From an optimization exercise on the open Yosys and OpenROAD flow, aimed at small area and a short achievable clock period; shortcuts taken in it are not production practice. Only simulation tests tie the RTL to the original design; equivalence was not proved. Not every run is shown, and edits may drop behaviour that the tests do not exercise. No activity file was given, so power comes from the tool's default toggle rates.

==> design.v <==
package cep_define;
typedef enum logic [11:0] {
    CSR_PMPCFG0   = 12'h3A0,
    CSR_PMPCFG1   = 12'h3A1,
    CSR_PMPCFG2   = 12'h3A2,
    CSR_PMPCFG3   = 12'h3A3,
    CSR_PMPADDR0  = 12'h3B0,
    CSR_PMPADDR1  = 12'h3B1,
    CSR_PMPADDR2  = 12'h3B2,
    CSR_PMPADDR3  = 12'h3B3,
    CSR_PMPADDR4  = 12'h3B4,
    CSR_PMPADDR5  = 12'h3B5,
    CSR_PMPADDR6  = 12'h3B6,
    CSR_PMPADDR7  = 12'h3B7,
    CSR_PMPADDR8  = 12'h3B8,
    CSR_PMPADDR9  = 12'h3B9,
    CSR_PMPADDR10 = 12'h3BA,
    CSR_PMPADDR11 = 12'h3BB,
    CSR_PMPADDR12 = 12'h3BC,
    CSR_PMPADDR13 = 12'h3BD,
    CSR_PMPADDR14 = 12'h3BE,
    CSR_PMPADDR15 = 12'h3BF
} pmp_csr_e;
typedef enum logic[1:0] { 
    OFF,
    TOR,
    NA4,
    NAPOT
 } mode;
typedef struct packed {
    logic        L;       
    logic [1:0]  reserved;  
    mode         A;       
    logic        X;       
    logic        W;       
    logic        R;       
} pmpcfg;
typedef enum logic[1:0] { 
   READ,
   WRITE,
   EXECUTE,
   NOTHING
} operations;
endpackage
module tor (
    input logic unsigned [31:0] addr,addr_n_1,addr_n,
    input logic [1:0]size,
    output logic tor_out
    );
always_comb begin
    if ((addr + size) < addr) begin
        tor_out = 1'b0;
    end 
    else begin
        tor_out = (addr>=addr_n_1) && ((addr+size)< (addr_n));
    end
end
endmodule
module na4 (
    input logic unsigned [31:0] addr,addr_n,
    input logic [1:0]size,
    output logic na4_out
    );
always_comb begin
    if ((addr + size) < addr) begin
        na4_out = 1'b0;
    end 
    else begin
        na4_out=(addr>=(addr_n))  && ((addr+size) <= (addr_n+3));
    end
end
endmodule
module napot (
    input logic unsigned [31:0] addr,addr_n,
    input logic [1:0]size,
    output logic napot_out
);
logic [5:0]position;
logic [31:0]ones,base,offset;
assign ones=(~(32'b0) << position+1);
assign base=(addr_n & (ones));
assign offset=(32'h8<<position);
always_comb begin
    if ((addr + size) < addr) begin
        napot_out = 1'b0;
    end 
    else begin
        napot_out = ((((base) + offset-1) >= (addr+size)) && (addr >= (base)));
    end
end
always_comb begin :priority_circuit
    casez (addr_n)   
        32'b???????????????????????????????0: position = 6'd0;
        32'b??????????????????????????????01: position = 6'd1;
        32'b?????????????????????????????011: position = 6'd2;
        32'b????????????????????????????0111: position = 6'd3;
        32'b???????????????????????????01111: position = 6'd4;
        32'b??????????????????????????011111: position = 6'd5;
        32'b?????????????????????????0111111: position = 6'd6;
        32'b????????????????????????01111111: position = 6'd7;
        32'b???????????????????????011111111: position = 6'd8;
        32'b??????????????????????0111111111: position = 6'd9;
        32'b?????????????????????01111111111: position = 6'd10;
        32'b????????????????????011111111111: position = 6'd11;
        32'b???????????????????0111111111111: position = 6'd12;
        32'b??????????????????01111111111111: position = 6'd13;
        32'b?????????????????011111111111111: position = 6'd14;
        32'b????????????????0111111111111111: position = 6'd15;
        32'b???????????????01111111111111111: position = 6'd16;
        32'b??????????????011111111111111111: position = 6'd17;
        32'b?????????????0111111111111111111: position = 6'd18;
        32'b????????????01111111111111111111: position = 6'd19;
        32'b???????????011111111111111111111: position = 6'd20;
        32'b??????????0111111111111111111111: position = 6'd21;
        32'b?????????01111111111111111111111: position = 6'd22;
        32'b????????011111111111111111111111: position = 6'd23;
        32'b???????0111111111111111111111111: position = 6'd24;
        32'b??????01111111111111111111111111: position = 6'd25;
        32'b?????011111111111111111111111111: position = 6'd26;
        32'b????0111111111111111111111111111: position = 6'd27;
        32'b???01111111111111111111111111111: position = 6'd28;
        32'b??011111111111111111111111111111: position = 6'd29;
        32'b?0111111111111111111111111111111: position = 6'd30;
        32'b01111111111111111111111111111111: position = 6'd31;
        32'b11111111111111111111111111111111: position = 6'd32;
        default: position = 6'd0;   
    endcase
end
endmodule
import cep_define ::*;
module addr_check_n (
    input logic unsigned [31:0]addr,addr_n,addr_n_1,
    input logic [1:0]size,
    input logic [1:0]a_n,
    output logic out
);
logic na4_out,napot_out,tor_out;
tor TOR(.*);
na4 NA4(.*);
napot NAPOT(.*);
always_comb begin
    case (a_n)
       2'b00:out = 1'b0;
       2'b01:out = tor_out;
       2'b10:out = na4_out;
       2'b11:out = napot_out;
       default: out= 1'b0;
    endcase
end
endmodule
module pmp_check (
    input logic unsigned [31:0] pmpaddr0_data,  pmpaddr1_data,   pmpaddr2_data,  pmpaddr3_data,  pmpaddr4_data,  pmpaddr5_data,
                                pmpaddr6_data,  pmpaddr7_data,   pmpaddr8_data,  pmpaddr9_data,  pmpaddr10_data, pmpaddr11_data,
                                pmpaddr12_data, pmpaddr13_data,  pmpaddr14_data, pmpaddr15_data,
    input logic          [31:0] pmpcfg0_data, pmpcfg1_data, pmpcfg2_data, pmpcfg3_data,
    input logic          [1:0]  size,
    input logic          [1:0]  priv_mode,oper,
    input logic unsigned [31:0] addr,
    output logic         [1:0]  permission
);
    logic        out0, out1, out2, out3, out4, out5, out6, out7, out8, out9, out10, out11, out12, out13, out14, out15; 
    logic [1:0]  pre_permission;
    logic [15:0] pri;
    logic [4:0]  entry_num;
    logic [31:0] pmpcfg_reg_selected;
    logic        oper_permission, pre_lock;
    cep_define::pmpcfg       pmp0cfg, pmp1cfg,  pmp2cfg,  pmp3cfg,  pmp4cfg,  pmp5cfg,  pmp6cfg,  pmp7cfg, 
                 pmp8cfg, pmp9cfg,  pmp10cfg, pmp11cfg, pmp12cfg, pmp13cfg, pmp14cfg, pmp15cfg;
    cep_define::pmpcfg       pmpcfg_selected;
    assign {pmp3cfg,  pmp2cfg,  pmp1cfg,  pmp0cfg}   = pmpcfg0_data;
    assign {pmp7cfg,  pmp6cfg,  pmp5cfg,  pmp4cfg}   = pmpcfg1_data;
    assign {pmp11cfg, pmp10cfg, pmp9cfg,  pmp8cfg}   = pmpcfg2_data;
    assign {pmp15cfg, pmp14cfg, pmp13cfg, pmp12cfg}  = pmpcfg3_data;
    addr_check_n Addr_Check_0 (.addr, .a_n(pmp0cfg.A),  .addr_n_1(32'b0),          .addr_n(pmpaddr0_data),  .size, .out(out0));
    addr_check_n Addr_Check_1 (.addr, .a_n(pmp1cfg.A),  .addr_n_1(pmpaddr0_data),  .addr_n(pmpaddr1_data),  .size, .out(out1));
    addr_check_n Addr_Check_2 (.addr, .a_n(pmp2cfg.A),  .addr_n_1(pmpaddr1_data),  .addr_n(pmpaddr2_data),  .size, .out(out2));
    addr_check_n Addr_Check_3 (.addr, .a_n(pmp3cfg.A),  .addr_n_1(pmpaddr2_data),  .addr_n(pmpaddr3_data),  .size, .out(out3));
    addr_check_n Addr_Check_4 (.addr, .a_n(pmp4cfg.A),  .addr_n_1(pmpaddr3_data),  .addr_n(pmpaddr4_data),  .size, .out(out4));
    addr_check_n Addr_Check_5 (.addr, .a_n(pmp5cfg.A),  .addr_n_1(pmpaddr4_data),  .addr_n(pmpaddr5_data),  .size, .out(out5));
    addr_check_n Addr_Check_6 (.addr, .a_n(pmp6cfg.A),  .addr_n_1(pmpaddr5_data),  .addr_n(pmpaddr6_data),  .size, .out(out6));
    addr_check_n Addr_Check_7 (.addr, .a_n(pmp7cfg.A),  .addr_n_1(pmpaddr6_data),  .addr_n(pmpaddr7_data),  .size, .out(out7));
    addr_check_n Addr_Check_8 (.addr, .a_n(pmp8cfg.A),  .addr_n_1(pmpaddr7_data),  .addr_n(pmpaddr8_data),  .size, .out(out8));
    addr_check_n Addr_Check_9 (.addr, .a_n(pmp9cfg.A),  .addr_n_1(pmpaddr8_data),  .addr_n(pmpaddr9_data),  .size, .out(out9));
    addr_check_n Addr_Check_10(.addr, .a_n(pmp10cfg.A), .addr_n_1(pmpaddr9_data),  .addr_n(pmpaddr10_data), .size, .out(out10));
    addr_check_n Addr_Check_11(.addr, .a_n(pmp11cfg.A), .addr_n_1(pmpaddr10_data), .addr_n(pmpaddr11_data), .size, .out(out11));
    addr_check_n Addr_Check_12(.addr, .a_n(pmp12cfg.A), .addr_n_1(pmpaddr11_data), .addr_n(pmpaddr12_data), .size, .out(out12));
    addr_check_n Addr_Check_13(.addr, .a_n(pmp13cfg.A), .addr_n_1(pmpaddr12_data), .addr_n(pmpaddr13_data), .size, .out(out13));
    addr_check_n Addr_Check_14(.addr, .a_n(pmp14cfg.A), .addr_n_1(pmpaddr13_data), .addr_n(pmpaddr14_data), .size, .out(out14));
    addr_check_n Addr_Check_15(.addr, .a_n(pmp15cfg.A), .addr_n_1(pmpaddr14_data), .addr_n(pmpaddr15_data), .size, .out(out15));
always_comb begin : priority_circuit
    pri = {out15, out14, out13, out12, out11, out10, out9, out8,
           out7,  out6,  out5,  out4,  out3,  out2,  out1, out0};
    casez (pri)   
        16'b???????????????1: entry_num = 5'd0;
        16'b??????????????10: entry_num = 5'd1;
        16'b?????????????100: entry_num = 5'd2;
        16'b????????????1000: entry_num = 5'd3;
        16'b???????????10000: entry_num = 5'd4;
        16'b??????????100000: entry_num = 5'd5;
        16'b?????????1000000: entry_num = 5'd6;
        16'b????????10000000: entry_num = 5'd7;
        16'b???????100000000: entry_num = 5'd8;
        16'b??????1000000000: entry_num = 5'd9;
        16'b?????10000000000: entry_num = 5'd10;
        16'b????100000000000: entry_num = 5'd11;
        16'b???1000000000000: entry_num = 5'd12;
        16'b??10000000000000: entry_num = 5'd13;
        16'b?100000000000000: entry_num = 5'd14;
        16'b1000000000000000: entry_num = 5'd15;
        default:entry_num=5'd16;
    endcase
end
always_comb begin : selction_of_pmpcfg_reg_and_entry
    case (entry_num[3:2])
        4'd0: pmpcfg_reg_selected = pmpcfg0_data;
        4'd1: pmpcfg_reg_selected = pmpcfg1_data;
        4'd2: pmpcfg_reg_selected = pmpcfg2_data;
        4'd3: pmpcfg_reg_selected = pmpcfg3_data;
        default: pmpcfg_reg_selected = 32'b0;
    endcase
    case (entry_num[1:0])
        4'd0: pmpcfg_selected = pmpcfg_reg_selected[7:0];
        4'd1: pmpcfg_selected = pmpcfg_reg_selected[15:8];
        4'd2: pmpcfg_selected = pmpcfg_reg_selected[23:16];
        4'd3: pmpcfg_selected = pmpcfg_reg_selected[31:24];
        default: pmpcfg_selected = 8'b0;
    endcase
    if (entry_num != 5'd16) begin
    case (oper)
        2'b00: oper_permission = pmpcfg_selected.R;
        2'b01: oper_permission = pmpcfg_selected.W;
        2'b10: oper_permission = pmpcfg_selected.X;
        default: oper_permission = 1'b0; 
    endcase
    end
    else 
        oper_permission = 1'b1;
    end
assign pre_permission = (oper_permission) ? 2'b11 : oper; 
assign pre_lock = (~pmpcfg_selected.L) && (priv_mode==2'b0);
assign permission = (pre_lock) ? {1'b1, pre_lock} : pre_permission;
endmodule
module pmp_registers (
    input  logic                 clock, reset, wr_en,
    input  logic          [1:0]  priv_mode,
    input  logic          [31:0] wdata,
    input  logic unsigned [31:0] rw_addr,
    output logic          [31:0] rdata,
    output logic unsigned [31:0] pmpaddr0_data,  pmpaddr1_data,  pmpaddr2_data,  pmpaddr3_data,  pmpaddr4_data,   pmpaddr5_data,
                                 pmpaddr6_data,  pmpaddr7_data,  pmpaddr8_data,  pmpaddr9_data,  pmpaddr10_data,  pmpaddr11_data,
                                 pmpaddr12_data, pmpaddr13_data, pmpaddr14_data, pmpaddr15_data,
    output logic          [31:0] pmpcfg0_data,   pmpcfg1_data,   pmpcfg2_data,   pmpcfg3_data
);
    logic unsigned [31:0] pmpaddr0, pmpaddr1, pmpaddr2,  pmpaddr3,  pmpaddr4,  pmpaddr5,  pmpaddr6,  pmpaddr7,
                          pmpaddr8, pmpaddr9, pmpaddr10, pmpaddr11, pmpaddr12, pmpaddr13, pmpaddr14, pmpaddr15;
    logic          [31:0] pmpcfg0, pmpcfg1, pmpcfg2, pmpcfg3;
    always_ff @(posedge clock) begin
        if (reset)begin
            pmpcfg0   <= 32'b0;
            pmpcfg1   <= 32'b0;
            pmpcfg2   <= 32'b0;
            pmpcfg3   <= 32'b0;
            pmpaddr0  <= 32'b0;
            pmpaddr1  <= 32'b0;
            pmpaddr2  <= 32'b0;
            pmpaddr3  <= 32'b0;
            pmpaddr4  <= 32'b0;
            pmpaddr5  <= 32'b0;
            pmpaddr6  <= 32'b0;
            pmpaddr7  <= 32'b0;
            pmpaddr8  <= 32'b0;
            pmpaddr9  <= 32'b0;
            pmpaddr10 <= 32'b0;
            pmpaddr11 <= 32'b0;
            pmpaddr12 <= 32'b0;
            pmpaddr13 <= 32'b0;
            pmpaddr14 <= 32'b0;
            pmpaddr15 <= 32'b0;
        end
        else if (wr_en && (priv_mode == 2'b0)) begin
            case (rw_addr)
                cep_define::CSR_PMPCFG0:
                    if (~(pmpcfg0[7]  || pmpcfg0[15] || pmpcfg0[23] || pmpcfg0[31]))
                        pmpcfg0 <= wdata;
                cep_define::CSR_PMPCFG1:
                    if (~(pmpcfg1[7]  || pmpcfg1[15] || pmpcfg1[23] || pmpcfg1[31]))
                        pmpcfg1 <= wdata;
                cep_define::CSR_PMPCFG2:
                    if (~(pmpcfg2[7]  || pmpcfg2[15] || pmpcfg2[23] || pmpcfg2[31]))
                        pmpcfg2 <= wdata;
                cep_define::CSR_PMPCFG3:
                    if (~(pmpcfg3[7]  || pmpcfg3[15] || pmpcfg3[23] || pmpcfg3[31]))
                        pmpcfg3 <= wdata;
                cep_define::CSR_PMPADDR0:
                    if (~pmpcfg0[7])        
                        pmpaddr0  <= wdata;
                cep_define::CSR_PMPADDR1:
                    if (~pmpcfg0[15])       
                        pmpaddr1  <= wdata;
                cep_define::CSR_PMPADDR2:
                    if (~pmpcfg0[23])       
                        pmpaddr2  <= wdata;
                cep_define::CSR_PMPADDR3:
                    if (~pmpcfg0[31])       
                        pmpaddr3  <= wdata;
                cep_define::CSR_PMPADDR4:
                    if (~pmpcfg1[7])        
                        pmpaddr4  <= wdata;
                cep_define::CSR_PMPADDR5:
                    if (~pmpcfg1[15])       
                        pmpaddr5  <= wdata;
                cep_define::CSR_PMPADDR6:
                    if (~pmpcfg1[23])       
                        pmpaddr6  <= wdata;
                cep_define::CSR_PMPADDR7:
                    if (~pmpcfg1[31])       
                        pmpaddr7  <= wdata;
                cep_define::CSR_PMPADDR8:
                    if (~pmpcfg2[7])        
                        pmpaddr8  <= wdata;
                cep_define::CSR_PMPADDR9:
                    if (~pmpcfg2[15])       
                        pmpaddr9  <= wdata;
                cep_define::CSR_PMPADDR10:
                    if (~pmpcfg2[23])       
                        pmpaddr10 <= wdata;
                cep_define::CSR_PMPADDR11:
                    if (~pmpcfg2[31])       
                        pmpaddr11 <= wdata;
                cep_define::CSR_PMPADDR12:
                    if (~pmpcfg3[7])        
                        pmpaddr12 <= wdata;
                cep_define::CSR_PMPADDR13:
                    if (~pmpcfg3[15])       
                        pmpaddr13 <= wdata;
                cep_define::CSR_PMPADDR14:
                    if (~pmpcfg3[23])       
                        pmpaddr14 <= wdata;
                cep_define::CSR_PMPADDR15:
                    if (~pmpcfg3[31])       
                        pmpaddr15 <= wdata;
                default:  ;
            endcase
        end
    end
    always_comb begin
        if (priv_mode==2'b0 && !(wr_en)) begin
            case (rw_addr)
                cep_define::CSR_PMPCFG0:   rdata = pmpcfg0;
                cep_define::CSR_PMPCFG1:   rdata = pmpcfg1;
                cep_define::CSR_PMPCFG2:   rdata = pmpcfg2;
                cep_define::CSR_PMPCFG3:   rdata = pmpcfg3;
                cep_define::CSR_PMPADDR0:  rdata = pmpaddr0;
                cep_define::CSR_PMPADDR1:  rdata = pmpaddr1;
                cep_define::CSR_PMPADDR2:  rdata = pmpaddr2;
                cep_define::CSR_PMPADDR3:  rdata = pmpaddr3;
                cep_define::CSR_PMPADDR4:  rdata = pmpaddr4;
                cep_define::CSR_PMPADDR5:  rdata = pmpaddr5;
                cep_define::CSR_PMPADDR6:  rdata = pmpaddr6;
                cep_define::CSR_PMPADDR7:  rdata = pmpaddr7;
                cep_define::CSR_PMPADDR8:  rdata = pmpaddr8;
                cep_define::CSR_PMPADDR9:  rdata = pmpaddr9;
                cep_define::CSR_PMPADDR10: rdata = pmpaddr10;
                cep_define::CSR_PMPADDR11: rdata = pmpaddr11;
                cep_define::CSR_PMPADDR12: rdata = pmpaddr12;
                cep_define::CSR_PMPADDR13: rdata = pmpaddr13;
                cep_define::CSR_PMPADDR14: rdata = pmpaddr14;
                cep_define::CSR_PMPADDR15: rdata = pmpaddr15;
                default:       rdata = 32'b0;
            endcase
        end 
        else rdata = 32'b0;
    end
    assign pmpcfg0_data   = pmpcfg0;
    assign pmpcfg1_data   = pmpcfg1;
    assign pmpcfg2_data   = pmpcfg2;
    assign pmpcfg3_data   = pmpcfg3;
    assign pmpaddr0_data  = pmpaddr0;
    assign pmpaddr1_data  = pmpaddr1;
    assign pmpaddr2_data  = pmpaddr2;
    assign pmpaddr3_data  = pmpaddr3;
    assign pmpaddr4_data  = pmpaddr4;
    assign pmpaddr5_data  = pmpaddr5;
    assign pmpaddr6_data  = pmpaddr6;
    assign pmpaddr7_data  = pmpaddr7;
    assign pmpaddr8_data  = pmpaddr8;
    assign pmpaddr9_data  = pmpaddr9;
    assign pmpaddr10_data = pmpaddr10;
    assign pmpaddr11_data = pmpaddr11;
    assign pmpaddr12_data = pmpaddr12;
    assign pmpaddr13_data = pmpaddr13;
    assign pmpaddr14_data = pmpaddr14;
    assign pmpaddr15_data = pmpaddr15;
endmodule
module pmp (
    input  logic                 clock, reset, wr_en,
    input  logic          [1:0]  oper, size, priv_mode,
    input  logic unsigned [31:0] addr, rw_addr,
    input  logic          [31:0] wdata,
    output logic          [31:0] rdata,
    output logic          [1:0]  permission
);
    logic unsigned [31:0] pmpaddr0_data,  pmpaddr1_data,  pmpaddr2_data,  pmpaddr3_data,  pmpaddr4_data,   pmpaddr5_data,
                          pmpaddr6_data,  pmpaddr7_data,  pmpaddr8_data,  pmpaddr9_data,  pmpaddr10_data,  pmpaddr11_data,
                          pmpaddr12_data, pmpaddr13_data, pmpaddr14_data, pmpaddr15_data;
    logic          [31:0] pmpcfg0_data, pmpcfg1_data, pmpcfg2_data, pmpcfg3_data;
    pmp_registers PMP_REG(.*);
    pmp_check PMP_CHECK(.*);
endmodule
==> run.sh <==
#!/bin/bash
# synth_recipe.tcl (not shown) runs the flow's synth.tcl, then flattens the netlist and writes it again
# the make line also repeats each setting of config.mk as NAME=value (left out here)
make -C /OpenROAD-flow-scripts/flow DESIGN_CONFIG=/design/flow/config.mk WORK_HOME=/design/flow/orfs CLKGATE_MAP_FILE= SYNTH_SCRIPT=/design/flow/synth_recipe.tcl finish
==> config.mk <==
export PLATFORM = sky130hd
export DESIGN_NAME = pmp
export DESIGN_NICKNAME = pmp
export VERILOG_FILES = /design/flow/design.v
export SDC_FILE = /design/flow/constraint.sdc
export NUM_CORES = 4
export LEC_CHECK = 0
export CAP_MARGIN = 20
export CORE_MARGIN = 2
export CORE_UTILIZATION = 25
export PLACE_DENSITY = 0.35
export SLEW_MARGIN = 20
==> constraint.sdc <==
create_clock -name core_clock -period 18.0 [get_ports {clock}]
set_input_delay 3.6000 -clock core_clock [delete_from_list [all_inputs] [get_ports {clock}]]
set_output_delay 3.6000 -clock core_clock [all_outputs]
set_load 0.01 [all_outputs]
run_1/met1.png
The bar under the picture is 200 um long. Cells faint in the background.
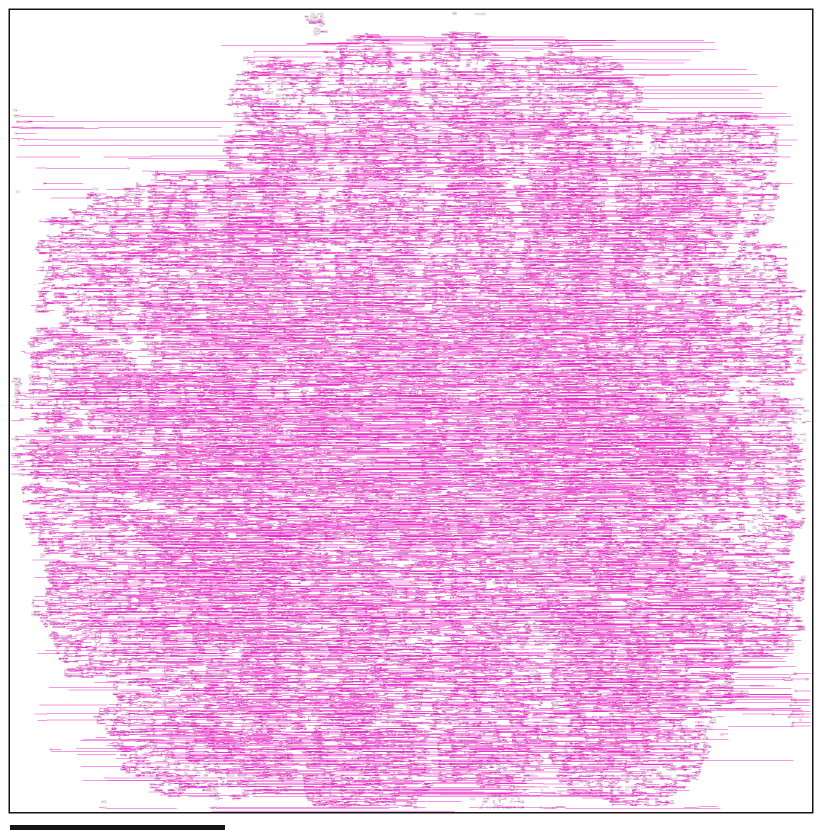
share of all routed wire: 43%
main direction: horizontal
wire length on this layer: 407 mm
longest straight run: 429 um
WL final: 937500 um
met1 Usage GRT: 0.4288
DR vias: 153303

run_1/met2.png
The bar under the picture is 200 um long. Cells faint in the background.
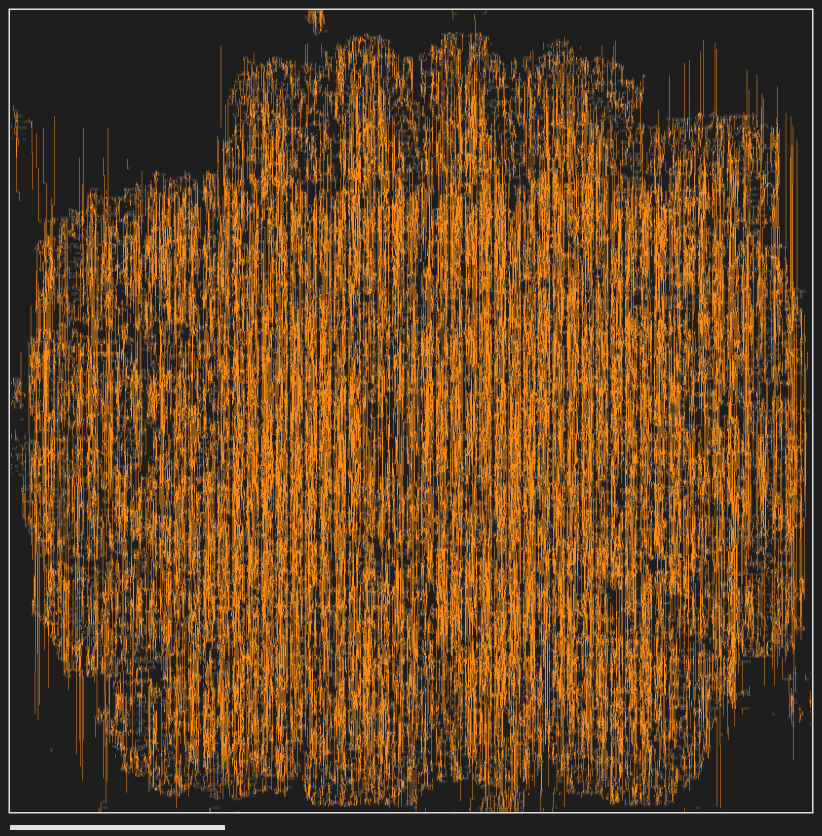
longest straight run: 444 um
nets with wire on the layer: 17919
main direction: vertical
wire length on this layer: 393 mm
met2 global-route usage: 0.4857

run_1/met3.png
Cells faint in the background.
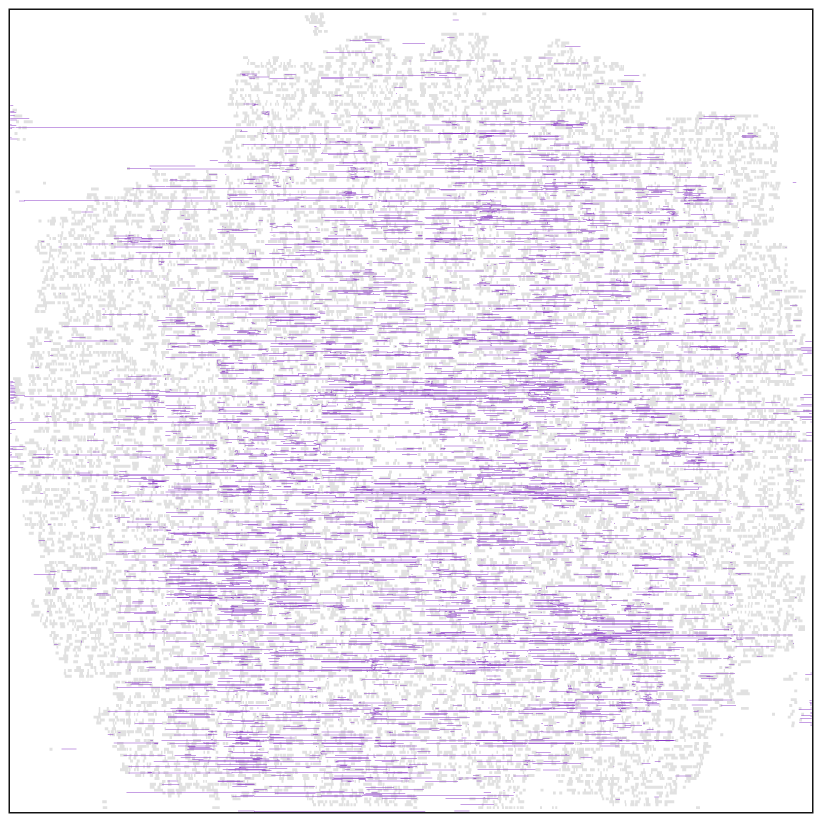
nets with wire on the layer: 1947
wire length on this layer: 75.4 mm
GRT met3 Usage: 0.05613

run_1/met4.png
The bar under the picture is 200 um long. Cells faint in the background.
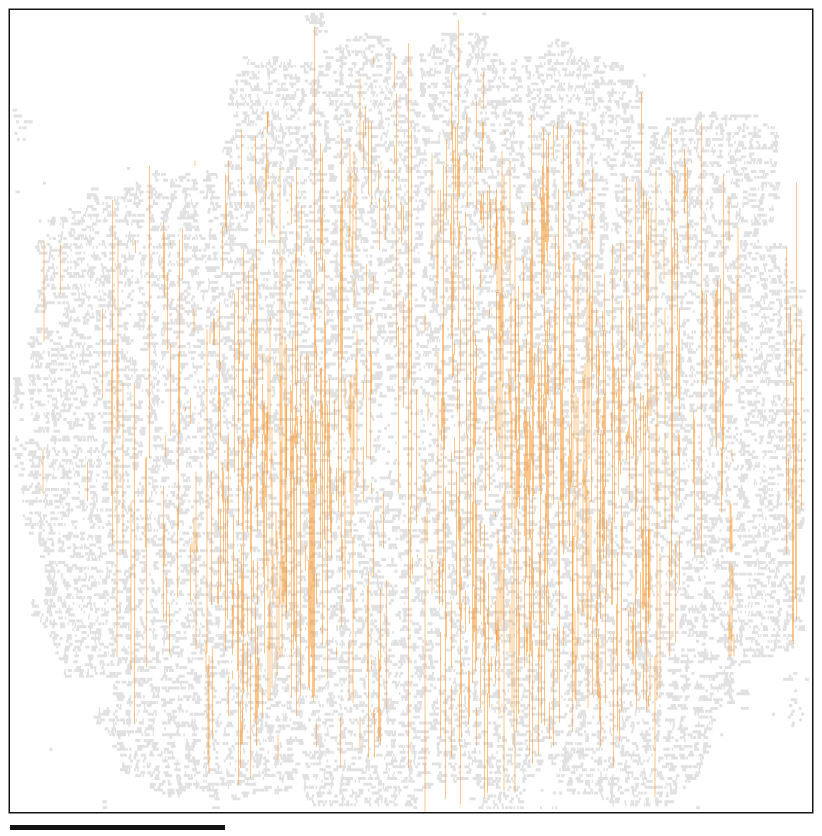
main direction: vertical
share of all routed wire: 6.5%
longest straight run: 675 um
nets with wire on the layer: 442
wire length on this layer: 61.3 mm

==> impl_metrics.ini, run 1 <==
[run_status]
status = no timing/DRC/antenna violations

[placement]
gp_congestion = 1.008
post-dp-hpwl_um = 732100
portBuffers = 138
dp_cells = 26544

[power_and_ir_drop]
leakage_nw = 63.32
finalPower_mw = 5.100
ir_drop_v = 0.00007448
power_density_mw_per_mm2 = 32.74

[die]
die_w_um = 747.5
std_cell_rows = 273
start_util = 0.2505
ios = 139
dieHeight_um = 747.5
die_area_mm2 = 0.5588
placeableCoreArea_mm2 = 0.5516

[worst_setup_path]
end_kind = output port
cpPeakStageDelay_ns = 0.86
reg2reg_depth = 5
arrival_ns = 13.83
critPathTopFamily = compound AO/OA/AOI/OAI gates
cp_max_fo = 8
cp.required_ns = 14.40
critical_path_buf_inv_count = 4
cp-start-kind = flop
crit_type = reg2out
slowest_stage = a311oi_1
crit_cells = 44

[clock_tree]
cts_max_level = 3
cts_tree = done
clk_latency_ns = 0.91
clkSinkCount = 640
cts_root_buf = clkbuf_16
cts_made_buffers = 97
ctsLongestPathBuffers = 4
path_clk_slew_ns = 0.06

[final_layout]
fin_util = 0.2824
multi_input_area_mm2 = 0.1172
synthToLayoutAreaGrowth_pct = 12.71
seq_area_mm2 = 0.01285
instances_no_fill = 26792
final_layout_size_suffix_gt1_frac = 0.06282
num-nets-final = 23135
n_fill_cell = 60748

[sta]
post-route-period-util = 0.9684
worst_pin_slew_ns = 1.443
fin_crit_ns = 17.43
setup_violations = 0
whs_ns = 0.4552
slew_headroom = 0.02806
hold_violations = 0
finalMaxSlewViolations = 0
max_freq_ghz = 0.05737
fin_skew_ns = 0.09716
rsz0062_at_grt = false
tns_ns = 0

[global_routing]
grt_usage = 0.3206
grt_max_degree = 169
grt-ovfl-total = 0
grt_pass1_wl_um = 1249000
grt_busiest_layer = met2
first_global_vias = 142848
antenna_found_initial = 155

[synth]
ys.flop_type = dfxtp_1
synth_cells = 19201
async_flop_share = 0
ys_seq_area_frac = 0.09271
yosysWarnings = 6
yosys.area.top_type_share = 0.3304
synth_fp_nets = 22972
yosysTopAreaCell = ha_1
synth_top_family_by_area = adder cells
muxShareOfSynthArea = 0.001965
synth_xor_area_frac = 0.06077
synthSimpleGateAreaFrac = 0.2201
ys_ff_latch = 640
synth-compound-area-share = 0.2239
netlist_area_mm2 = 0.1382
synth_cell_types = 104
synth_edf_count = 0
avgSynthCellArea_um2 = 7.198
synthTopCellsByArea = ha_1 (33%), dfxtp_1 (9.3%), nand2_1 (7.8%)
synth_fa_ha_area_frac = 0.3328

[drt]
drt_pass1_iterations = 8
drtAntennaViolNets = 0
drc_errors = 0
post_drt_wl_per_cell_um = 34.99
via_per_inst = 5.722
drtIter0Drc = 17890

[run]
max_cap_viol_count = 0

[worst_hold_path]
min_path_type = reg2reg
holdPathStages = 2
==> run 1: path summary, 6_finish.rpt <==
check	start	to	slack, ns
max	PMP_REG.pmpaddr14[5]$_SDFFE_PP0P_	permission[0]	0.57
min	PMP_REG.pmpcfg1[28]$_SDFFE_PP0P_	PMP_REG.pmpcfg1[28]$_SDFFE_PP0P_	0.46
max reg2reg	PMP_REG.pmpcfg1[7]$_SDFFE_PP0P_	PMP_REG.pmpcfg1[19]$_SDFFE_PP0P_	15.37
min reg2reg	PMP_REG.pmpcfg1[28]$_SDFFE_PP0P_	PMP_REG.pmpcfg1[28]$_SDFFE_PP0P_	0.46
==> run 1: worst reg2reg max path, delay by kind of cell, from the launching register on <==
family / cells / cell delay, ns
buf+inv: 1 / 0.52
compound gates: 1 / 0.38
flops: 1 / 0.47
simple gates: 3 / 1.13
==> run 1: synth_stat cells, types with 160 or more instances <==
library cell,instances
ha_1,3649
nand2_1,2870
inv_1,1747
a21oi_1,1724
nor2_1,958
nand3_1,833
xnor2_1,829
o21ai_0,784
clkbuf_1,712
dfxtp_1,640
a21o_1,507
nand4_1,494
nor3_1,385
o211ai_1,320
nor2b_1,215
a211oi_1,213
and3_1,161
a31oi_1,160
==> run 1: per-layer routing <==
layer	part of all wire	up-vias
li1	-	69787
met1	0.43	74652
met2	0.42	7245
met3	0.080	1593
met4	0.065	26
met5	0.00019	-
==> run 1: report_power, final <==
part	leakage, nW	internal [mW]	total (mW)	switching (mW)
sequential	5.16	1.42	1.42	0.000000000165
combinational	56.5	0.417	1.55	1.14
clock	1.62	1.23	2.13	0.905
==> run 1: repair_timing <==
item	CTS	global route
endpoints found under the setup margin	2	2
resized for setup	11	117
hold buffers	0	0
setup buffers	1	5
pin swaps	1	8
==> run 1: final cells by class <==
type,instances,share of cell area
multi-input cells,16075,0.7526
well taps,7287,0.05853
inverters,1748,0.04256
flip-flops and latches,640,0.08249
clock buffers,124,0.01753
diodes,67,0.001076
clock inverters,49,0.003775
repair buffers,802,0.04142
==> run 1: cell usage in the layout (no fill, tap or decap), types with 149 or more instances in the layout <==
cell      count
ha_1       3633
nand2_1    2865
a21oi_1    1718
inv_1      1714
nor2_1      937
nand3_1     829
xnor2_1     818
o21ai_0     775
buf_4       660
dfxtp_1     617
a21o_1      506
nand4_1     494
nor3_1      375
o211ai_1    320
nor2b_1     209
a211oi_1    208
and3_1      160
a31oi_1     149
==> run 1: kinds of logic after synthesis <==
logic type	after synthesis
buf+inv	2486
simple gates	6571
mux	27
flops	640
xor+xnor	959
fa+ha+maj	3666
compound gates	4852
==> run 1: through the flow <==
step                cell area [um^2]  setup WS [ns]
floorplan                     138200          3.737
global placement              151500        0.03249
detailed placement            151600         0.2018
CTS                           155000       0.001090
global route                  155600        0.02192
finish                        155800         0.5680
--- run 2 (changed files replaced; the others as in run 1) ---
==> design.v <==
package cep_define;
typedef enum logic [11:0] {
    CSR_PMPCFG0   = 12'h3A0,
    CSR_PMPCFG1   = 12'h3A1,
    CSR_PMPCFG2   = 12'h3A2,
    CSR_PMPCFG3   = 12'h3A3,
    CSR_PMPADDR0  = 12'h3B0,
    CSR_PMPADDR1  = 12'h3B1,
    CSR_PMPADDR2  = 12'h3B2,
    CSR_PMPADDR3  = 12'h3B3,
    CSR_PMPADDR4  = 12'h3B4,
    CSR_PMPADDR5  = 12'h3B5,
    CSR_PMPADDR6  = 12'h3B6,
    CSR_PMPADDR7  = 12'h3B7,
    CSR_PMPADDR8  = 12'h3B8,
    CSR_PMPADDR9  = 12'h3B9,
    CSR_PMPADDR10 = 12'h3BA,
    CSR_PMPADDR11 = 12'h3BB,
    CSR_PMPADDR12 = 12'h3BC,
    CSR_PMPADDR13 = 12'h3BD,
    CSR_PMPADDR14 = 12'h3BE,
    CSR_PMPADDR15 = 12'h3BF
} pmp_csr_e;
typedef enum logic[1:0] { 
    OFF,
    TOR,
    NA4,
    NAPOT
 } mode;
typedef struct packed {
    logic        L;       
    logic [1:0]  reserved;  
    mode         A;       
    logic        X;       
    logic        W;       
    logic        R;       
} pmpcfg;
typedef enum logic[1:0] { 
   READ,
   WRITE,
   EXECUTE,
   NOTHING
} operations;
endpackage
module lt32 (
    input  logic [31:0] x, y,
    output logic        lt
);
    logic [31:0] g, p;
    logic [15:0] g1, p1;
    logic [7:0]  g2, p2;
    logic [3:0]  g3, p3;
    logic [1:0]  g4, p4;
    always_comb begin
        g = y & ~x;
        p = y | ~x;
        for (int b = 0; b < 16; b++) begin
            g1[b] = g[2*b+1] | (p[2*b+1] & g[2*b]);
            p1[b] = p[2*b+1] & p[2*b];
        end
        for (int b = 0; b < 8; b++) begin
            g2[b] = g1[2*b+1] | (p1[2*b+1] & g1[2*b]);
            p2[b] = p1[2*b+1] & p1[2*b];
        end
        for (int b = 0; b < 4; b++) begin
            g3[b] = g2[2*b+1] | (p2[2*b+1] & g2[2*b]);
            p3[b] = p2[2*b+1] & p2[2*b];
        end
        for (int b = 0; b < 2; b++) begin
            g4[b] = g3[2*b+1] | (p3[2*b+1] & g3[2*b]);
            p4[b] = p3[2*b+1] & p3[2*b];
        end
        lt = g4[1] | (p4[1] & g4[0]);
    end
endmodule
module entry_cmp (
    input  logic [31:0] addr, e,
    input  logic [31:0] lob,         
    input  logic [31:0] u,           
    output logic        lower, below
);
    logic lt_lo;
    lt32 c_lo (.x(addr), .y(lob), .lt(lt_lo));
    lt32 c_hi (.x(e),    .y(u),   .lt(below));
    assign lower = ~lt_lo;
endmodule
module entry_reg (
    input  logic [31:0] a,
    input  logic [1:0]  mode,
    output logic [31:0] lob, u,
    output logic        valid,       
    output logic        up_all       
);
    logic [31:0] am;
    logic [32:0] pre, c;
    logic        na4, napot, big, cout, base_zero;
    assign na4   = (mode == 2'd2);
    assign napot = (mode == 2'd3);
    assign pre[0] = 1'b1;
    for (genvar b = 0; b < 32; b++) begin : g_pre
        assign pre[b+1] = pre[b] & a[b];
        assign am[b] = a[b] & ~(napot & pre[b]);
    end
    assign c[0] = 1'b0;
    for (genvar b = 1; b <= 32; b++) begin : g_inc
        logic st;
        if (b == 2) begin : g_s2
            assign st = na4;
        end else if (b >= 3 && b < 32) begin : g_sn
            assign st = napot & pre[b-3] & ~a[b-3];
        end else begin : g_s0
            assign st = 1'b0;
        end
        assign c[b] = st | (c[b-1] & a[b-1]);
    end
    for (genvar b = 0; b < 32; b++) begin : g_u
        assign u[b] = am[b] ^ c[b];
    end
    assign cout      = c[32];
    assign big       = napot & pre[29];             
    assign base_zero = ~(am[31] | am[30]);
    assign valid     = big ? base_zero : (~cout | (u == 32'b0));
    assign up_all    = cout | big;
    for (genvar b = 0; b < 32; b++) begin : g_lob
        assign lob[b] = a[b] & ~(napot & valid & pre[b]);
    end
endmodule
module pmp_match (
    input  logic [511:0] pmpaddr,      
    input  logic [127:0] pmpcfg,       
    input  logic [31:0]  addr,
    input  logic [1:0]   size, oper, priv_mode,
    output logic [1:0]   permission
);
    logic [31:0] e;
    logic        wrap;
    pmp_end u_end (.addr, .size, .e, .wrap);
    logic [15:0] match, grant, lower, below, valid, up_all;
    genvar i;
    generate
        for (i = 0; i < 16; i++) begin : g_entry
            logic [31:0] lob, u;
            logic [7:0]  cfg;
            logic        tor, lsel;
            assign cfg = pmpcfg[8*i +: 8];
            entry_reg u_reg (.a(pmpaddr[32*i +: 32]), .mode(cfg[4:3]), .lob, .u,
                             .valid(valid[i]), .up_all(up_all[i]));
            entry_cmp u_cmp (.addr, .e, .lob, .u, .lower(lower[i]), .below(below[i]));
            assign tor = (cfg[4:3] == 2'd1);
            if (i == 0) begin : g_l0
                assign lsel = tor | lower[0];
            end else begin : g_ln
                assign lsel = tor ? lower[i-1] : lower[i];
            end
            assign match[i] = (cfg[4:3] != 2'd0) && !wrap && valid[i] && lsel &&
                              (up_all[i] || below[i]);
            assign grant[i] = ((priv_mode == 2'b00) && !cfg[7]) ||
                              (oper == 2'd0 && cfg[0]) ||
                              (oper == 2'd1 && cfg[1]) ||
                              (oper == 2'd2 && cfg[2]);
        end
    endgenerate
    logic granted;
    always_comb begin
        granted = 1'b1;       
        for (int k = 15; k >= 0; k--)
            if (match[k]) granted = grant[k];
    end
    assign permission = granted ? 2'b11 : oper;
endmodule
module pmp_end (
    input  logic [31:0] addr,
    input  logic [1:0]  size,
    output logic [31:0] e,
    output logic        wrap
);
    logic [32:2] cy;           
    assign e[0]  = addr[0] ^ size[0];
    assign e[1]  = addr[1] ^ size[1] ^ (addr[0] & size[0]);
    assign cy[2] = (addr[1] & size[1]) | ((addr[1] | size[1]) & addr[0] & size[0]);
    for (genvar b = 3; b <= 32; b++) begin : g_cy
        assign cy[b] = cy[2] & (&addr[b-1:2]);
    end
    for (genvar b = 2; b < 32; b++) begin : g_e
        assign e[b] = addr[b] ^ cy[b];
    end
    assign wrap = cy[32];
endmodule
module pmp (
    input  logic                 clock, reset, wr_en,
    input  logic          [1:0]  oper, size, priv_mode,
    input  logic unsigned [31:0] addr, rw_addr,
    input  logic          [31:0] wdata,
    output logic          [31:0] rdata,
    output logic          [1:0]  permission
);
    logic [3:0][31:0]  pmpcfg;
    logic [15:0][31:0] pmpaddr;
    logic        csr_hi, is_cfg, is_addr, m0, wr_ok, rd_ok;
    logic [31:0] wd;
    assign csr_hi  = (rw_addr[31:6] == 26'hE);                                
    assign is_addr = csr_hi && (rw_addr[5:4] == 2'b11);                       
    assign is_cfg  = csr_hi && (rw_addr[5:4] == 2'b10) && (rw_addr[3:2] == 2'b00);  
    assign m0      = (priv_mode == 2'b00);
    assign wr_ok   = wr_en && m0;
    assign rd_ok   = !wr_en && m0;
    assign wd      = reset ? 32'b0 : wdata;
    always_ff @(posedge clock) begin
        for (int k = 0; k < 4; k++)
            if (reset || (wr_ok && is_cfg && rw_addr[1:0] == k &&
                          !(pmpcfg[k][7] || pmpcfg[k][15] || pmpcfg[k][23] || pmpcfg[k][31])))
                pmpcfg[k] <= wd;
        for (int k = 0; k < 16; k++)
            if (reset || (wr_ok && is_addr && rw_addr[3:0] == k && !pmpcfg[k/4][8*(k%4)+7]))
                pmpaddr[k] <= wd;
    end
    logic [31:0] ra, rc;
    assign ra    = pmpaddr[rw_addr[3:0]];
    assign rc    = pmpcfg[rw_addr[1:0]];
    assign rdata = (rd_ok && is_addr) ? ra : (rd_ok && is_cfg) ? rc : 32'b0;
    pmp_match u_match (.pmpaddr(pmpaddr), .pmpcfg(pmpcfg), .addr, .size, .oper, .priv_mode,
                       .permission);
endmodule
==> config.mk <==
export PLATFORM = sky130hd
export DESIGN_NAME = pmp
export DESIGN_NICKNAME = pmp
export VERILOG_FILES = /design/flow/design.v
export SDC_FILE = /design/flow/constraint.sdc
export NUM_CORES = 4
export LEC_CHECK = 0
export ABC_AREA = 1
export CAP_MARGIN = 20
export CORE_MARGIN = 2
export CORE_UTILIZATION = 25
export PLACE_DENSITY = 0.35
export SLEW_MARGIN = 20
export SYNTH_HIERARCHICAL = 1
export SYNTH_MINIMUM_KEEP_SIZE = 0
run_2/met4.png
The bar under the picture is 200 um long. Cells faint in the background.
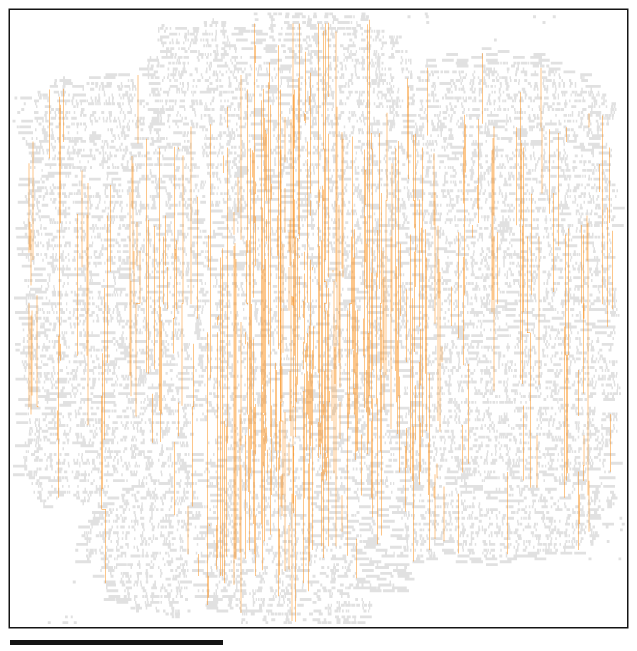
share of all routed wire: 7.2%
nets with wire on the layer: 224
wire length on this layer: 37.6 mm
main direction: vertical

run_2/layout.png
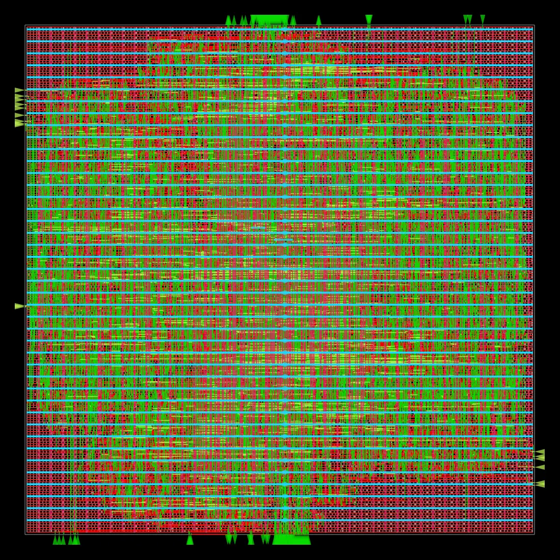
row count: 211
I/O pin count: 139
die span in x: 578.9 um

==> run 2 against run 1 <==
  * Still clean on timing, DRC and antenna
  * Clock power about the same
  * Count of clock-buffer cells in the layout down 9
  * Sequential share of layout area up 12 points
  * Design area down 40%
  * Sequential cell count unchanged
  * Global-route usage down 1.6 points
  * Fmax up 16%
  * Combinational power up 31%
  * Die area down 40%
  * Register-to-register slack better by 0.02 ns
  * First-iteration DRC count down 50%
  * Critical path type unchanged
==> impl_metrics.ini, run 2 <==
[run_status]
status = no timing/DRC/antenna violations

[synth]
synth_most_common_cell = nand2_1
yosys.area.top_type_share = 0.2469
synth_cell_types = 61
yosysTopAreaCell = nand2_1
ys_seq_area_frac = 0.2326
synth_fp_nets = 14668
netlist_area_mm2 = 0.08263
ys_ff_latch = 640
synth_edf_count = 640
ys.flop_type = edfxtp_1

[clock_tree]
clk_latency_ns = 0.89
cts_made_buffers = 100
ctsLongestPathBuffers = 4
cts_tree = done
path_clk_slew_ns = 0.06
cts_hold_buffers = 0

[worst_setup_path]
end_kind = output port
arrival_ns = 11.39
cp_max_fo = 29
slowest_stage = nand3_2
cp.required_ns = 14.40
cp-start-kind = flop
crit_type = reg2out

[drt]
drtIter0Drc = 9023
drc_errors = 0
drtAntennaViolNets = 0
via_count = 93693
post_drt_wl_per_cell_um = 27.17
totalWireLength_um = 523500

[sta]
hold_violations = 0
max_freq_ghz = 0.06671
slew_headroom = 0.2020
tns_ns = 0
finalMaxSlewViolations = 0
fin_crit_ns = 14.99
fin_skew_ns = 0.06872
rsz0062_at_grt = false
worst_pin_slew_ns = 1.193

[final_layout]
fin_util = 0.2825
num-nets-final = 14874
final_layout_size_suffix_gt1_frac = 0.1160
n_fill_cell = 38265
synthToLayoutAreaGrowth_pct = 12.75

[die]
placeableCoreArea_mm2 = 0.3297
die_area_mm2 = 0.3351

[power_and_ir_drop]
leakage_nw = 46.60

[global_routing]
grt_max_degree = 108
grt_usage = 0.3046
grt-ovfl-total = 0
grt_pass1_wl_um = 707500
antenna_found_initial = 61

[worst_hold_path]
min_path_type = reg2reg

[placement]
post-dp-hpwl_um = 391000
run_2/met3.png
Cells faint in the background.
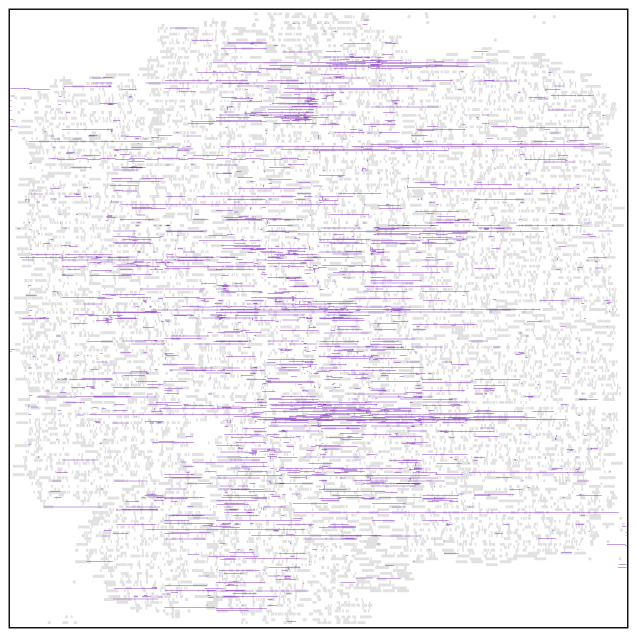
longest straight run: 305 um
wire length on this layer: 28.0 mm
nets with wire on the layer: 967
main direction: horizontal
share of all routed wire: 5.4%

-- run 2: cell types whose count changed after synthesis, sizes merged, moves of 694 or more --
cell    previous run  this run
clkbuf           713        19
ha              3649         4
nand2           2870      6071
xnor2            829        82
nor2             958      1841
a21oi           1727      1001
-- run 2: area by class of cell --
class	count	area, um^2	area share
inverters	2394	8996	0.09656
diodes	55	137.6	0.001477
multi-input cells	11299	53230	0.5714
flip-flops and latches	640	19220	0.2063
repair buffers	330	2796	0.03002
well taps	4366	5463	0.05863
clock inverters	68	763.2	0.008192
clock buffers	115	2559	0.02746
-- run 2: metrics by stage --
| stage | total power [mW] | cells | setup WS (ns) | instance area, um^2 | hold WS, ns |
|---|---|---|---|---|---|
| 5_1_grt | 6.421 | 19213 | 2.120 | 93030 | 1.126 |
| 3_3_place_gp | 4.068 | 19028 | 3.848 | 89690 | 1.091 |
| 3_5_place_dp | 4.043 | 19029 | 3.935 | 89710 | 1.079 |
| 4_1_cts | 6.192 | 19212 | 2.987 | 93030 | 1.084 |
| 6_report | 6.164 | 19267 | 3.010 | 93170 | 1.059 |
| 2_1_floorplan | 3.073 | 14559 | 7.020 | 82630 | 1.330 |
-- run 2: final timing paths --
path / end / depth (start not counted) / slack, ns / from
setup / recovery: permission[1] / 97 / 3.01 / pmpcfg[108]$_DFFE_PP_
hold reg to reg: pmpcfg[4]$_DFFE_PP_ / 3 / 1.06 / pmpcfg[7]$_DFFE_PP_
setup reg to reg: pmpaddr[509]$_DFFE_PP_ / 4 / 15.39 / pmpcfg[127]$_DFFE_PP_
hold / removal: pmpcfg[4]$_DFFE_PP_ / 3 / 1.06 / pmpcfg[7]$_DFFE_PP_
-- run 2: logic make-up (layout without fill, tap and decap cells) --
logic type / Yosys count / in the layout / share of synthesized area
and+or+nand+nor: 9382 / 9382 / 0.4885
buffers and inverters: 2620 / 2907 / 0.1299
AOI/OAI and AO/OA: 1746 / 1746 / 0.1306
DFF: 640 / 640 / 0.2326
xor gates and xnor gates: 167 / 167 / 0.01770
adders and majority gates: 4 / 4 / 0.0006057
other: 0 / 55 / 0
-- run 2: power breakdown --
| group | internal (mW) | switching [mW] | leakage [nW] |
|---|---|---|---|
| clock network | 1.22 | 0.902 | 1.60 |
| registers | 1.78 | 0.223 | 6.17 |
| logic | 0.510 | 1.52 | 38.8 |
| total | 3.52 | 2.65 | 46.6 |
-- run 2: critical path: cells and delay by family (launching register included) --
family	cells	cell delay [ns]
and+or+nand+nor	92	8.87
DFF	1	0.56
buffers and inverters	5	1.04
-- run 2: metal layers --
metal / global-route usage / wire length (um) / vias up
met5: 0 / 33 / -
met4: 0.2033 / 37620 / 4
met3: 0.03176 / 28000 / 764
met2: 0.5087 / 244300 / 3205
met1: 0.3702 / 213600 / 43645
li1: - / - / 46075
-- run 2: modules after synthesis (local to each module, per instance) --
module,flops+latches,area (um^2),times used
entry_cmp,0,3.754,16
entry_reg,0,1969,16
lt32,0,688.2,32
pmp,640,27060,1
pmp_end,0,945.9,1
pmp_match,0,1028,1
--- run 3 (diff from run 2) ---
--- a/design.v
+++ b/design.v
@@ -74,4 +74,21 @@
     end
 endmodule
+module pre_and32 (
+    input  logic [31:0] x,
+    output logic [32:0] pre
+);
+    logic [7:0] blk;
+    logic [8:0] bp;
+    assign bp[0] = 1'b1;
+    for (genvar m = 0; m < 8; m++) begin : g_blk
+        assign blk[m]  = &x[4*m +: 4];
+        assign bp[m+1] = bp[m] & blk[m];
+        assign pre[4*m]     = bp[m];
+        assign pre[4*m + 1] = bp[m] & x[4*m];
+        assign pre[4*m + 2] = bp[m] & x[4*m] & x[4*m+1];
+        assign pre[4*m + 3] = bp[m] & x[4*m] & x[4*m+1] & x[4*m+2];
+    end
+    assign pre[32] = bp[8];
+endmodule
 module entry_cmp (
     input  logic [31:0] addr, e,
@@ -92,34 +109,35 @@
     output logic        up_all       
 );
-    logic [31:0] am;
-    logic [32:0] pre, c;
-    logic        na4, napot, big, cout, base_zero;
+    logic [32:0] pre, pres;
+    logic [31:0] am, as, ms, v2;
+    logic        tor, na4, napot, inc, big, base_zero, cout;
+    assign tor   = (mode == 2'd1);
     assign na4   = (mode == 2'd2);
     assign napot = (mode == 2'd3);
-    assign pre[0] = 1'b1;
-    for (genvar b = 0; b < 32; b++) begin : g_pre
-        assign pre[b+1] = pre[b] & a[b];
+    assign inc   = na4 | napot;
+    pre_and32 u_pre (.x(a), .pre);
+    assign ms[0] = 1'b1;
+    assign ms[1] = 1'b1;
+    for (genvar b = 2; b < 32; b++) begin : g_ms
+        assign ms[b] = napot & pre[b-2];
+    end
+    for (genvar b = 0; b < 32; b++) begin : g_am
         assign am[b] = a[b] & ~(napot & pre[b]);
     end
-    assign c[0] = 1'b0;
-    for (genvar b = 1; b <= 32; b++) begin : g_inc
-        logic st;
-        if (b == 2) begin : g_s2
-            assign st = na4;
-        end else if (b >= 3 && b < 32) begin : g_sn
-            assign st = napot & pre[b-3] & ~a[b-3];
-        end else begin : g_s0
-            assign st = 1'b0;
-        end
-        assign c[b] = st | (c[b-1] & a[b-1]);
-    end
+    assign as = a | ms;
+    pre_and32 u_pres (.x(as), .pre(pres));
     for (genvar b = 0; b < 32; b++) begin : g_u
-        assign u[b] = am[b] ^ c[b];
-    end
-    assign cout      = c[32];
+        assign u[b] = am[b] ^ (inc & ~ms[b] & pres[b]);
+    end
+    assign cout = inc & pres[32];
+    assign v2[0] = a[0] & ~napot;
+    assign v2[1] = a[1] & (~napot | ~pre[1]);
+    for (genvar b = 2; b < 32; b++) begin : g_v2
+        assign v2[b] = a[b] & napot & pre[b-2] & ~pre[b];
+    end
     assign big       = napot & pre[29];             
-    assign base_zero = ~(am[31] | am[30]);
-    assign valid     = big ? base_zero : (~cout | (u == 32'b0));
-    assign up_all    = cout | big;
+    assign base_zero = ~(a[31] & ~pre[31]) & ~(a[30] & ~pre[30]);
+    assign valid     = tor | (big ? base_zero : ~(cout & (|v2)));
+    assign up_all    = big | cout;
     for (genvar b = 0; b < 32; b++) begin : g_lob
         assign lob[b] = a[b] & ~(napot & valid & pre[b]);
@@ -161,10 +179,28 @@
         end
     endgenerate
+    logic [15:0] m1, g1;
+    logic [7:0]  m2, g2;
+    logic [3:0]  m3, g3;
+    logic [1:0]  m4, g4;
+    always_comb begin
+        for (int k = 0; k < 16; k++) begin
+            m1[k] = match[k];
+            g1[k] = grant[k];
+        end
+        for (int k = 0; k < 8; k++) begin
+            m2[k] = m1[2*k] | m1[2*k+1];
+            g2[k] = m1[2*k] ? g1[2*k] : g1[2*k+1];
+        end
+        for (int k = 0; k < 4; k++) begin
+            m3[k] = m2[2*k] | m2[2*k+1];
+            g3[k] = m2[2*k] ? g2[2*k] : g2[2*k+1];
+        end
+        for (int k = 0; k < 2; k++) begin
+            m4[k] = m3[2*k] | m3[2*k+1];
+            g4[k] = m3[2*k] ? g3[2*k] : g3[2*k+1];
+        end
+    end
     logic granted;
-    always_comb begin
-        granted = 1'b1;       
-        for (int k = 15; k >= 0; k--)
-            if (match[k]) granted = grant[k];
-    end
+    assign granted    = m4[0] ? g4[0] : (m4[1] ? g4[1] : 1'b1);
     assign permission = granted ? 2'b11 : oper;
 endmodule
@@ -175,15 +211,14 @@
     output logic        wrap
 );
-    logic [32:2] cy;           
-    assign e[0]  = addr[0] ^ size[0];
-    assign e[1]  = addr[1] ^ size[1] ^ (addr[0] & size[0]);
-    assign cy[2] = (addr[1] & size[1]) | ((addr[1] | size[1]) & addr[0] & size[0]);
-    for (genvar b = 3; b <= 32; b++) begin : g_cy
-        assign cy[b] = cy[2] & (&addr[b-1:2]);
-    end
+    logic [32:0] pre;          
+    logic        c2;           
+    pre_and32 u_pre (.x({2'b11, addr[31:2]}), .pre);
+    assign e[0] = addr[0] ^ size[0];
+    assign e[1] = addr[1] ^ size[1] ^ (addr[0] & size[0]);
+    assign c2   = (addr[1] & size[1]) | ((addr[1] | size[1]) & addr[0] & size[0]);
     for (genvar b = 2; b < 32; b++) begin : g_e
-        assign e[b] = addr[b] ^ cy[b];
-    end
-    assign wrap = cy[32];
+        assign e[b] = addr[b] ^ (c2 & pre[b-2]);
+    end
+    assign wrap = c2 & pre[30];
 endmodule
 module pmp (
==> flow/run.sh (new file) <==
#!/bin/bash
# Own flow: the standard layout (standard.sh), with one change to synthesis:
# ABC maps for area ("map -a", keeping the balanced structure the RTL describes) instead of
# the delay script, and adders are left to ABC instead of being extracted into
# half/full-adder cells. Everything else (floorplan, power grid, placement,
# CTS, routing) is the standard flow.
set -euo pipefail
W=$PWD
S=$W/scripts_area
rm -rf "$S"
cp -r "$FLOW_HOME/scripts" "$S"
cp "$W/flow/abc_area_map.script" "$S/abc_speed.script"
sed -i 's/^  extract_fa {\*}\[dont_use_extract_fa_args\]$/  # extract_fa skipped by this flow/' "$S/synth.tcl"
grep -q "extract_fa skipped by this flow" "$S/synth.tcl"
bash standard.sh finish SCRIPTS_DIR="$S" > "$W/standard_flow.log" 2>&1
==> flow/abc_area_map.script (new file) <==
strash
map -a
topo
==> standard.sh (new file) <==
#!/bin/bash
# synth_recipe.tcl (not shown) runs the flow's synth.tcl, then flattens the netlist and writes it again
# the make line also repeats each setting of config.mk as NAME=value (left out here)
make -C /OpenROAD-flow-scripts/flow DESIGN_CONFIG=/design/flow/config.mk WORK_HOME=/design/flow/orfs CLKGATE_MAP_FILE= SYNTH_SCRIPT=/design/flow/synth_recipe.tcl "${@:-finish}"
==> config.mk (replaced) <==
export PLATFORM = sky130hd
export DESIGN_NAME = pmp
export DESIGN_NICKNAME = pmp
export VERILOG_FILES = /design/flow/design.v
export SDC_FILE = /design/flow/constraint.sdc
export NUM_CORES = 4
export LEC_CHECK = 0
export CAP_MARGIN = 20
export CORE_MARGIN = 2
export CORE_UTILIZATION = 40
export PLACE_DENSITY = 0.55
export SETUP_SLACK_MARGIN = 5
export SLEW_MARGIN = 20
removed: run.sh
run_3/met4.png
The bar under the picture is 100 um long. Cells faint in the background.
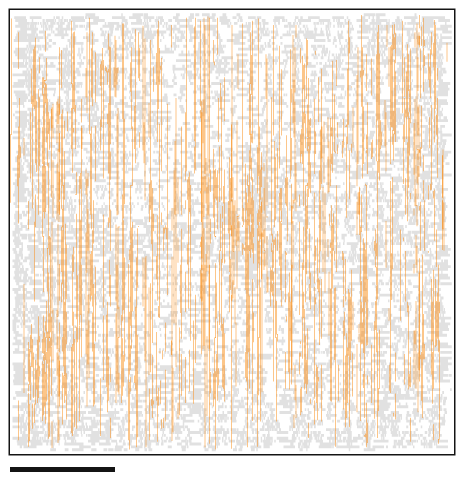
main direction: vertical
longest straight run: 256 um
share of all routed wire: 9.7%
wire length on this layer: 43.2 mm

run_3/met2.png
The bar under the picture is 100 um long. Cells faint in the background.
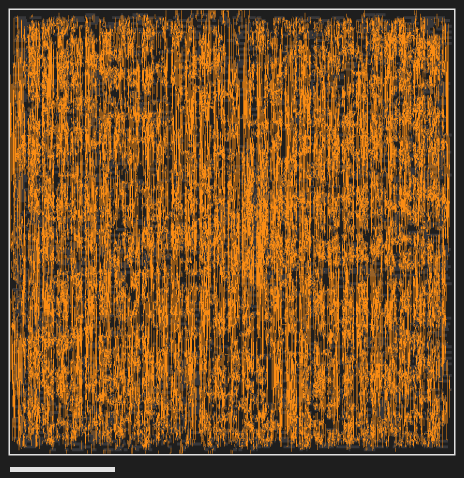
main direction: vertical
longest straight run: 157 um
nets with wire on the layer: 9619
wire length on this layer: 175 mm
share of all routed wire: 39%

==> run 3 against run 2 <==
  * Global-route usage up 17 points
  * Synthesized cell count down 27%
  * Hold slack got worse by 0.19 ns
  * Sequential cell count did not move
  * Largest cell class unchanged
  * Largest power group is now combinational logic
  * Final cell count is 29% lower
  * Still clean
  * Fmax up 17%
  * Combinational power is 3% higher
==> impl_metrics.ini, run 3 <==
[run_status]
status = no timing/DRC/antenna violations

[worst_hold_path]
min_to = pmpcfg[30]$_DFFE_PP_
holdPathStages = 2
min_path_type = reg2reg
hp-start = pmpcfg[15]$_DFFE_PP_

[synth]
ys.flop_type = edfxtp_1
yosys.area.top_type_share = 0.2749
synthTopCellsByCount = nor2_1 (2040), clkinv_1 (1502), nand2_1 (1482)
netlist_area_mm2 = 0.06991
synth_cells = 10594
ys_ff_latch = 640
synth_most_common_cell = nor2_1
async_flop_share = 0
synth_cell_types = 41
yosysTopAreaCell = edfxtp_1
ys_seq_area_frac = 0.2749
yosysWarnings = 3
synth_fp_nets = 10699
synth_edf_count = 640
synthTopCellsByArea = edfxtp_1 (27%), nor2_1 (11%), clkinv_1 (8.1%)
avgSynthCellArea_um2 = 6.599

[die]
die_w_um = 422.1
dieHeight_um = 422.1
ios = 139
std_cell_rows = 153
start_util = 0.4022
die_area_mm2 = 0.1781
placeableCoreArea_mm2 = 0.1738

[run]
max_cap_viol_count = 0

[power_and_ir_drop]
leakage_nw = 27.82
intPower_mw = 3.407
power_frac_seq = 0.324
power_switching_mw = 2.530
pwr-share-comb = 0.353
p_clk_frac = 0.322
finalPower_mw = 5.937
power_density_mw_per_mm2 = 71.86
ir_drop_v = 0.00008255
swShare = 0.4261

[final_layout]
n_fill_cell = 18011
layout_commonest_cell = nor2_1
synthToLayoutAreaGrowth_pct = 18.17
seq_area_mm2 = 0.01922
largest_reg_flops = 512
num-nets-final = 11261
top_register = pmpaddr
reg.largest.list = pmpaddr x512, pmpcfg x128
final_cell_mix = nor2_1 (1895), nand2_1 (1470), clkinv_1 (1462)
final_layout_size_suffix_gt1_frac = 0.08693
multi_input_area_mm2 = 0.04750

[sta]
finalMaxSlewViolations = 0
tns_ns = 0
hold_violations = 0
rsz0062_at_grt = false
setup_violations = 0
fin_crit_ns = 12.79
worst_pin_slew_ns = 1.334
post-route-period-util = 0.7103
fin_skew_ns = 0.03426
max_freq_ghz = 0.07821
slew_headroom = 0.1103

[drt]
via_count = 91046
post_drt_wl_per_cell_um = 32.86
via_per_inst = 6.690
drt_pass1_iterations = 9
drtIter0Drc = 14440
totalWireLength_um = 447100
drc_errors = 0
drtAntennaViolNets = 0

[global_routing]
antenna_found_initial = 53
grt-ovfl-total = 0
grt_usage = 0.4774
grt_max_degree = 131
first_global_vias = 79514
grt_pass1_wl_um = 604000

[worst_setup_path]
arrival_ns = 9.19
cp-start-kind = primary input
r2r_start = pmpcfg[71]$_DFFE_PP_
cp.required_ns = 14.40
end_kind = output port
crit_type = in2out
reg2reg_depth = 4
regToRegSetupSlack_ns = 15.38
rr_endpoint = pmpcfg[75]$_DFFE_PP_
cp_max_fo = 20

[clock_tree]
cts_max_level = 3
clkSinkCount = 640
path_clk_slew_ns = 0.06
cts_hold_buffers = 0
ctsLongestPathBuffers = 3
cts_tree = done
cts_root_buf = clkbuf_16
cts_made_buffers = 88
clk_latency_ns = 0.78

[placement]
post-dp-hpwl_um = 324700
portBuffers = 138
gp_congestion = 1.113
run_3/met1.png
The bar under the picture is 100 um long. Cells faint in the background.
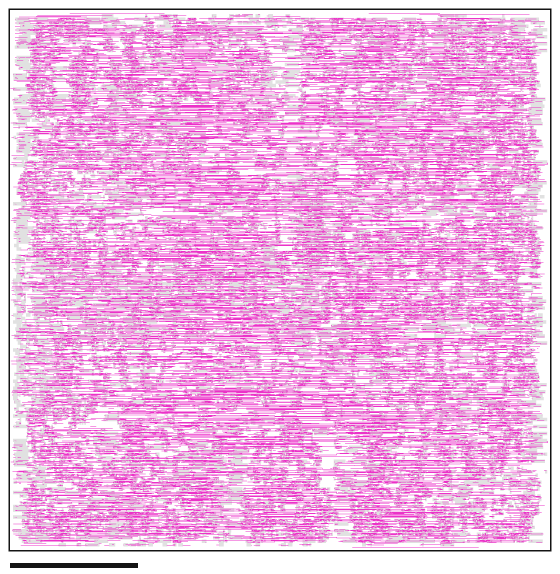
main direction: horizontal
share of all routed wire: 37%
wire length on this layer: 164 mm
longest straight run: 165 um
nets with wire on the layer: 10711

==> run 3: changes by cell type in the layout (fill, tap and decap cells not counted), sizes merged, moves of 210 or more <==
cell    change
o21ai     +262
nand2    -4589
inv      -2334
a21oi     -210
nand3     -219
xor2      +254
clkinv   +1429
nor4      +211
nand4     +309
mux2i     +232
==> run 3: per-stage QoR <==
stage | hold slack, ns | worst slack [ns] | cell area, um^2 | std cells | utilization
2_1_floorplan | 1.348 | 5.273 | 69910 | 10594 | -
3_3_place_gp | 0.8242 | 2.481 | 76700 | 13266 | 0.4413
3_5_place_dp | 0.8305 | 2.467 | 76710 | 13267 | 0.4413
4_1_cts | 0.8380 | 5.002 | 80930 | 13486 | 0.4656
5_1_grt | 0.8710 | 5.060 | 82480 | 13554 | 0.4745
6_report | 0.8696 | 5.214 | 82610 | 13609 | 0.4753
==> run 3: worst max-delay path, stage by stage <==
cell	delay, ns
buf_2	0.64
buf_4	0.61
clkinv_1	0.27
nor4_1	0.56
a31oi_1	0.33
nor2_4	0.28
clkinv_2	0.26
a21oi_1	0.27
o211a_1	0.21
nor3b_2	0.22
o21ai_0	0.12
nand3_1	0.08
a31oi_1	0.05
a311o_2	0.44
nand2_1	0.14
nor2_1	0.08
o22ai_2	0.21
nand3_4	0.17
a21oi_4	0.32
nand2_1	0.09
dlymetal6s2s_1	0.18
==> run 3: worst max path at each step <==
stage	from	depth (start not counted)	slack (ns)	to
4_1_cts	addr[2]	32	5.00	permission[1]
3_3_place_gp	addr[0]	23	2.48	permission[1]
2_1_floorplan	addr[4]	25	5.27	permission[0]
6_report	addr[28]	21	5.21	permission[0]
3_5_place_dp	addr[0]	23	2.47	permission[1]
5_1_grt	pmpaddr[480]$_DFFE_PP_	42	5.06	permission[0]
==> run 3: layout make-up <==
cell class,count,share of cell area
Antenna cell,56,0.001696
Timing Repair inverter,3,0.0002272
Clock inverter,58,0.008284
Inverter,1502,0.06974
Tap cell,2325,0.03521
Timing Repair Buffer,463,0.04954
Multi-Input combinational cell,8458,0.5750
Sequential cell,640,0.2326
Clock buffer,104,0.02764
==> run 3: repair_timing <==
action	in CTS	in global routing
setup endpoints to repair	2	2
cloned	8	4
pin swaps	26	49
resized for setup	168	264
setup buffers	49	62
==> run 3: layer usage <==
layer  wire length, um  up-vias  track usage  part of all wire
met3             64820     1757       0.1784              0.14
met1            164300    42651       0.5926              0.37
met4             43200       18       0.3795             0.097
met2            174600     7166       0.6581              0.39
li1                  -    39454            -                 -
met5               270        -     0.006452           0.00060
==> run 3: power groups by stage <==
stage	clock (mW)	combinational [mW]	sequential, mW
after global placement	0	1.86	1.95
final	1.91	2.10	1.93
after global routing	1.96	2.16	1.93
after detailed placement	0	1.87	1.94
after CTS	1.91	1.92	1.91
after floorplan	0	1.00	1.89
==> run 3: kinds of logic after synthesis <==
kind of cell / synth area share
xor+xnor: 0.06377
mux: 0.03322
compound gates: 0.2210
flops: 0.2749
buf+inv: 0.08065
fa+ha+maj: 0.001718
simple gates: 0.3248
--- run 4 (diff from run 3) ---
--- a/design.v
+++ b/design.v
@@ -110,5 +110,5 @@
 );
     logic [32:0] pre, pres;
-    logic [31:0] am, as, ms, v2;
+    logic [31:0] as, ms, v2;
     logic        tor, na4, napot, inc, big, base_zero, cout;
     assign tor   = (mode == 2'd1);
@@ -122,11 +122,8 @@
         assign ms[b] = napot & pre[b-2];
     end
-    for (genvar b = 0; b < 32; b++) begin : g_am
-        assign am[b] = a[b] & ~(napot & pre[b]);
-    end
     assign as = a | ms;
     pre_and32 u_pres (.x(as), .pre(pres));
     for (genvar b = 0; b < 32; b++) begin : g_u
-        assign u[b] = am[b] ^ (inc & ~ms[b] & pres[b]);
+        assign u[b] = lob[b] ^ (inc & ~ms[b] & pres[b]);
     end
     assign cout = inc & pres[32];
--- a/flow/run.sh
+++ b/flow/run.sh
@@ -4,5 +4,5 @@
 # the delay script, and adders are left to ABC instead of being extracted into
 # half/full-adder cells. Everything else (floorplan, power grid, placement,
-# CTS, routing) is the standard flow.
+# CTS, routing) is the standard flow, with repair_timing asked for more slack.
 set -euo pipefail
 W=$PWD
@@ -13,3 +13,4 @@
 sed -i 's/^  extract_fa {\*}\[dont_use_extract_fa_args\]$/  # extract_fa skipped by this flow/' "$S/synth.tcl"
 grep -q "extract_fa skipped by this flow" "$S/synth.tcl"
-bash standard.sh finish SCRIPTS_DIR="$S" > "$W/standard_flow.log" 2>&1
+# repair_timing aims for 7 ns of setup slack (the 18 ns clock and the SDC are unchanged)
+bash standard.sh finish SCRIPTS_DIR="$S" SETUP_SLACK_MARGIN=7 > "$W/standard_flow.log" 2>&1
--- a/config.mk
+++ b/config.mk
@@ -10,4 +10,3 @@
 export CORE_UTILIZATION = 40
 export PLACE_DENSITY = 0.55
-export SETUP_SLACK_MARGIN = 5
 export SLEW_MARGIN = 20
run_4/layout.png
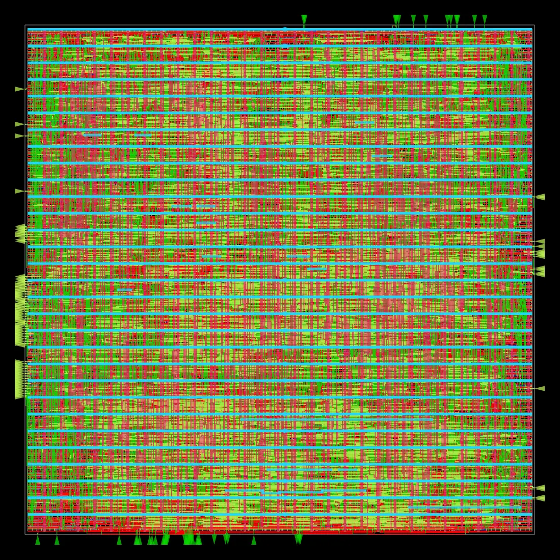
full die area: 0.1716 mm^2
WL final: 460200 um

run_4/met3.png
Cells faint in the background.
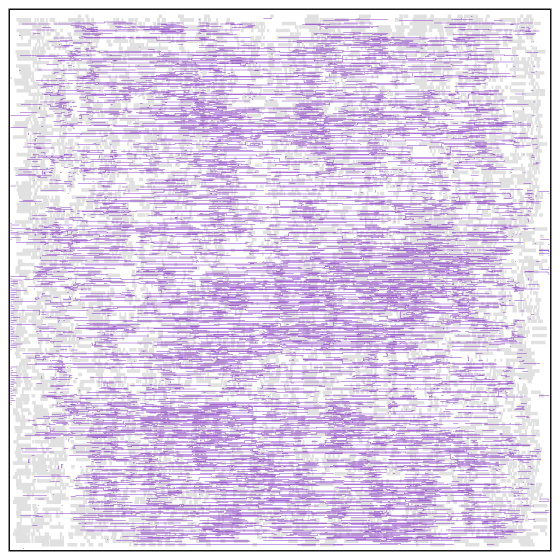
main direction: horizontal
wire length on this layer: 80.1 mm
nets with wire on the layer: 2261
longest straight run: 239 um
share of all routed wire: 17%

==> run 4 against run 3 <==
  * Now fails the layout checks on capacitance limit, slew limit
  * Sequential share of layout area shrank 1.9 points
  * Power grew 3.8%
  * Register-to-register slack worse by 0.06 ns
  * Final cell count fell by 4.1%
  * Fmax increased by 9.4%
  * First-iteration DRC count up 16%
  * Combinational power increased by 12%
  * Area after synthesis down 3.7%
  * Utilization is 6.3 points higher
  * Design area rose by 8.9%
  * Critical endpoint unchanged
  * Highest routed layer unchanged
==> impl_metrics.ini, run 4 <==
[run_status]
status = failed layout checks
failed_checks = capacitance limit, slew limit

[sta]
post-route-period-util = 0.6496
slew_headroom = -0.008909
max_freq_ghz = 0.08553
fin_crit_ns = 11.69
finalMaxSlewViolations = 1
worst_pin_slew_ns = 1.498
tns_ns = 0
rsz0062_at_grt = true
setup_violations = 0
fin_skew_ns = 0.02975

[drt]
via_count = 92416
drtIter0Drc = 16713
drc_errors = 0
drt_pass1_iterations = 8
post_drt_wl_per_cell_um = 35.28
drtAntennaViolNets = 0

[synth]
synth_fp_nets = 9824
async_flop_share = 0
synth_fa_ha_area_frac = 0.001190
synth_cell_types = 41
yosysWarnings = 3
netlist_area_mm2 = 0.06731
muxShareOfSynthArea = 0.03509
synth_cells = 9719
synth_xor_area_frac = 0.06636
yosysTopAreaCell = edfxtp_1
ys.flop_type = edfxtp_1
synthTopCellsByArea = edfxtp_1 (29%), nand2_1 (8.4%), clkinv_1 (7.3%)
synth_most_common_cell = nand2_1
synth_top_family_by_area = simple AND/OR/NAND/NOR gates
yosys.area.top_type_share = 0.2855
synth-compound-area-share = 0.2684
avgSynthCellArea_um2 = 6.926
synthTopCellsByCount = nand2_1 (1510), clkinv_1 (1310), nor2_1 (1095)
ys_seq_area_frac = 0.2855

[die]
die_w_um = 414.2
start_util = 0.4025
ios = 139
std_cell_rows = 150
dieHeight_um = 414.2

[worst_setup_path]
cp-start-kind = primary input
cp_max_fo = 11
cp.required_ns = 14.40
startpoint = addr[24]
r2r_start = pmpcfg[47]$_DFFE_PP_
crit_type = in2out
arrival_ns = 8.09

[final_layout]
synthToLayoutAreaGrowth_pct = 33.66
final_cell_mix = nand2_1 (1428), clkinv_1 (1080), o21ai_0 (757)
layout_commonest_cell = nand2_1
final_layout_size_suffix_gt1_frac = 0.2192
top_register = pmpaddr
fin_util = 0.5381

[worst_hold_path]
min_path_type = reg2reg
hp-start = pmpcfg[55]$_DFFE_PP_

[clock_tree]
cts_root_buf = clkbuf_16
cts_hold_buffers = 0
cts_tree = done
clk_latency_ns = 0.79
path_clk_slew_ns = 0.06
cts_made_buffers = 84

[placement]
portBuffers = 138
gp_congestion = 1.108

[global_routing]
antenna_found_initial = 66
grt_max_degree = 152
grt_usage = 0.5013
grt-ovfl-total = 0
first_global_vias = 79951

[run]
max_cap_viol_count = 2

[power_and_ir_drop]
ir_drop_v = 0.00008184
leakage_nw = 29.05
run_4/met1.png
The bar under the picture is 100 um long. Cells faint in the background.
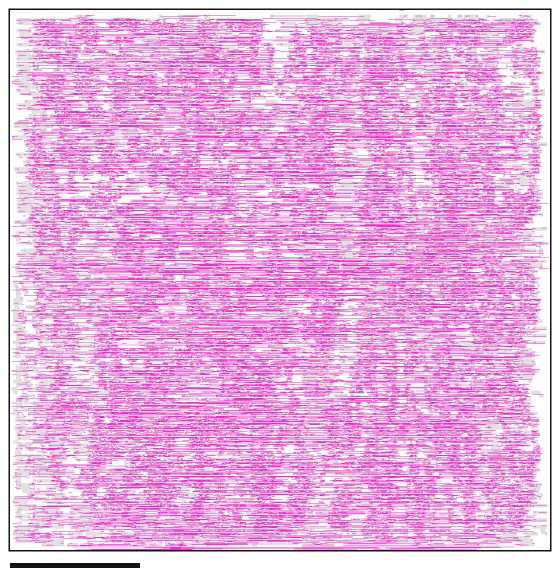
nets with wire on the layer: 10254
main direction: horizontal
wire length on this layer: 166 mm
longest straight run: 179 um
share of all routed wire: 36%

-- run 4: cell types whose count changed after synthesis, moves of 52 or more --
| cell | before | now |
|---|---|---|
| o22ai_1 | 86 | 26 |
| nor2_1 | 2040 | 1095 |
| xor2_1 | 336 | 284 |
| nor3_1 | 358 | 225 |
| a21oi_1 | 791 | 914 |
| o21ai_0 | 773 | 929 |
| clkinv_1 | 1502 | 1310 |
| xnor2_1 | 173 | 226 |
| nand4_1 | 464 | 380 |
| o211ai_1 | 110 | 167 |
-- run 4: cell families (layout without fill, tap and decap cells) --
kind of cell,after synthesis,count (layout)
adder cells (fa/ha/maj),8,8
AO/OA/AOI/OAI,2937,2937
flip-flops,640,640
buffers and inverters,1310,2310
AND/OR/NAND/NOR,4078,4085
multiplexers,236,236
other,0,115
XOR/XNOR,510,510
-- run 4: worst max-delay path, stage by stage --
cell	delay [ns]
buf_4	0.38
nand4_1	0.41
nor2_4	0.31
clkinv_4	0.10
nor2_4	0.18
buf_6	0.13
a21boi_4	0.06
nor2_4	0.25
clkinv_4	0.22
a21oi_4	0.22
o221ai_4	0.16
nor4_4	0.46
o21ai_2	0.17
a41oi_2	0.32
nor2_1	0.09
a21oi_1	0.15
or2_4	0.15
a21oi_2	0.04
nor2_1	0.13
nor2_2	0.06
a21oi_4	0.21
nand2_1	0.08
buf_2	0.14
-- run 4: timing repair --
item                       in CTS  in global routing
pin swaps                     199                252
cloned                         27                 13
setup endpoints to repair      23                 25
buffers inserted              266                178
hold endpoints to repair        0                  0
gates resized for setup      1470                783
-- run 4: cell type report --
class                           count  area (um^2)
Fill cell                       16048        77250
Multi-Input combinational cell   7776        51060
Sequential cell                   640        19220
Timing Repair Buffer              823         7918
Inverter                         1310         5513
Tap cell                         2204         2758
Clock buffer                       93         2136
Clock inverter                     62        833.3
Antenna cell                      115        287.8
Timing Repair inverter             22        255.2
-- run 4: worst paths after layout --
check	end	slack, ns	depth (start not counted)
setup / recovery	permission[0]	6.31	23
hold / removal	pmpcfg[38]$_DFFE_PP_	0.92	2
setup reg to reg	pmpcfg[60]$_DFFE_PP_	15.32	3
hold reg to reg	pmpcfg[38]$_DFFE_PP_	0.92	2
-- run 4: per-layer routing --
| layer | global-route usage | up-vias | routed length, um | part of all wire |
|---|---|---|---|---|
| li1 | - | 38176 | - | - |
| met1 | 0.6379 | 43425 | 166300 | 0.36 |
| met2 | 0.6546 | 8713 | 171800 | 0.37 |
| met3 | 0.2309 | 2070 | 80140 | 0.17 |
| met4 | 0.3650 | 32 | 41380 | 0.090 |
| met5 | 0.01278 | - | 577 | 0.0013 |
-- run 4: report_power, final --
part           switching [mW]  internal [mW]
Clock                   0.800           1.11
Combinational            1.73          0.634
Sequential              0.116           1.78
Total                    2.64           3.52
-- run 4: metrics by stage --
stage	hold slack, ns	total power, mW	cell area [um^2]	cells
6_report	0.9164	6.164	89980	13045
5_1_grt	0.9070	6.241	89730	12947
4_1_cts	0.8974	5.868	85070	12739
3_5_place_dp	0.8759	3.747	74170	12291
3_3_place_gp	0.8482	3.739	74160	12290
2_1_floorplan	1.348	2.847	67680	9719
--- run 5 (diff from run 4) ---
--- a/design.v
+++ b/design.v
@@ -91,4 +91,22 @@
     assign pre[32] = bp[8];
 endmodule
+module pre_and32_fast (
+    input  logic [31:0] x,
+    output logic [32:0] pre
+);
+    logic [31:0] l [0:5];
+    always_comb begin
+        l[0] = x;
+        for (int k = 0; k < 5; k++)
+            for (int b = 0; b < 32; b++)
+                if ((b >> k) & 1)
+                    l[k+1][b] = l[k][b] & l[k][((b >> k) << k) - 1];
+                else
+                    l[k+1][b] = l[k][b];
+        pre[0] = 1'b1;
+        for (int b = 0; b < 32; b++)
+            pre[b+1] = l[5][b];
+    end
+endmodule
 module entry_cmp (
     input  logic [31:0] addr, e,
@@ -210,5 +228,5 @@
     logic [32:0] pre;          
     logic        c2;           
-    pre_and32 u_pre (.x({2'b11, addr[31:2]}), .pre);
+    pre_and32_fast u_pre (.x({2'b11, addr[31:2]}), .pre);
     assign e[0] = addr[0] ^ size[0];
     assign e[1] = addr[1] ^ size[1] ^ (addr[0] & size[0]);
--- a/flow/run.sh
+++ b/flow/run.sh
@@ -13,4 +13,6 @@
 sed -i 's/^  extract_fa {\*}\[dont_use_extract_fa_args\]$/  # extract_fa skipped by this flow/' "$S/synth.tcl"
 grep -q "extract_fa skipped by this flow" "$S/synth.tcl"
-# repair_timing aims for 7 ns of setup slack (the 18 ns clock and the SDC are unchanged)
-bash standard.sh finish SCRIPTS_DIR="$S" SETUP_SLACK_MARGIN=7 > "$W/standard_flow.log" 2>&1
+# repair_timing aims for 7 ns of setup slack (the 18 ns clock and the SDC are unchanged);
+# every port still gets its own buffer, a buf_2 instead of the default delay buffer
+bash standard.sh finish SCRIPTS_DIR="$S" SETUP_SLACK_MARGIN=7 \
+    BUFFER_PORTS_ARGS="-buffer_cell sky130_fd_sc_hd__buf_2" > "$W/standard_flow.log" 2>&1
run_5/met2.png
The bar under the picture is 100 um long. Cells faint in the background.
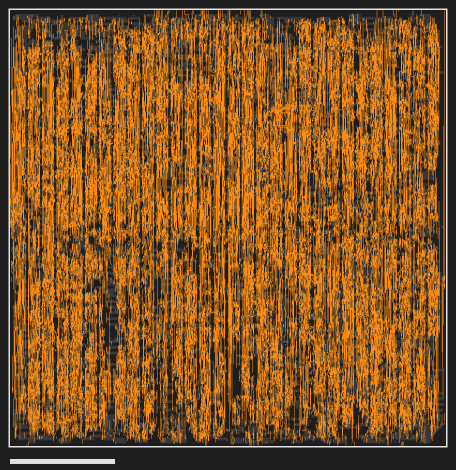
share of all routed wire: 39%
nets with wire on the layer: 9324
main direction: vertical
wire length on this layer: 176 mm
longest straight run: 207 um
met2 global-route usage: 0.6745
WL final: 449200 um

run_5/met1.png
The bar under the picture is 100 um long. Cells faint in the background.
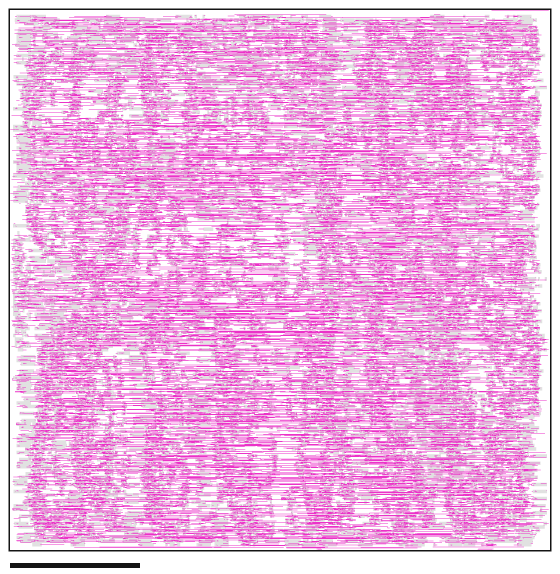
longest straight run: 157 um
nets with wire on the layer: 10248
share of all routed wire: 35%
wire length on this layer: 159 mm
main direction: horizontal

==> run 5 against run 4 <==
  * Critical path depth grew 1
  * Non-clock buffer count is 26 lower
  * Synthesized cell count grew 0.12%
  * Now clean on timing, DRC and antenna
  * Register-to-register slack worse by 0.05 ns
  * Utilization decreased by 1.2 points
  * Sequential cell count did not move
  * Fmax fell by 0.54%
  * Sequential power about the same
  * Routed wire length down 2.4%
  * Critical path type unchanged
==> impl_metrics.ini, run 5 <==
[run_status]
status = no timing/DRC/antenna violations

[global_routing]
antenna_found_initial = 65
grt_pass1_wl_um = 597900
first_global_vias = 79403
grt-ovfl-total = 0
grt_max_degree = 106

[die]
dieHeight_um = 414.4
placeableCoreArea_mm2 = 0.1672
ios = 139
std_cell_rows = 150
die_area_mm2 = 0.1717

[final_layout]
num-nets-final = 10741
reg.largest.list = pmpaddr x512, pmpcfg x128
final_cell_mix = nand2_1 (1414), clkinv_1 (1107), o21ai_0 (790)
synthToLayoutAreaGrowth_pct = 30.62
instances_no_fill = 12977

[drt]
drc_errors = 0
post_drt_wl_per_cell_um = 34.62
drtAntennaViolNets = 0
via_per_inst = 6.980
via_count = 90575
drt_pass1_iterations = 10

[clock_tree]
cts_made_buffers = 86
cts_root_buf = clkbuf_16
ctsLongestPathBuffers = 3
cts_tree = done
clkSinkCount = 640

[sta]
slew_headroom = 0.1457
max_freq_ghz = 0.08506
setup_ws_ns = 6.244

[power_and_ir_drop]
power_density_mw_per_mm2 = 68.17
finalPower_mw = 5.999
pwr-share-comb = 0.383
power_frac_seq = 0.317
swShare = 0.4309

[synth]
synth_cells = 9731
ys_ff_latch = 640
synth_most_common_cell = nand2_1
synth_cell_types = 41
yosys.area.top_type_share = 0.2852
synth_edf_count = 640
ys.flop_type = edfxtp_1
yosysWarnings = 5
synthTopCellsByCount = nand2_1 (1499), clkinv_1 (1320), nor2_1 (1101)
synth_fp_nets = 9836
yosysTopAreaCell = edfxtp_1

[worst_setup_path]
regToRegSetupSlack_ns = 15.27
cp-start-kind = primary input
critical_path_buf_inv_count = 9
r2r_start = pmpcfg[31]$_DFFE_PP_
cpPeakStageDelay_ns = 0.62

[placement]
post-dp-hpwl_um = 311100
portBuffers = 138
gp_congestion = 1.090

[worst_hold_path]
min_to = pmpcfg[7]$_DFFE_PP_

[run]
max_cap_viol_count = 0
run_5/met3.png
Cells faint in the background.
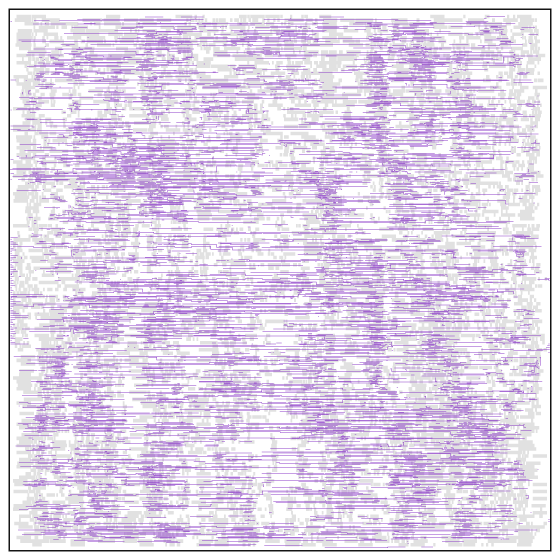
longest straight run: 234 um
share of all routed wire: 15%
main direction: horizontal
nets with wire on the layer: 2048
wire length on this layer: 68.2 mm

-- run 5: cell types whose count changed after synthesis, sizes merged --
cell	delta
nand2	-11
clkinv	+10
nor2	+6
nand3	+3
nand4	+3
nor3	+3
a21boi	-1
a21oi	-1
and3	-1
mux2i	+1
nor4	-1
o2111ai	+1
-- run 5: power by group through the flow --
stage | Combinational [mW] | Sequential (mW) | Clock [mW]
6_report | 2.30 | 1.90 | 1.80
5_1_grt | 2.34 | 1.91 | 1.85
4_1_cts | 2.01 | 1.89 | 1.80
3_5_place_dp | 1.80 | 1.93 | 0
3_3_place_gp | 1.79 | 1.93 | 0
2_1_floorplan | 0.960 | 1.89 | 0
-- run 5: worst register-to-register path, delay by kind of cell, from the launching register on --
kind | cells | cell delay, ns
compound gates | 1 | 0.38
buf+inv | 1 | 0.63
flops | 1 | 0.47
simple gates | 1 | 0.73
-- run 5: metal layers --
layer  global-route usage  share of wire  up-vias
met5                    0        0.00022        -
met4               0.4119           0.10        9
met3               0.1741           0.15     1908
met2               0.6745           0.39     7917
met1               0.6036           0.35    42686
li1                     -              -    38055
-- run 5: worst max-delay path by stage --
| stage | start | endpoint | slack, ns |
|---|---|---|---|
| 2_1_floorplan | addr[27] | permission[0] | 7.01 |
| 4_1_cts | addr[6] | permission[1] | 6.37 |
| 3_3_place_gp | addr[3] | permission[1] | 2.85 |
| 6_report | addr[21] | permission[1] | 6.24 |
| 3_5_place_dp | addr[3] | permission[0] | 2.87 |
| 5_1_grt | pmpaddr[37]$_DFFE_PP_ | permission[1] | 6.13 |
-- run 5: layout make-up --
type | instances | area, um^2
fill | 16062 | 79220
multi-input combinational | 7774 | 50330
sequential | 640 | 19220
timing repair buffer | 797 | 7071
inverter | 1320 | 5483
tap | 2204 | 2758
clock buffer | 100 | 2247
clock inverter | 53 | 554.3
antenna | 72 | 180.2
timing repair inverter | 17 | 161.4
-- run 5: cell families (layout without fill, tap and decap cells) --
family | after synthesis | in the layout | share of synthesized area
xor gates and xnor gates | 510 | 510 | 0.06630
and+or+nand+nor | 4080 | 4083 | 0.2704
muxes | 237 | 237 | 0.03521
buffers and inverters | 1320 | 2287 | 0.07354
AOI/OAI and AO/OA | 2936 | 2936 | 0.2681
other | 0 | 72 | 0
adders and majority gates | 8 | 8 | 0.001189
DFF | 640 | 640 | 0.2852
-- run 5: repair_timing --
action | 4_1_cts | 5_1_grt
endpoints found under the setup margin | 26 | 15
buffers inserted | 194 | 212
pin swaps | 138 | 232
cloned | 14 | 18
resized for setup | 1060 | 942
-- run 5: per-stage QoR --
stage | utilization | hold slack, ns | area [um^2]
4_1_cts | 0.4930 | 0.8844 | 82450
3_3_place_gp | 0.4408 | 0.8443 | 73700
6_report | 0.5263 | 0.8945 | 88000
3_5_place_dp | 0.4408 | 0.8662 | 73700
5_1_grt | 0.5253 | 0.9304 | 87840
2_1_floorplan | - | 1.348 | 67700
--- run 6 (diff from run 5) ---
--- a/flow/run.sh
+++ b/flow/run.sh
@@ -13,6 +13,6 @@
 sed -i 's/^  extract_fa {\*}\[dont_use_extract_fa_args\]$/  # extract_fa skipped by this flow/' "$S/synth.tcl"
 grep -q "extract_fa skipped by this flow" "$S/synth.tcl"
-# repair_timing aims for 7 ns of setup slack (the 18 ns clock and the SDC are unchanged);
+# repair_timing aims for 6 ns of setup slack (the 18 ns clock and the SDC are unchanged);
 # every port still gets its own buffer, a buf_2 instead of the default delay buffer
-bash standard.sh finish SCRIPTS_DIR="$S" SETUP_SLACK_MARGIN=7 \
+bash standard.sh finish SCRIPTS_DIR="$S" SETUP_SLACK_MARGIN=6 \
     BUFFER_PORTS_ARGS="-buffer_cell sky130_fd_sc_hd__buf_2" > "$W/standard_flow.log" 2>&1
--- a/config.mk
+++ b/config.mk
@@ -6,7 +6,7 @@
 export NUM_CORES = 4
 export LEC_CHECK = 0
-export CAP_MARGIN = 20
+export CAP_MARGIN = 40
 export CORE_MARGIN = 2
 export CORE_UTILIZATION = 40
 export PLACE_DENSITY = 0.55
-export SLEW_MARGIN = 20
+export SLEW_MARGIN = 40
run_6/layout.png
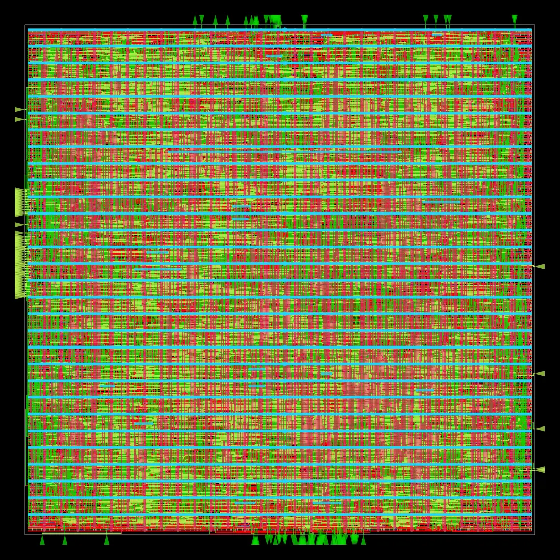
full die area: 0.1717 mm^2
die span in x: 414.4 um
WL final: 473100 um

run_6/met4.png
The bar under the picture is 100 um long. Cells faint in the background.
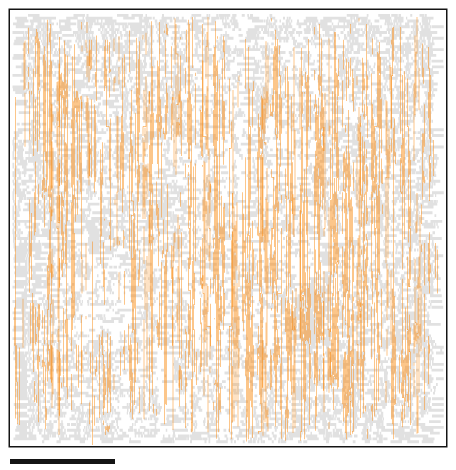
nets with wire on the layer: 633
main direction: vertical
longest straight run: 305 um
wire length on this layer: 49.1 mm
share of all routed wire: 10%

==> run 6 against run 5 <==
  * Clock skew grew 0.022 ns
  * Sequential cell count did not move
  * Area after synthesis unchanged
  * Critical path depth is 2 lower
  * Utilization decreased by 2.1 points
  * Via count rose by 2.0%
  * Synthesized cell count did not move
  * Fmax is 3.4% lower
  * Combinational power is 3% lower
  * Global-route usage up 2.6 points
==> impl_metrics.ini, run 6 <==
[synth]
synthSimpleGateAreaFrac = 0.2704
synth_cells = 9731
synth_most_common_cell = nand2_1
synth_edf_count = 640
ys.flop_type = edfxtp_1
synth_top_family_by_area = simple AND/OR/NAND/NOR gates
synth_fp_nets = 9836
yosysTopAreaCell = edfxtp_1
synth_xor_area_frac = 0.06630
ys_ff_latch = 640
async_flop_share = 0
netlist_area_mm2 = 0.06737
ys_seq_area_frac = 0.2852
synth_cell_types = 41
avgSynthCellArea_um2 = 6.924
yosys.area.top_type_share = 0.2852
yosysWarnings = 5
synthTopCellsByCount = nand2_1 (1499), clkinv_1 (1320), nor2_1 (1101)
muxShareOfSynthArea = 0.03521
synth_fa_ha_area_frac = 0.001189
synthTopCellsByArea = edfxtp_1 (29%), nand2_1 (8.4%), clkinv_1 (7.4%)
synth-compound-area-share = 0.2681

[clock_tree]
clkSinkCount = 640
cts_max_level = 3
clk_latency_ns = 0.80
cts_root_buf = clkbuf_16
path_clk_slew_ns = 0.06
cts_hold_buffers = 0
ctsLongestPathBuffers = 3
cts_tree = done
cts_made_buffers = 84

[run_status]
status = no timing/DRC/antenna violations

[placement]
portBuffers = 138
post-dp-hpwl_um = 332200
gp_congestion = 1.099

[power_and_ir_drop]
leakage_nw = 27.32
power_switching_mw = 2.633
p_clk_frac = 0.309
pwr-share-comb = 0.374
swShare = 0.4387
intPower_mw = 3.369
power_density_mw_per_mm2 = 70.99
power_frac_seq = 0.318
ir_drop_v = 0.00008828

[worst_setup_path]
crit_type = in2out
cpPeakStageDelay_ns = 0.53
end_kind = output port
path_cells = buf_2 -> buf_4 -> clkinv_2 -> nor3_1 -> nand2_1 -> nor2_2 -> xor2_4 -> buf_12 -> a31oi_2 -> o221ai_1 -> nand2_1 -> o211ai_1 -> a221oi_2 -> o2111ai_1 -> nand4_1 -> nand2_1 -> clkinv_1 -> nand4_1 -> nand3_4 -> a21oi_4 -> nand2_1 -> buf_2
critPathTopFamily = simple AND/OR/NAND/NOR gates
cp_common_cell = nand2_1
cp.required_ns = 14.40
cp-start-kind = primary input
cp_max_fo = 19
slowest_stage = nand4_1
critical_path_buf_inv_count = 6
arrival_ns = 8.57

[global_routing]
grt_usage = 0.5149
grt_max_degree = 111
first_global_vias = 78405
antenna_found_initial = 79
grt_pass1_wl_um = 620900
grt-ovfl-total = 0

[sta]
whs_ns = 0.8359
worst_pin_slew_ns = 1.120
post-route-period-util = 0.6762
setup_violations = 0
finalMaxSlewViolations = 0
slew_headroom = 0.2454
rsz0062_at_grt = false
fin_skew_ns = 0.05202
tns_ns = 0
fin_crit_ns = 12.17
max_freq_ghz = 0.08216
hold_violations = 0

[final_layout]
final_cell_mix = nand2_1 (1457), clkinv_1 (1179), nor2_1 (784)
top_register = pmpaddr
reg.largest.list = pmpaddr x512, pmpcfg x128
largest_reg_flops = 512
synthToLayoutAreaGrowth_pct = 25.50
num-nets-final = 10586
layout_commonest_cell = nand2_1
final_layout_size_suffix_gt1_frac = 0.1775

[die]
ios = 139
start_util = 0.4029
placeableCoreArea_mm2 = 0.1672
std_cell_rows = 150

[run]
max_cap_viol_count = 0

[drt]
via_count = 92392
drc_errors = 0
post_drt_wl_per_cell_um = 36.72
drt_pass1_iterations = 12
via_per_inst = 7.170
drtAntennaViolNets = 0
drtIter0Drc = 18569

[worst_hold_path]
min_path_type = reg2reg
run_6/met1.png
The bar under the picture is 100 um long. Cells faint in the background.
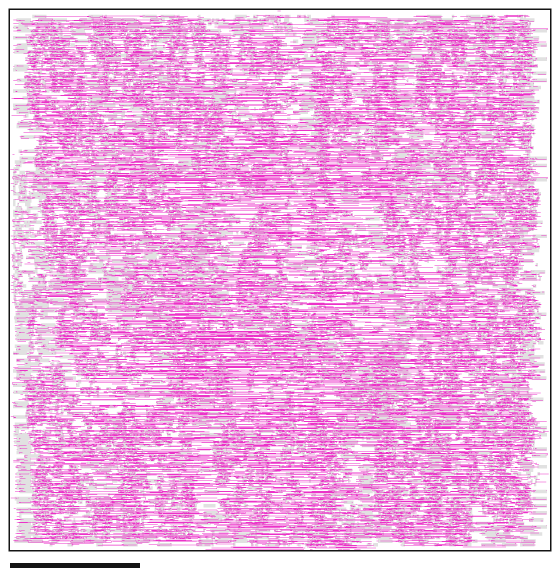
share of all routed wire: 35%
nets with wire on the layer: 10147
longest straight run: 112 um
main direction: horizontal

[run 6: cell counts after synthesis]
Identical to the previous run, type by type.
[run 6: routing by layer]
layer | global-route usage | part of all wire
met3 | 0.2121 | 0.17
met5 | 0 | 0.00089
met1 | 0.6379 | 0.35
met4 | 0.4360 | 0.10
met2 | 0.6853 | 0.38
[run 6: area by class of cell]
| class | instances | area, um^2 |
|---|---|---|
| fill | 16432 | 82670 |
| multi-input combinational | 7773 | 48550 |
| sequential | 640 | 19220 |
| timing repair buffer | 652 | 5415 |
| inverter | 1320 | 5320 |
| tap | 2204 | 2758 |
| clock buffer | 97 | 2151 |
| clock inverter | 59 | 720.7 |
| antenna | 131 | 327.8 |
| timing repair inverter | 10 | 90.09 |
[run 6: repair_timing]
action / in CTS / in global routing
pin swaps: 58 / 147
cloned: 4 / 12
setup endpoints to repair: 2 / 2
gates resized for setup: 480 / 895
setup buffers: 93 / 167
[run 6: metrics by stage]
stage               area, um^2  worst slack [ns]  total power, mW  std cells  utilization
finish                   84550             5.829            6.002      12886       0.5056
global route             84290             5.800            6.066      12781       0.5041
CTS                      79440             5.998            5.695      12575       0.4751
detailed placement       73940             3.459            3.788      12322       0.4422
global placement         73640             3.519            3.775      12309       0.4404
floorplan                67390             6.032            2.843       9731            -
[run 6: logic make-up after synthesis]
group                      count (synthesis)
DFF                                      640
adders and majority gates                  8
muxes                                    237
AOI/OAI and AO/OA                       2936
xor gates and xnor gates                 510
and+or+nand+nor                         4080
buffers and inverters                   1320
[run 6: power groups by stage]
| stage | Clock (mW) | Sequential (mW) | Combinational, mW |
|---|---|---|---|
| floorplan | 0 | 1.89 | 0.956 |
| global placement | 0 | 1.93 | 1.84 |
| detailed placement | 0 | 1.93 | 1.86 |
| CTS | 1.85 | 1.90 | 1.95 |
| global route | 1.90 | 1.91 | 2.26 |
| finish | 1.85 | 1.91 | 2.24 |
[run 6: worst paths after layout]
path / endpoint / startpoint / slack, ns / depth (start not counted)
min: pmpcfg[120]$_DFFE_PP_ / pmpcfg[127]$_DFFE_PP_ / 0.84 / 1
max: permission[0] / addr[14] / 5.83 / 22
max reg2reg: pmpcfg[1]$_DFFE_PP_ / pmpcfg[23]$_DFFE_PP_ / 15.27 / 3
min reg2reg: pmpcfg[120]$_DFFE_PP_ / pmpcfg[127]$_DFFE_PP_ / 0.84 / 1
--- run 7 (diff from run 6) ---
--- a/flow/run.sh
+++ b/flow/run.sh
@@ -1,5 +1,5 @@
 #!/bin/bash
 # Own flow: the standard layout (standard.sh), with one change to synthesis:
-# ABC maps for area ("map -a", keeping the balanced structure the RTL describes) instead of
+# ABC maps for area ("&nf -R 1000", keeping the balanced structure the RTL describes) instead of
 # the delay script, and adders are left to ABC instead of being extracted into
 # half/full-adder cells. Everything else (floorplan, power grid, placement,
==> flow/abc_area_map.script (replaced) <==
strash
&get -n
&nf -R 1000
&put
topo
run_7/met1.png
The bar under the picture is 100 um long. Cells faint in the background.
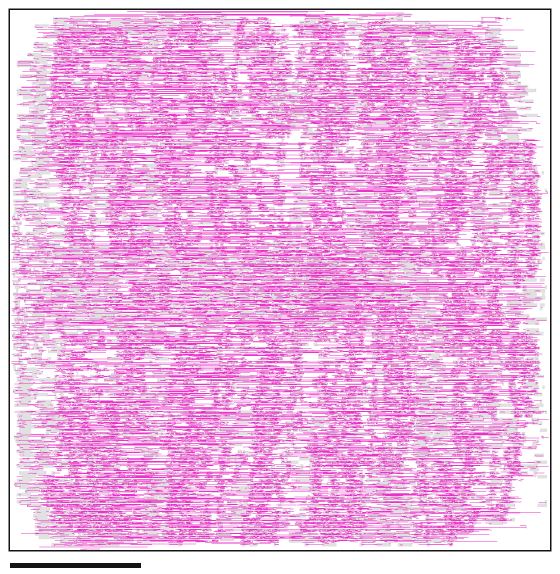
wire length on this layer: 154 mm
longest straight run: 162 um
main direction: horizontal
share of all routed wire: 37%
DR vias: 83666
WL final: 416300 um

run_7/met4.png
The bar under the picture is 100 um long. Cells faint in the background.
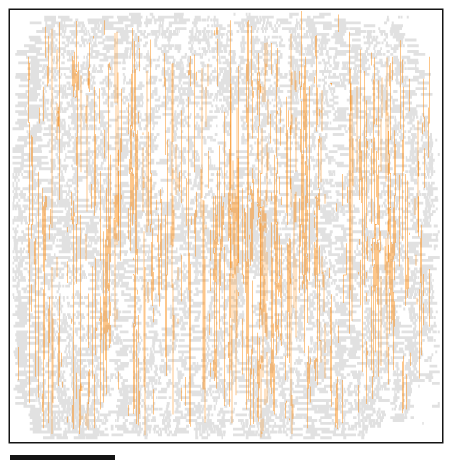
nets with wire on the layer: 427
share of all routed wire: 7.3%

==> run 7 against run 6 <==
  * Highest routed layer unchanged
  * Via count down 9.4%
  * Final cell count down 13%
  * Still clean
  * Design area unchanged
  * First-iteration DRC count down 17%
  * Power down 0.65%
==> impl_metrics.ini, run 7 <==
[drt]
drtIter0Drc = 15490
drt_pass1_iterations = 12
drc_errors = 0
post_drt_wl_per_cell_um = 37.28
via_per_inst = 7.492
drtAntennaViolNets = 0

[global_routing]
grt_pass1_wl_um = 556300
first_global_vias = 72340
antenna_found_initial = 48
grt-ovfl-total = 0
grt_max_degree = 65
grt_usage = 0.4621

[clock_tree]
cts_made_buffers = 83
cts_root_buf = clkbuf_16
clk_latency_ns = 0.75
clkSinkCount = 640
path_clk_slew_ns = 0.07
cts_tree = done
ctsLongestPathBuffers = 3
cts_max_level = 3

[synth]
synthTopCellsByCount = nand2_1 (1106), nor2_1 (847), o21ai_0 (643)
avgSynthCellArea_um2 = 8.264
yosysWarnings = 5
ys.flop_type = edfxtp_1
synth_cells = 8007
ys_ff_latch = 640
async_flop_share = 0
synth_most_common_cell = nand2_1
synth_fp_nets = 8112
ys_seq_area_frac = 0.2905
yosysTopAreaCell = edfxtp_1
synth_edf_count = 640
synth_cell_types = 59
yosys.area.top_type_share = 0.2905
synthTopCellsByArea = edfxtp_1 (29%), mux4_2 (6.5%), nand2_1 (6.3%)
netlist_area_mm2 = 0.06617

[worst_setup_path]
end_kind = output port
cp-start-kind = primary input
cp.required_ns = 14.40
crit_type = in2out
cp_max_fo = 12
cp_common_cell = buf_4
arrival_ns = 8.59
slowest_stage = xnor2_2
cpPeakStageDelay_ns = 0.71
path_cells = clkbuf_4 -> or2_4 -> nand3_2 -> buf_12 -> and2_2 -> nor4b_4 -> buf_4 -> xnor2_2 -> buf_6 -> o211ai_1 -> a21boi_0 -> a2111oi_4 -> nor4_4 -> nor4_4 -> o41ai_4 -> buf_4 -> nor3_4 -> buf_4 -> nand2_1 -> o21ai_2 -> a21oi_4 -> o21ai_4 -> or2_0 -> buf_2

[run]
max_cap_viol_count = 0

[placement]
place_area_mm2 = 0.07285
portBuffers = 138
gp_congestion = 1.078
post-dp-hpwl_um = 299000

[final_layout]
seq_area_mm2 = 0.01922
final_cell_mix = nand2_1 (1063), nor2_1 (770), edfxtp_1 (640)
reg.largest.list = pmpaddr x512, pmpcfg x128
top_register = pmpaddr
num-nets-final = 8968
synthToLayoutAreaGrowth_pct = 27.79
largest_reg_flops = 512
layout_commonest_cell = nand2_1
multi_input_area_mm2 = 0.05178
final_layout_size_suffix_gt1_frac = 0.1992
fin_area_mm2 = 0.08455

[sta]
fin_skew_ns = 0.04234
hold_violations = 0
worst_pin_slew_ns = 0.9990
setup_violations = 0
finalMaxSlewViolations = 0
fin_crit_ns = 12.19
post-route-period-util = 0.6772
slew_headroom = 0.3278
whs_ns = 1.040
max_freq_ghz = 0.08204
rsz0062_at_grt = true
tns_ns = 0

[power_and_ir_drop]
power_density_mw_per_mm2 = 70.53
ir_drop_v = 0.00009046
leakage_nw = 27.18
finalPower_mw = 5.963

[worst_hold_path]
min_path_type = reg2reg

[die]
start_util = 0.4019
die_w_um = 410.7
ios = 139
die_area_mm2 = 0.1687
std_cell_rows = 149
dieHeight_um = 410.7
placeableCoreArea_mm2 = 0.1646

[run_status]
status = no timing/DRC/antenna violations
run_7/final_placement.png
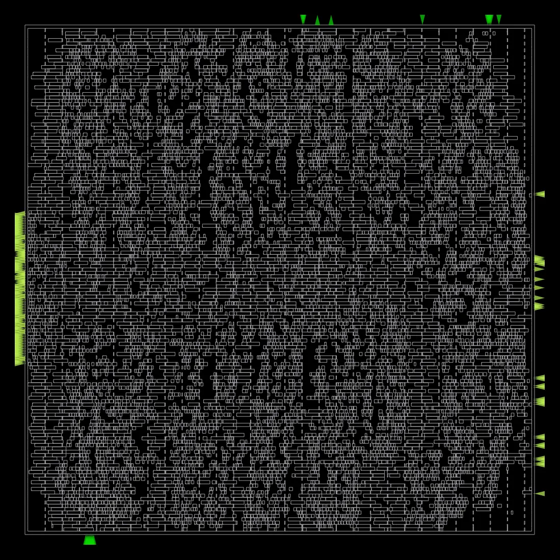
post-layout util: 0.5136
Seq/total area: 0.2273
Post-Layout Cell Count: 11168
flip-flop and latch count: 640
fillers: 15420

-- run 7: cell count changes after synthesis, moves of 110 or more --
cell,previous run,this run
mux2i_1,237,12
clkinv_1,1320,82
a21oi_1,913,485
a211oi_1,88,198
and3_1,0,133
nand3b_1,9,148
nor4_1,336,166
and2_0,0,186
o21ai_0,929,643
a211o_1,0,154
o2111ai_1,172,49
mux4_2,0,192
nor2_1,1101,847
nand2_1,1499,1106
-- run 7: through the flow --
step,setup slack [ns],cells,utilization
2_1_floorplan,6.045,8007,-
3_3_place_gp,2.800,10582,0.4398
3_5_place_dp,3.096,10600,0.4426
4_1_cts,6.003,10919,0.4882
5_1_grt,5.548,11129,0.5130
6_report,5.811,11168,0.5136
-- run 7: cells by family after synthesis --
family	after synthesis	synth area share
AOI/OAI and AO/OA	2659	0.2760
and+or+nand+nor	3855	0.2859
DFF	640	0.2905
adders and majority gates	40	0.006051
xor gates and xnor gates	526	0.06963
buffers and inverters	82	0.004652
muxes	205	0.06734
-- run 7: layout make-up --
| class | instances | area share |
|---|---|---|
| repair buffers | 769 | 0.08825 |
| diodes | 48 | 0.001421 |
| inverters | 82 | 0.004587 |
| clock inverters | 64 | 0.008583 |
| well taps | 2189 | 0.03239 |
| clock buffers | 89 | 0.02508 |
| flip-flops and latches | 640 | 0.2273 |
| multi-input cells | 7287 | 0.6124 |
-- run 7: per-layer routing --
layer | global-route usage | vias up | share of wire
met5 | 0 | - | 0.00074
met4 | 0.2630 | 24 | 0.073
met3 | 0.2158 | 1265 | 0.18
met2 | 0.6048 | 7425 | 0.38
met1 | 0.6152 | 40566 | 0.37
li1 | - | 34386 | -
-- run 7: worst paths after layout --
check	startpoint	to	slack [ns]	cells after the start
setup / recovery	size[1]	permission[0]	5.81	24
hold / removal	pmpcfg[127]$_DFFE_PP_	pmpaddr[481]$_DFFE_PP_	1.04	2
setup reg to reg	pmpcfg[63]$_DFFE_PP_	pmpcfg[36]$_DFFE_PP_	15.57	3
hold reg to reg	pmpcfg[127]$_DFFE_PP_	pmpaddr[481]$_DFFE_PP_	1.04	2
-- run 7: power breakdown --
part           internal (mW)  switching (mW)  total, mW
Combinational          0.694            1.43       2.12
Sequential              1.78           0.236       2.02
Clock                   1.04           0.787       1.82
-- run 7: repair_timing --
action | 4_1_cts | 5_1_grt
resized for setup | 743 | 572
pin swaps | 98 | 154
cloned | 10 | 17
endpoints found under the setup margin | 2 | 2
hold buffers | 0 | 0
buffers inserted | 156 | 180
-- run 7: worst max-delay path: cells and delay by family --
family          cells  cell delay, ns
compound gates      7            1.39
xor+xnor            1            0.71
buf+inv             7            1.28
simple gates        9            1.58

==> layout pictures side by side <==
Top view of the die.
picture 1
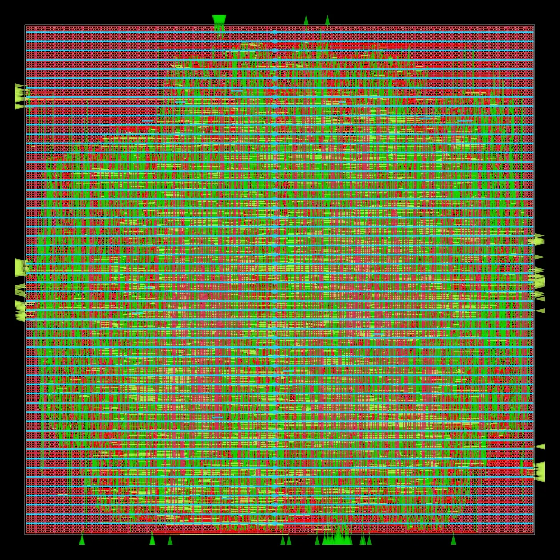
picture 2
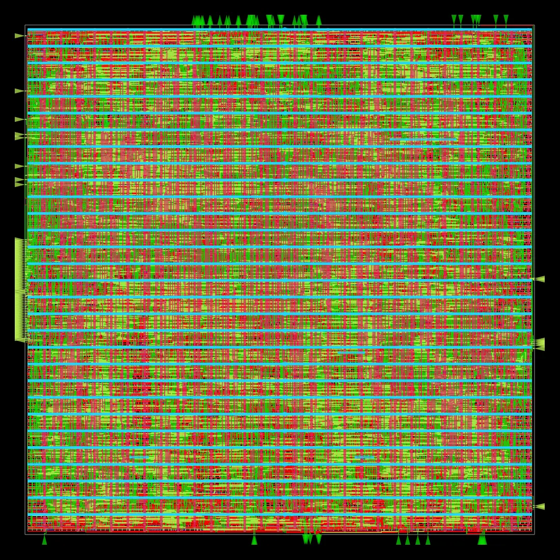
picture 3
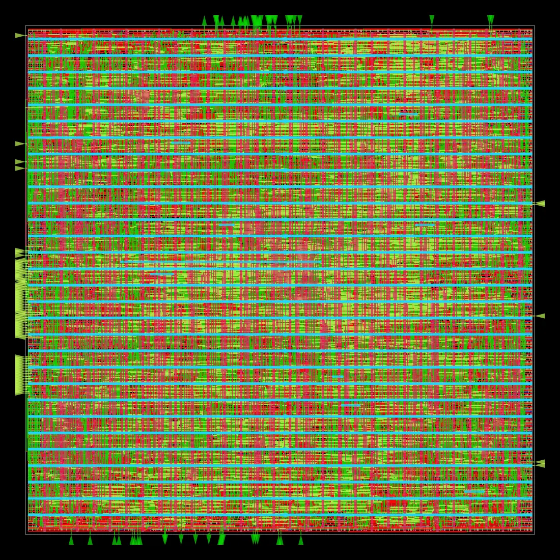
picture 4
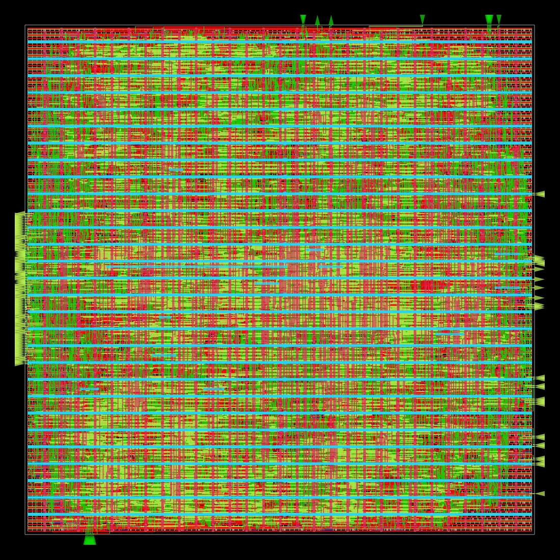
For run 3, see picture 3.
For run 7, see picture 4.
For run 1, see picture 1.
For run 5, see picture 2.
The one with the lowest utilization is picture 1.
The one with the fewest cells is picture 4.


==> notes/layouts.md <==
Pictures saved along the way, in no particular order.

The metal 3 layer.
Cells faint in the background.
shot_01.png
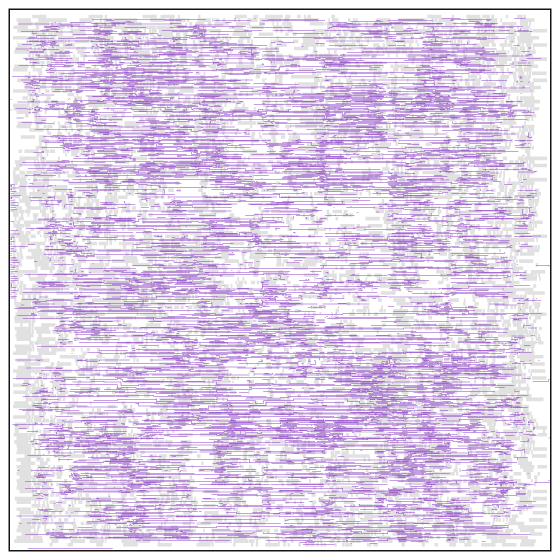
shot_02.png
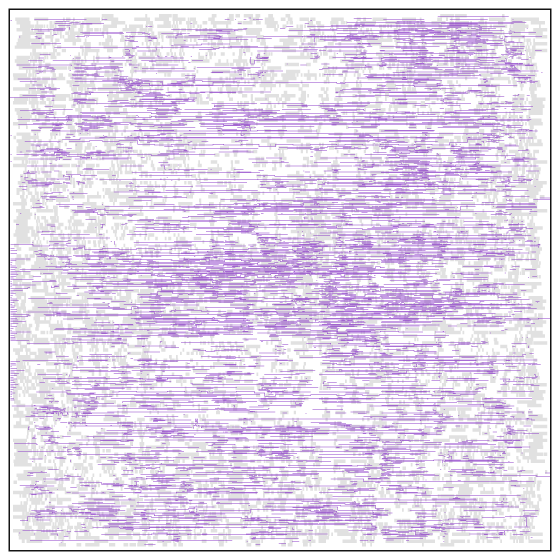
shot_03.png
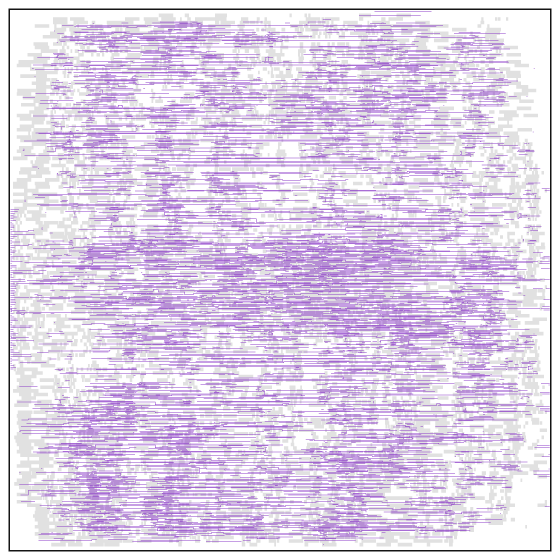
For run 6, see shot_01.png.
For run 7, see shot_03.png.
For run 3, see shot_02.png.

Key to shot_03.png:
nets with wire on the layer: 1950
share of all routed wire: 18%

==> what the ideal ports hide <==
Ports are ideal in the flow. The routed layouts listed here were re-timed in OpenROAD. Step 1 (the two cells are an assumption about what drives the block):
set clk [get_ports {clock}]
set_driving_cell -lib_cell sky130_fd_sc_hd__clkbuf_16 $clk
set_driving_cell -lib_cell sky130_fd_sc_hd__buf_2 [delete_from_list [all_inputs] $clk]
Step 2 moves the port delays by t, midway between the first and last clock arrival at a register: inputs arrive t later, outputs are due t later. That takes back most of the time a late clock gives input paths. Three values: ideal ports, drivers, drivers and shift; two values: the first two.
| run | shift t [ns] | setup WS [ns] | worst setup path at the end | clock arrival spread, ns | pins driven straight from the clock port |
|---|---|---|---|---|---|
| run 1 | 0.948 | 0.568 / 0.469 / 1.189 | input to output | 0.114 / 0.114 | 1 |
| run 2 | 0.971 | 3.010 / 2.897 / 3.868 | register to output | 0.079 / 0.078 | 1 |
| run 3 | 0.855 | 5.214 / 5.192 / 5.192 | input to output | 0.041 / 0.042 | 1 |
| run 4 | 0.869 | 6.308 / 6.266 / 6.266 | input to output | 0.046 / 0.046 | 1 |
| run 5 | 0.845 | 6.244 / 6.166 / 6.166 | input to output | 0.049 / 0.049 | 1 |
| run 6 | 0.877 | 5.829 / 5.804 / 5.804 | input to output | 0.069 / 0.068 | 1 |
| run 7 | 0.818 | 5.811 / 5.627 / 5.627 | input to output | 0.052 / 0.053 | 1 |
The setup slack of run 7, which loses most, moves by -0.184 ns with the drivers and by -0.184 ns with both steps.
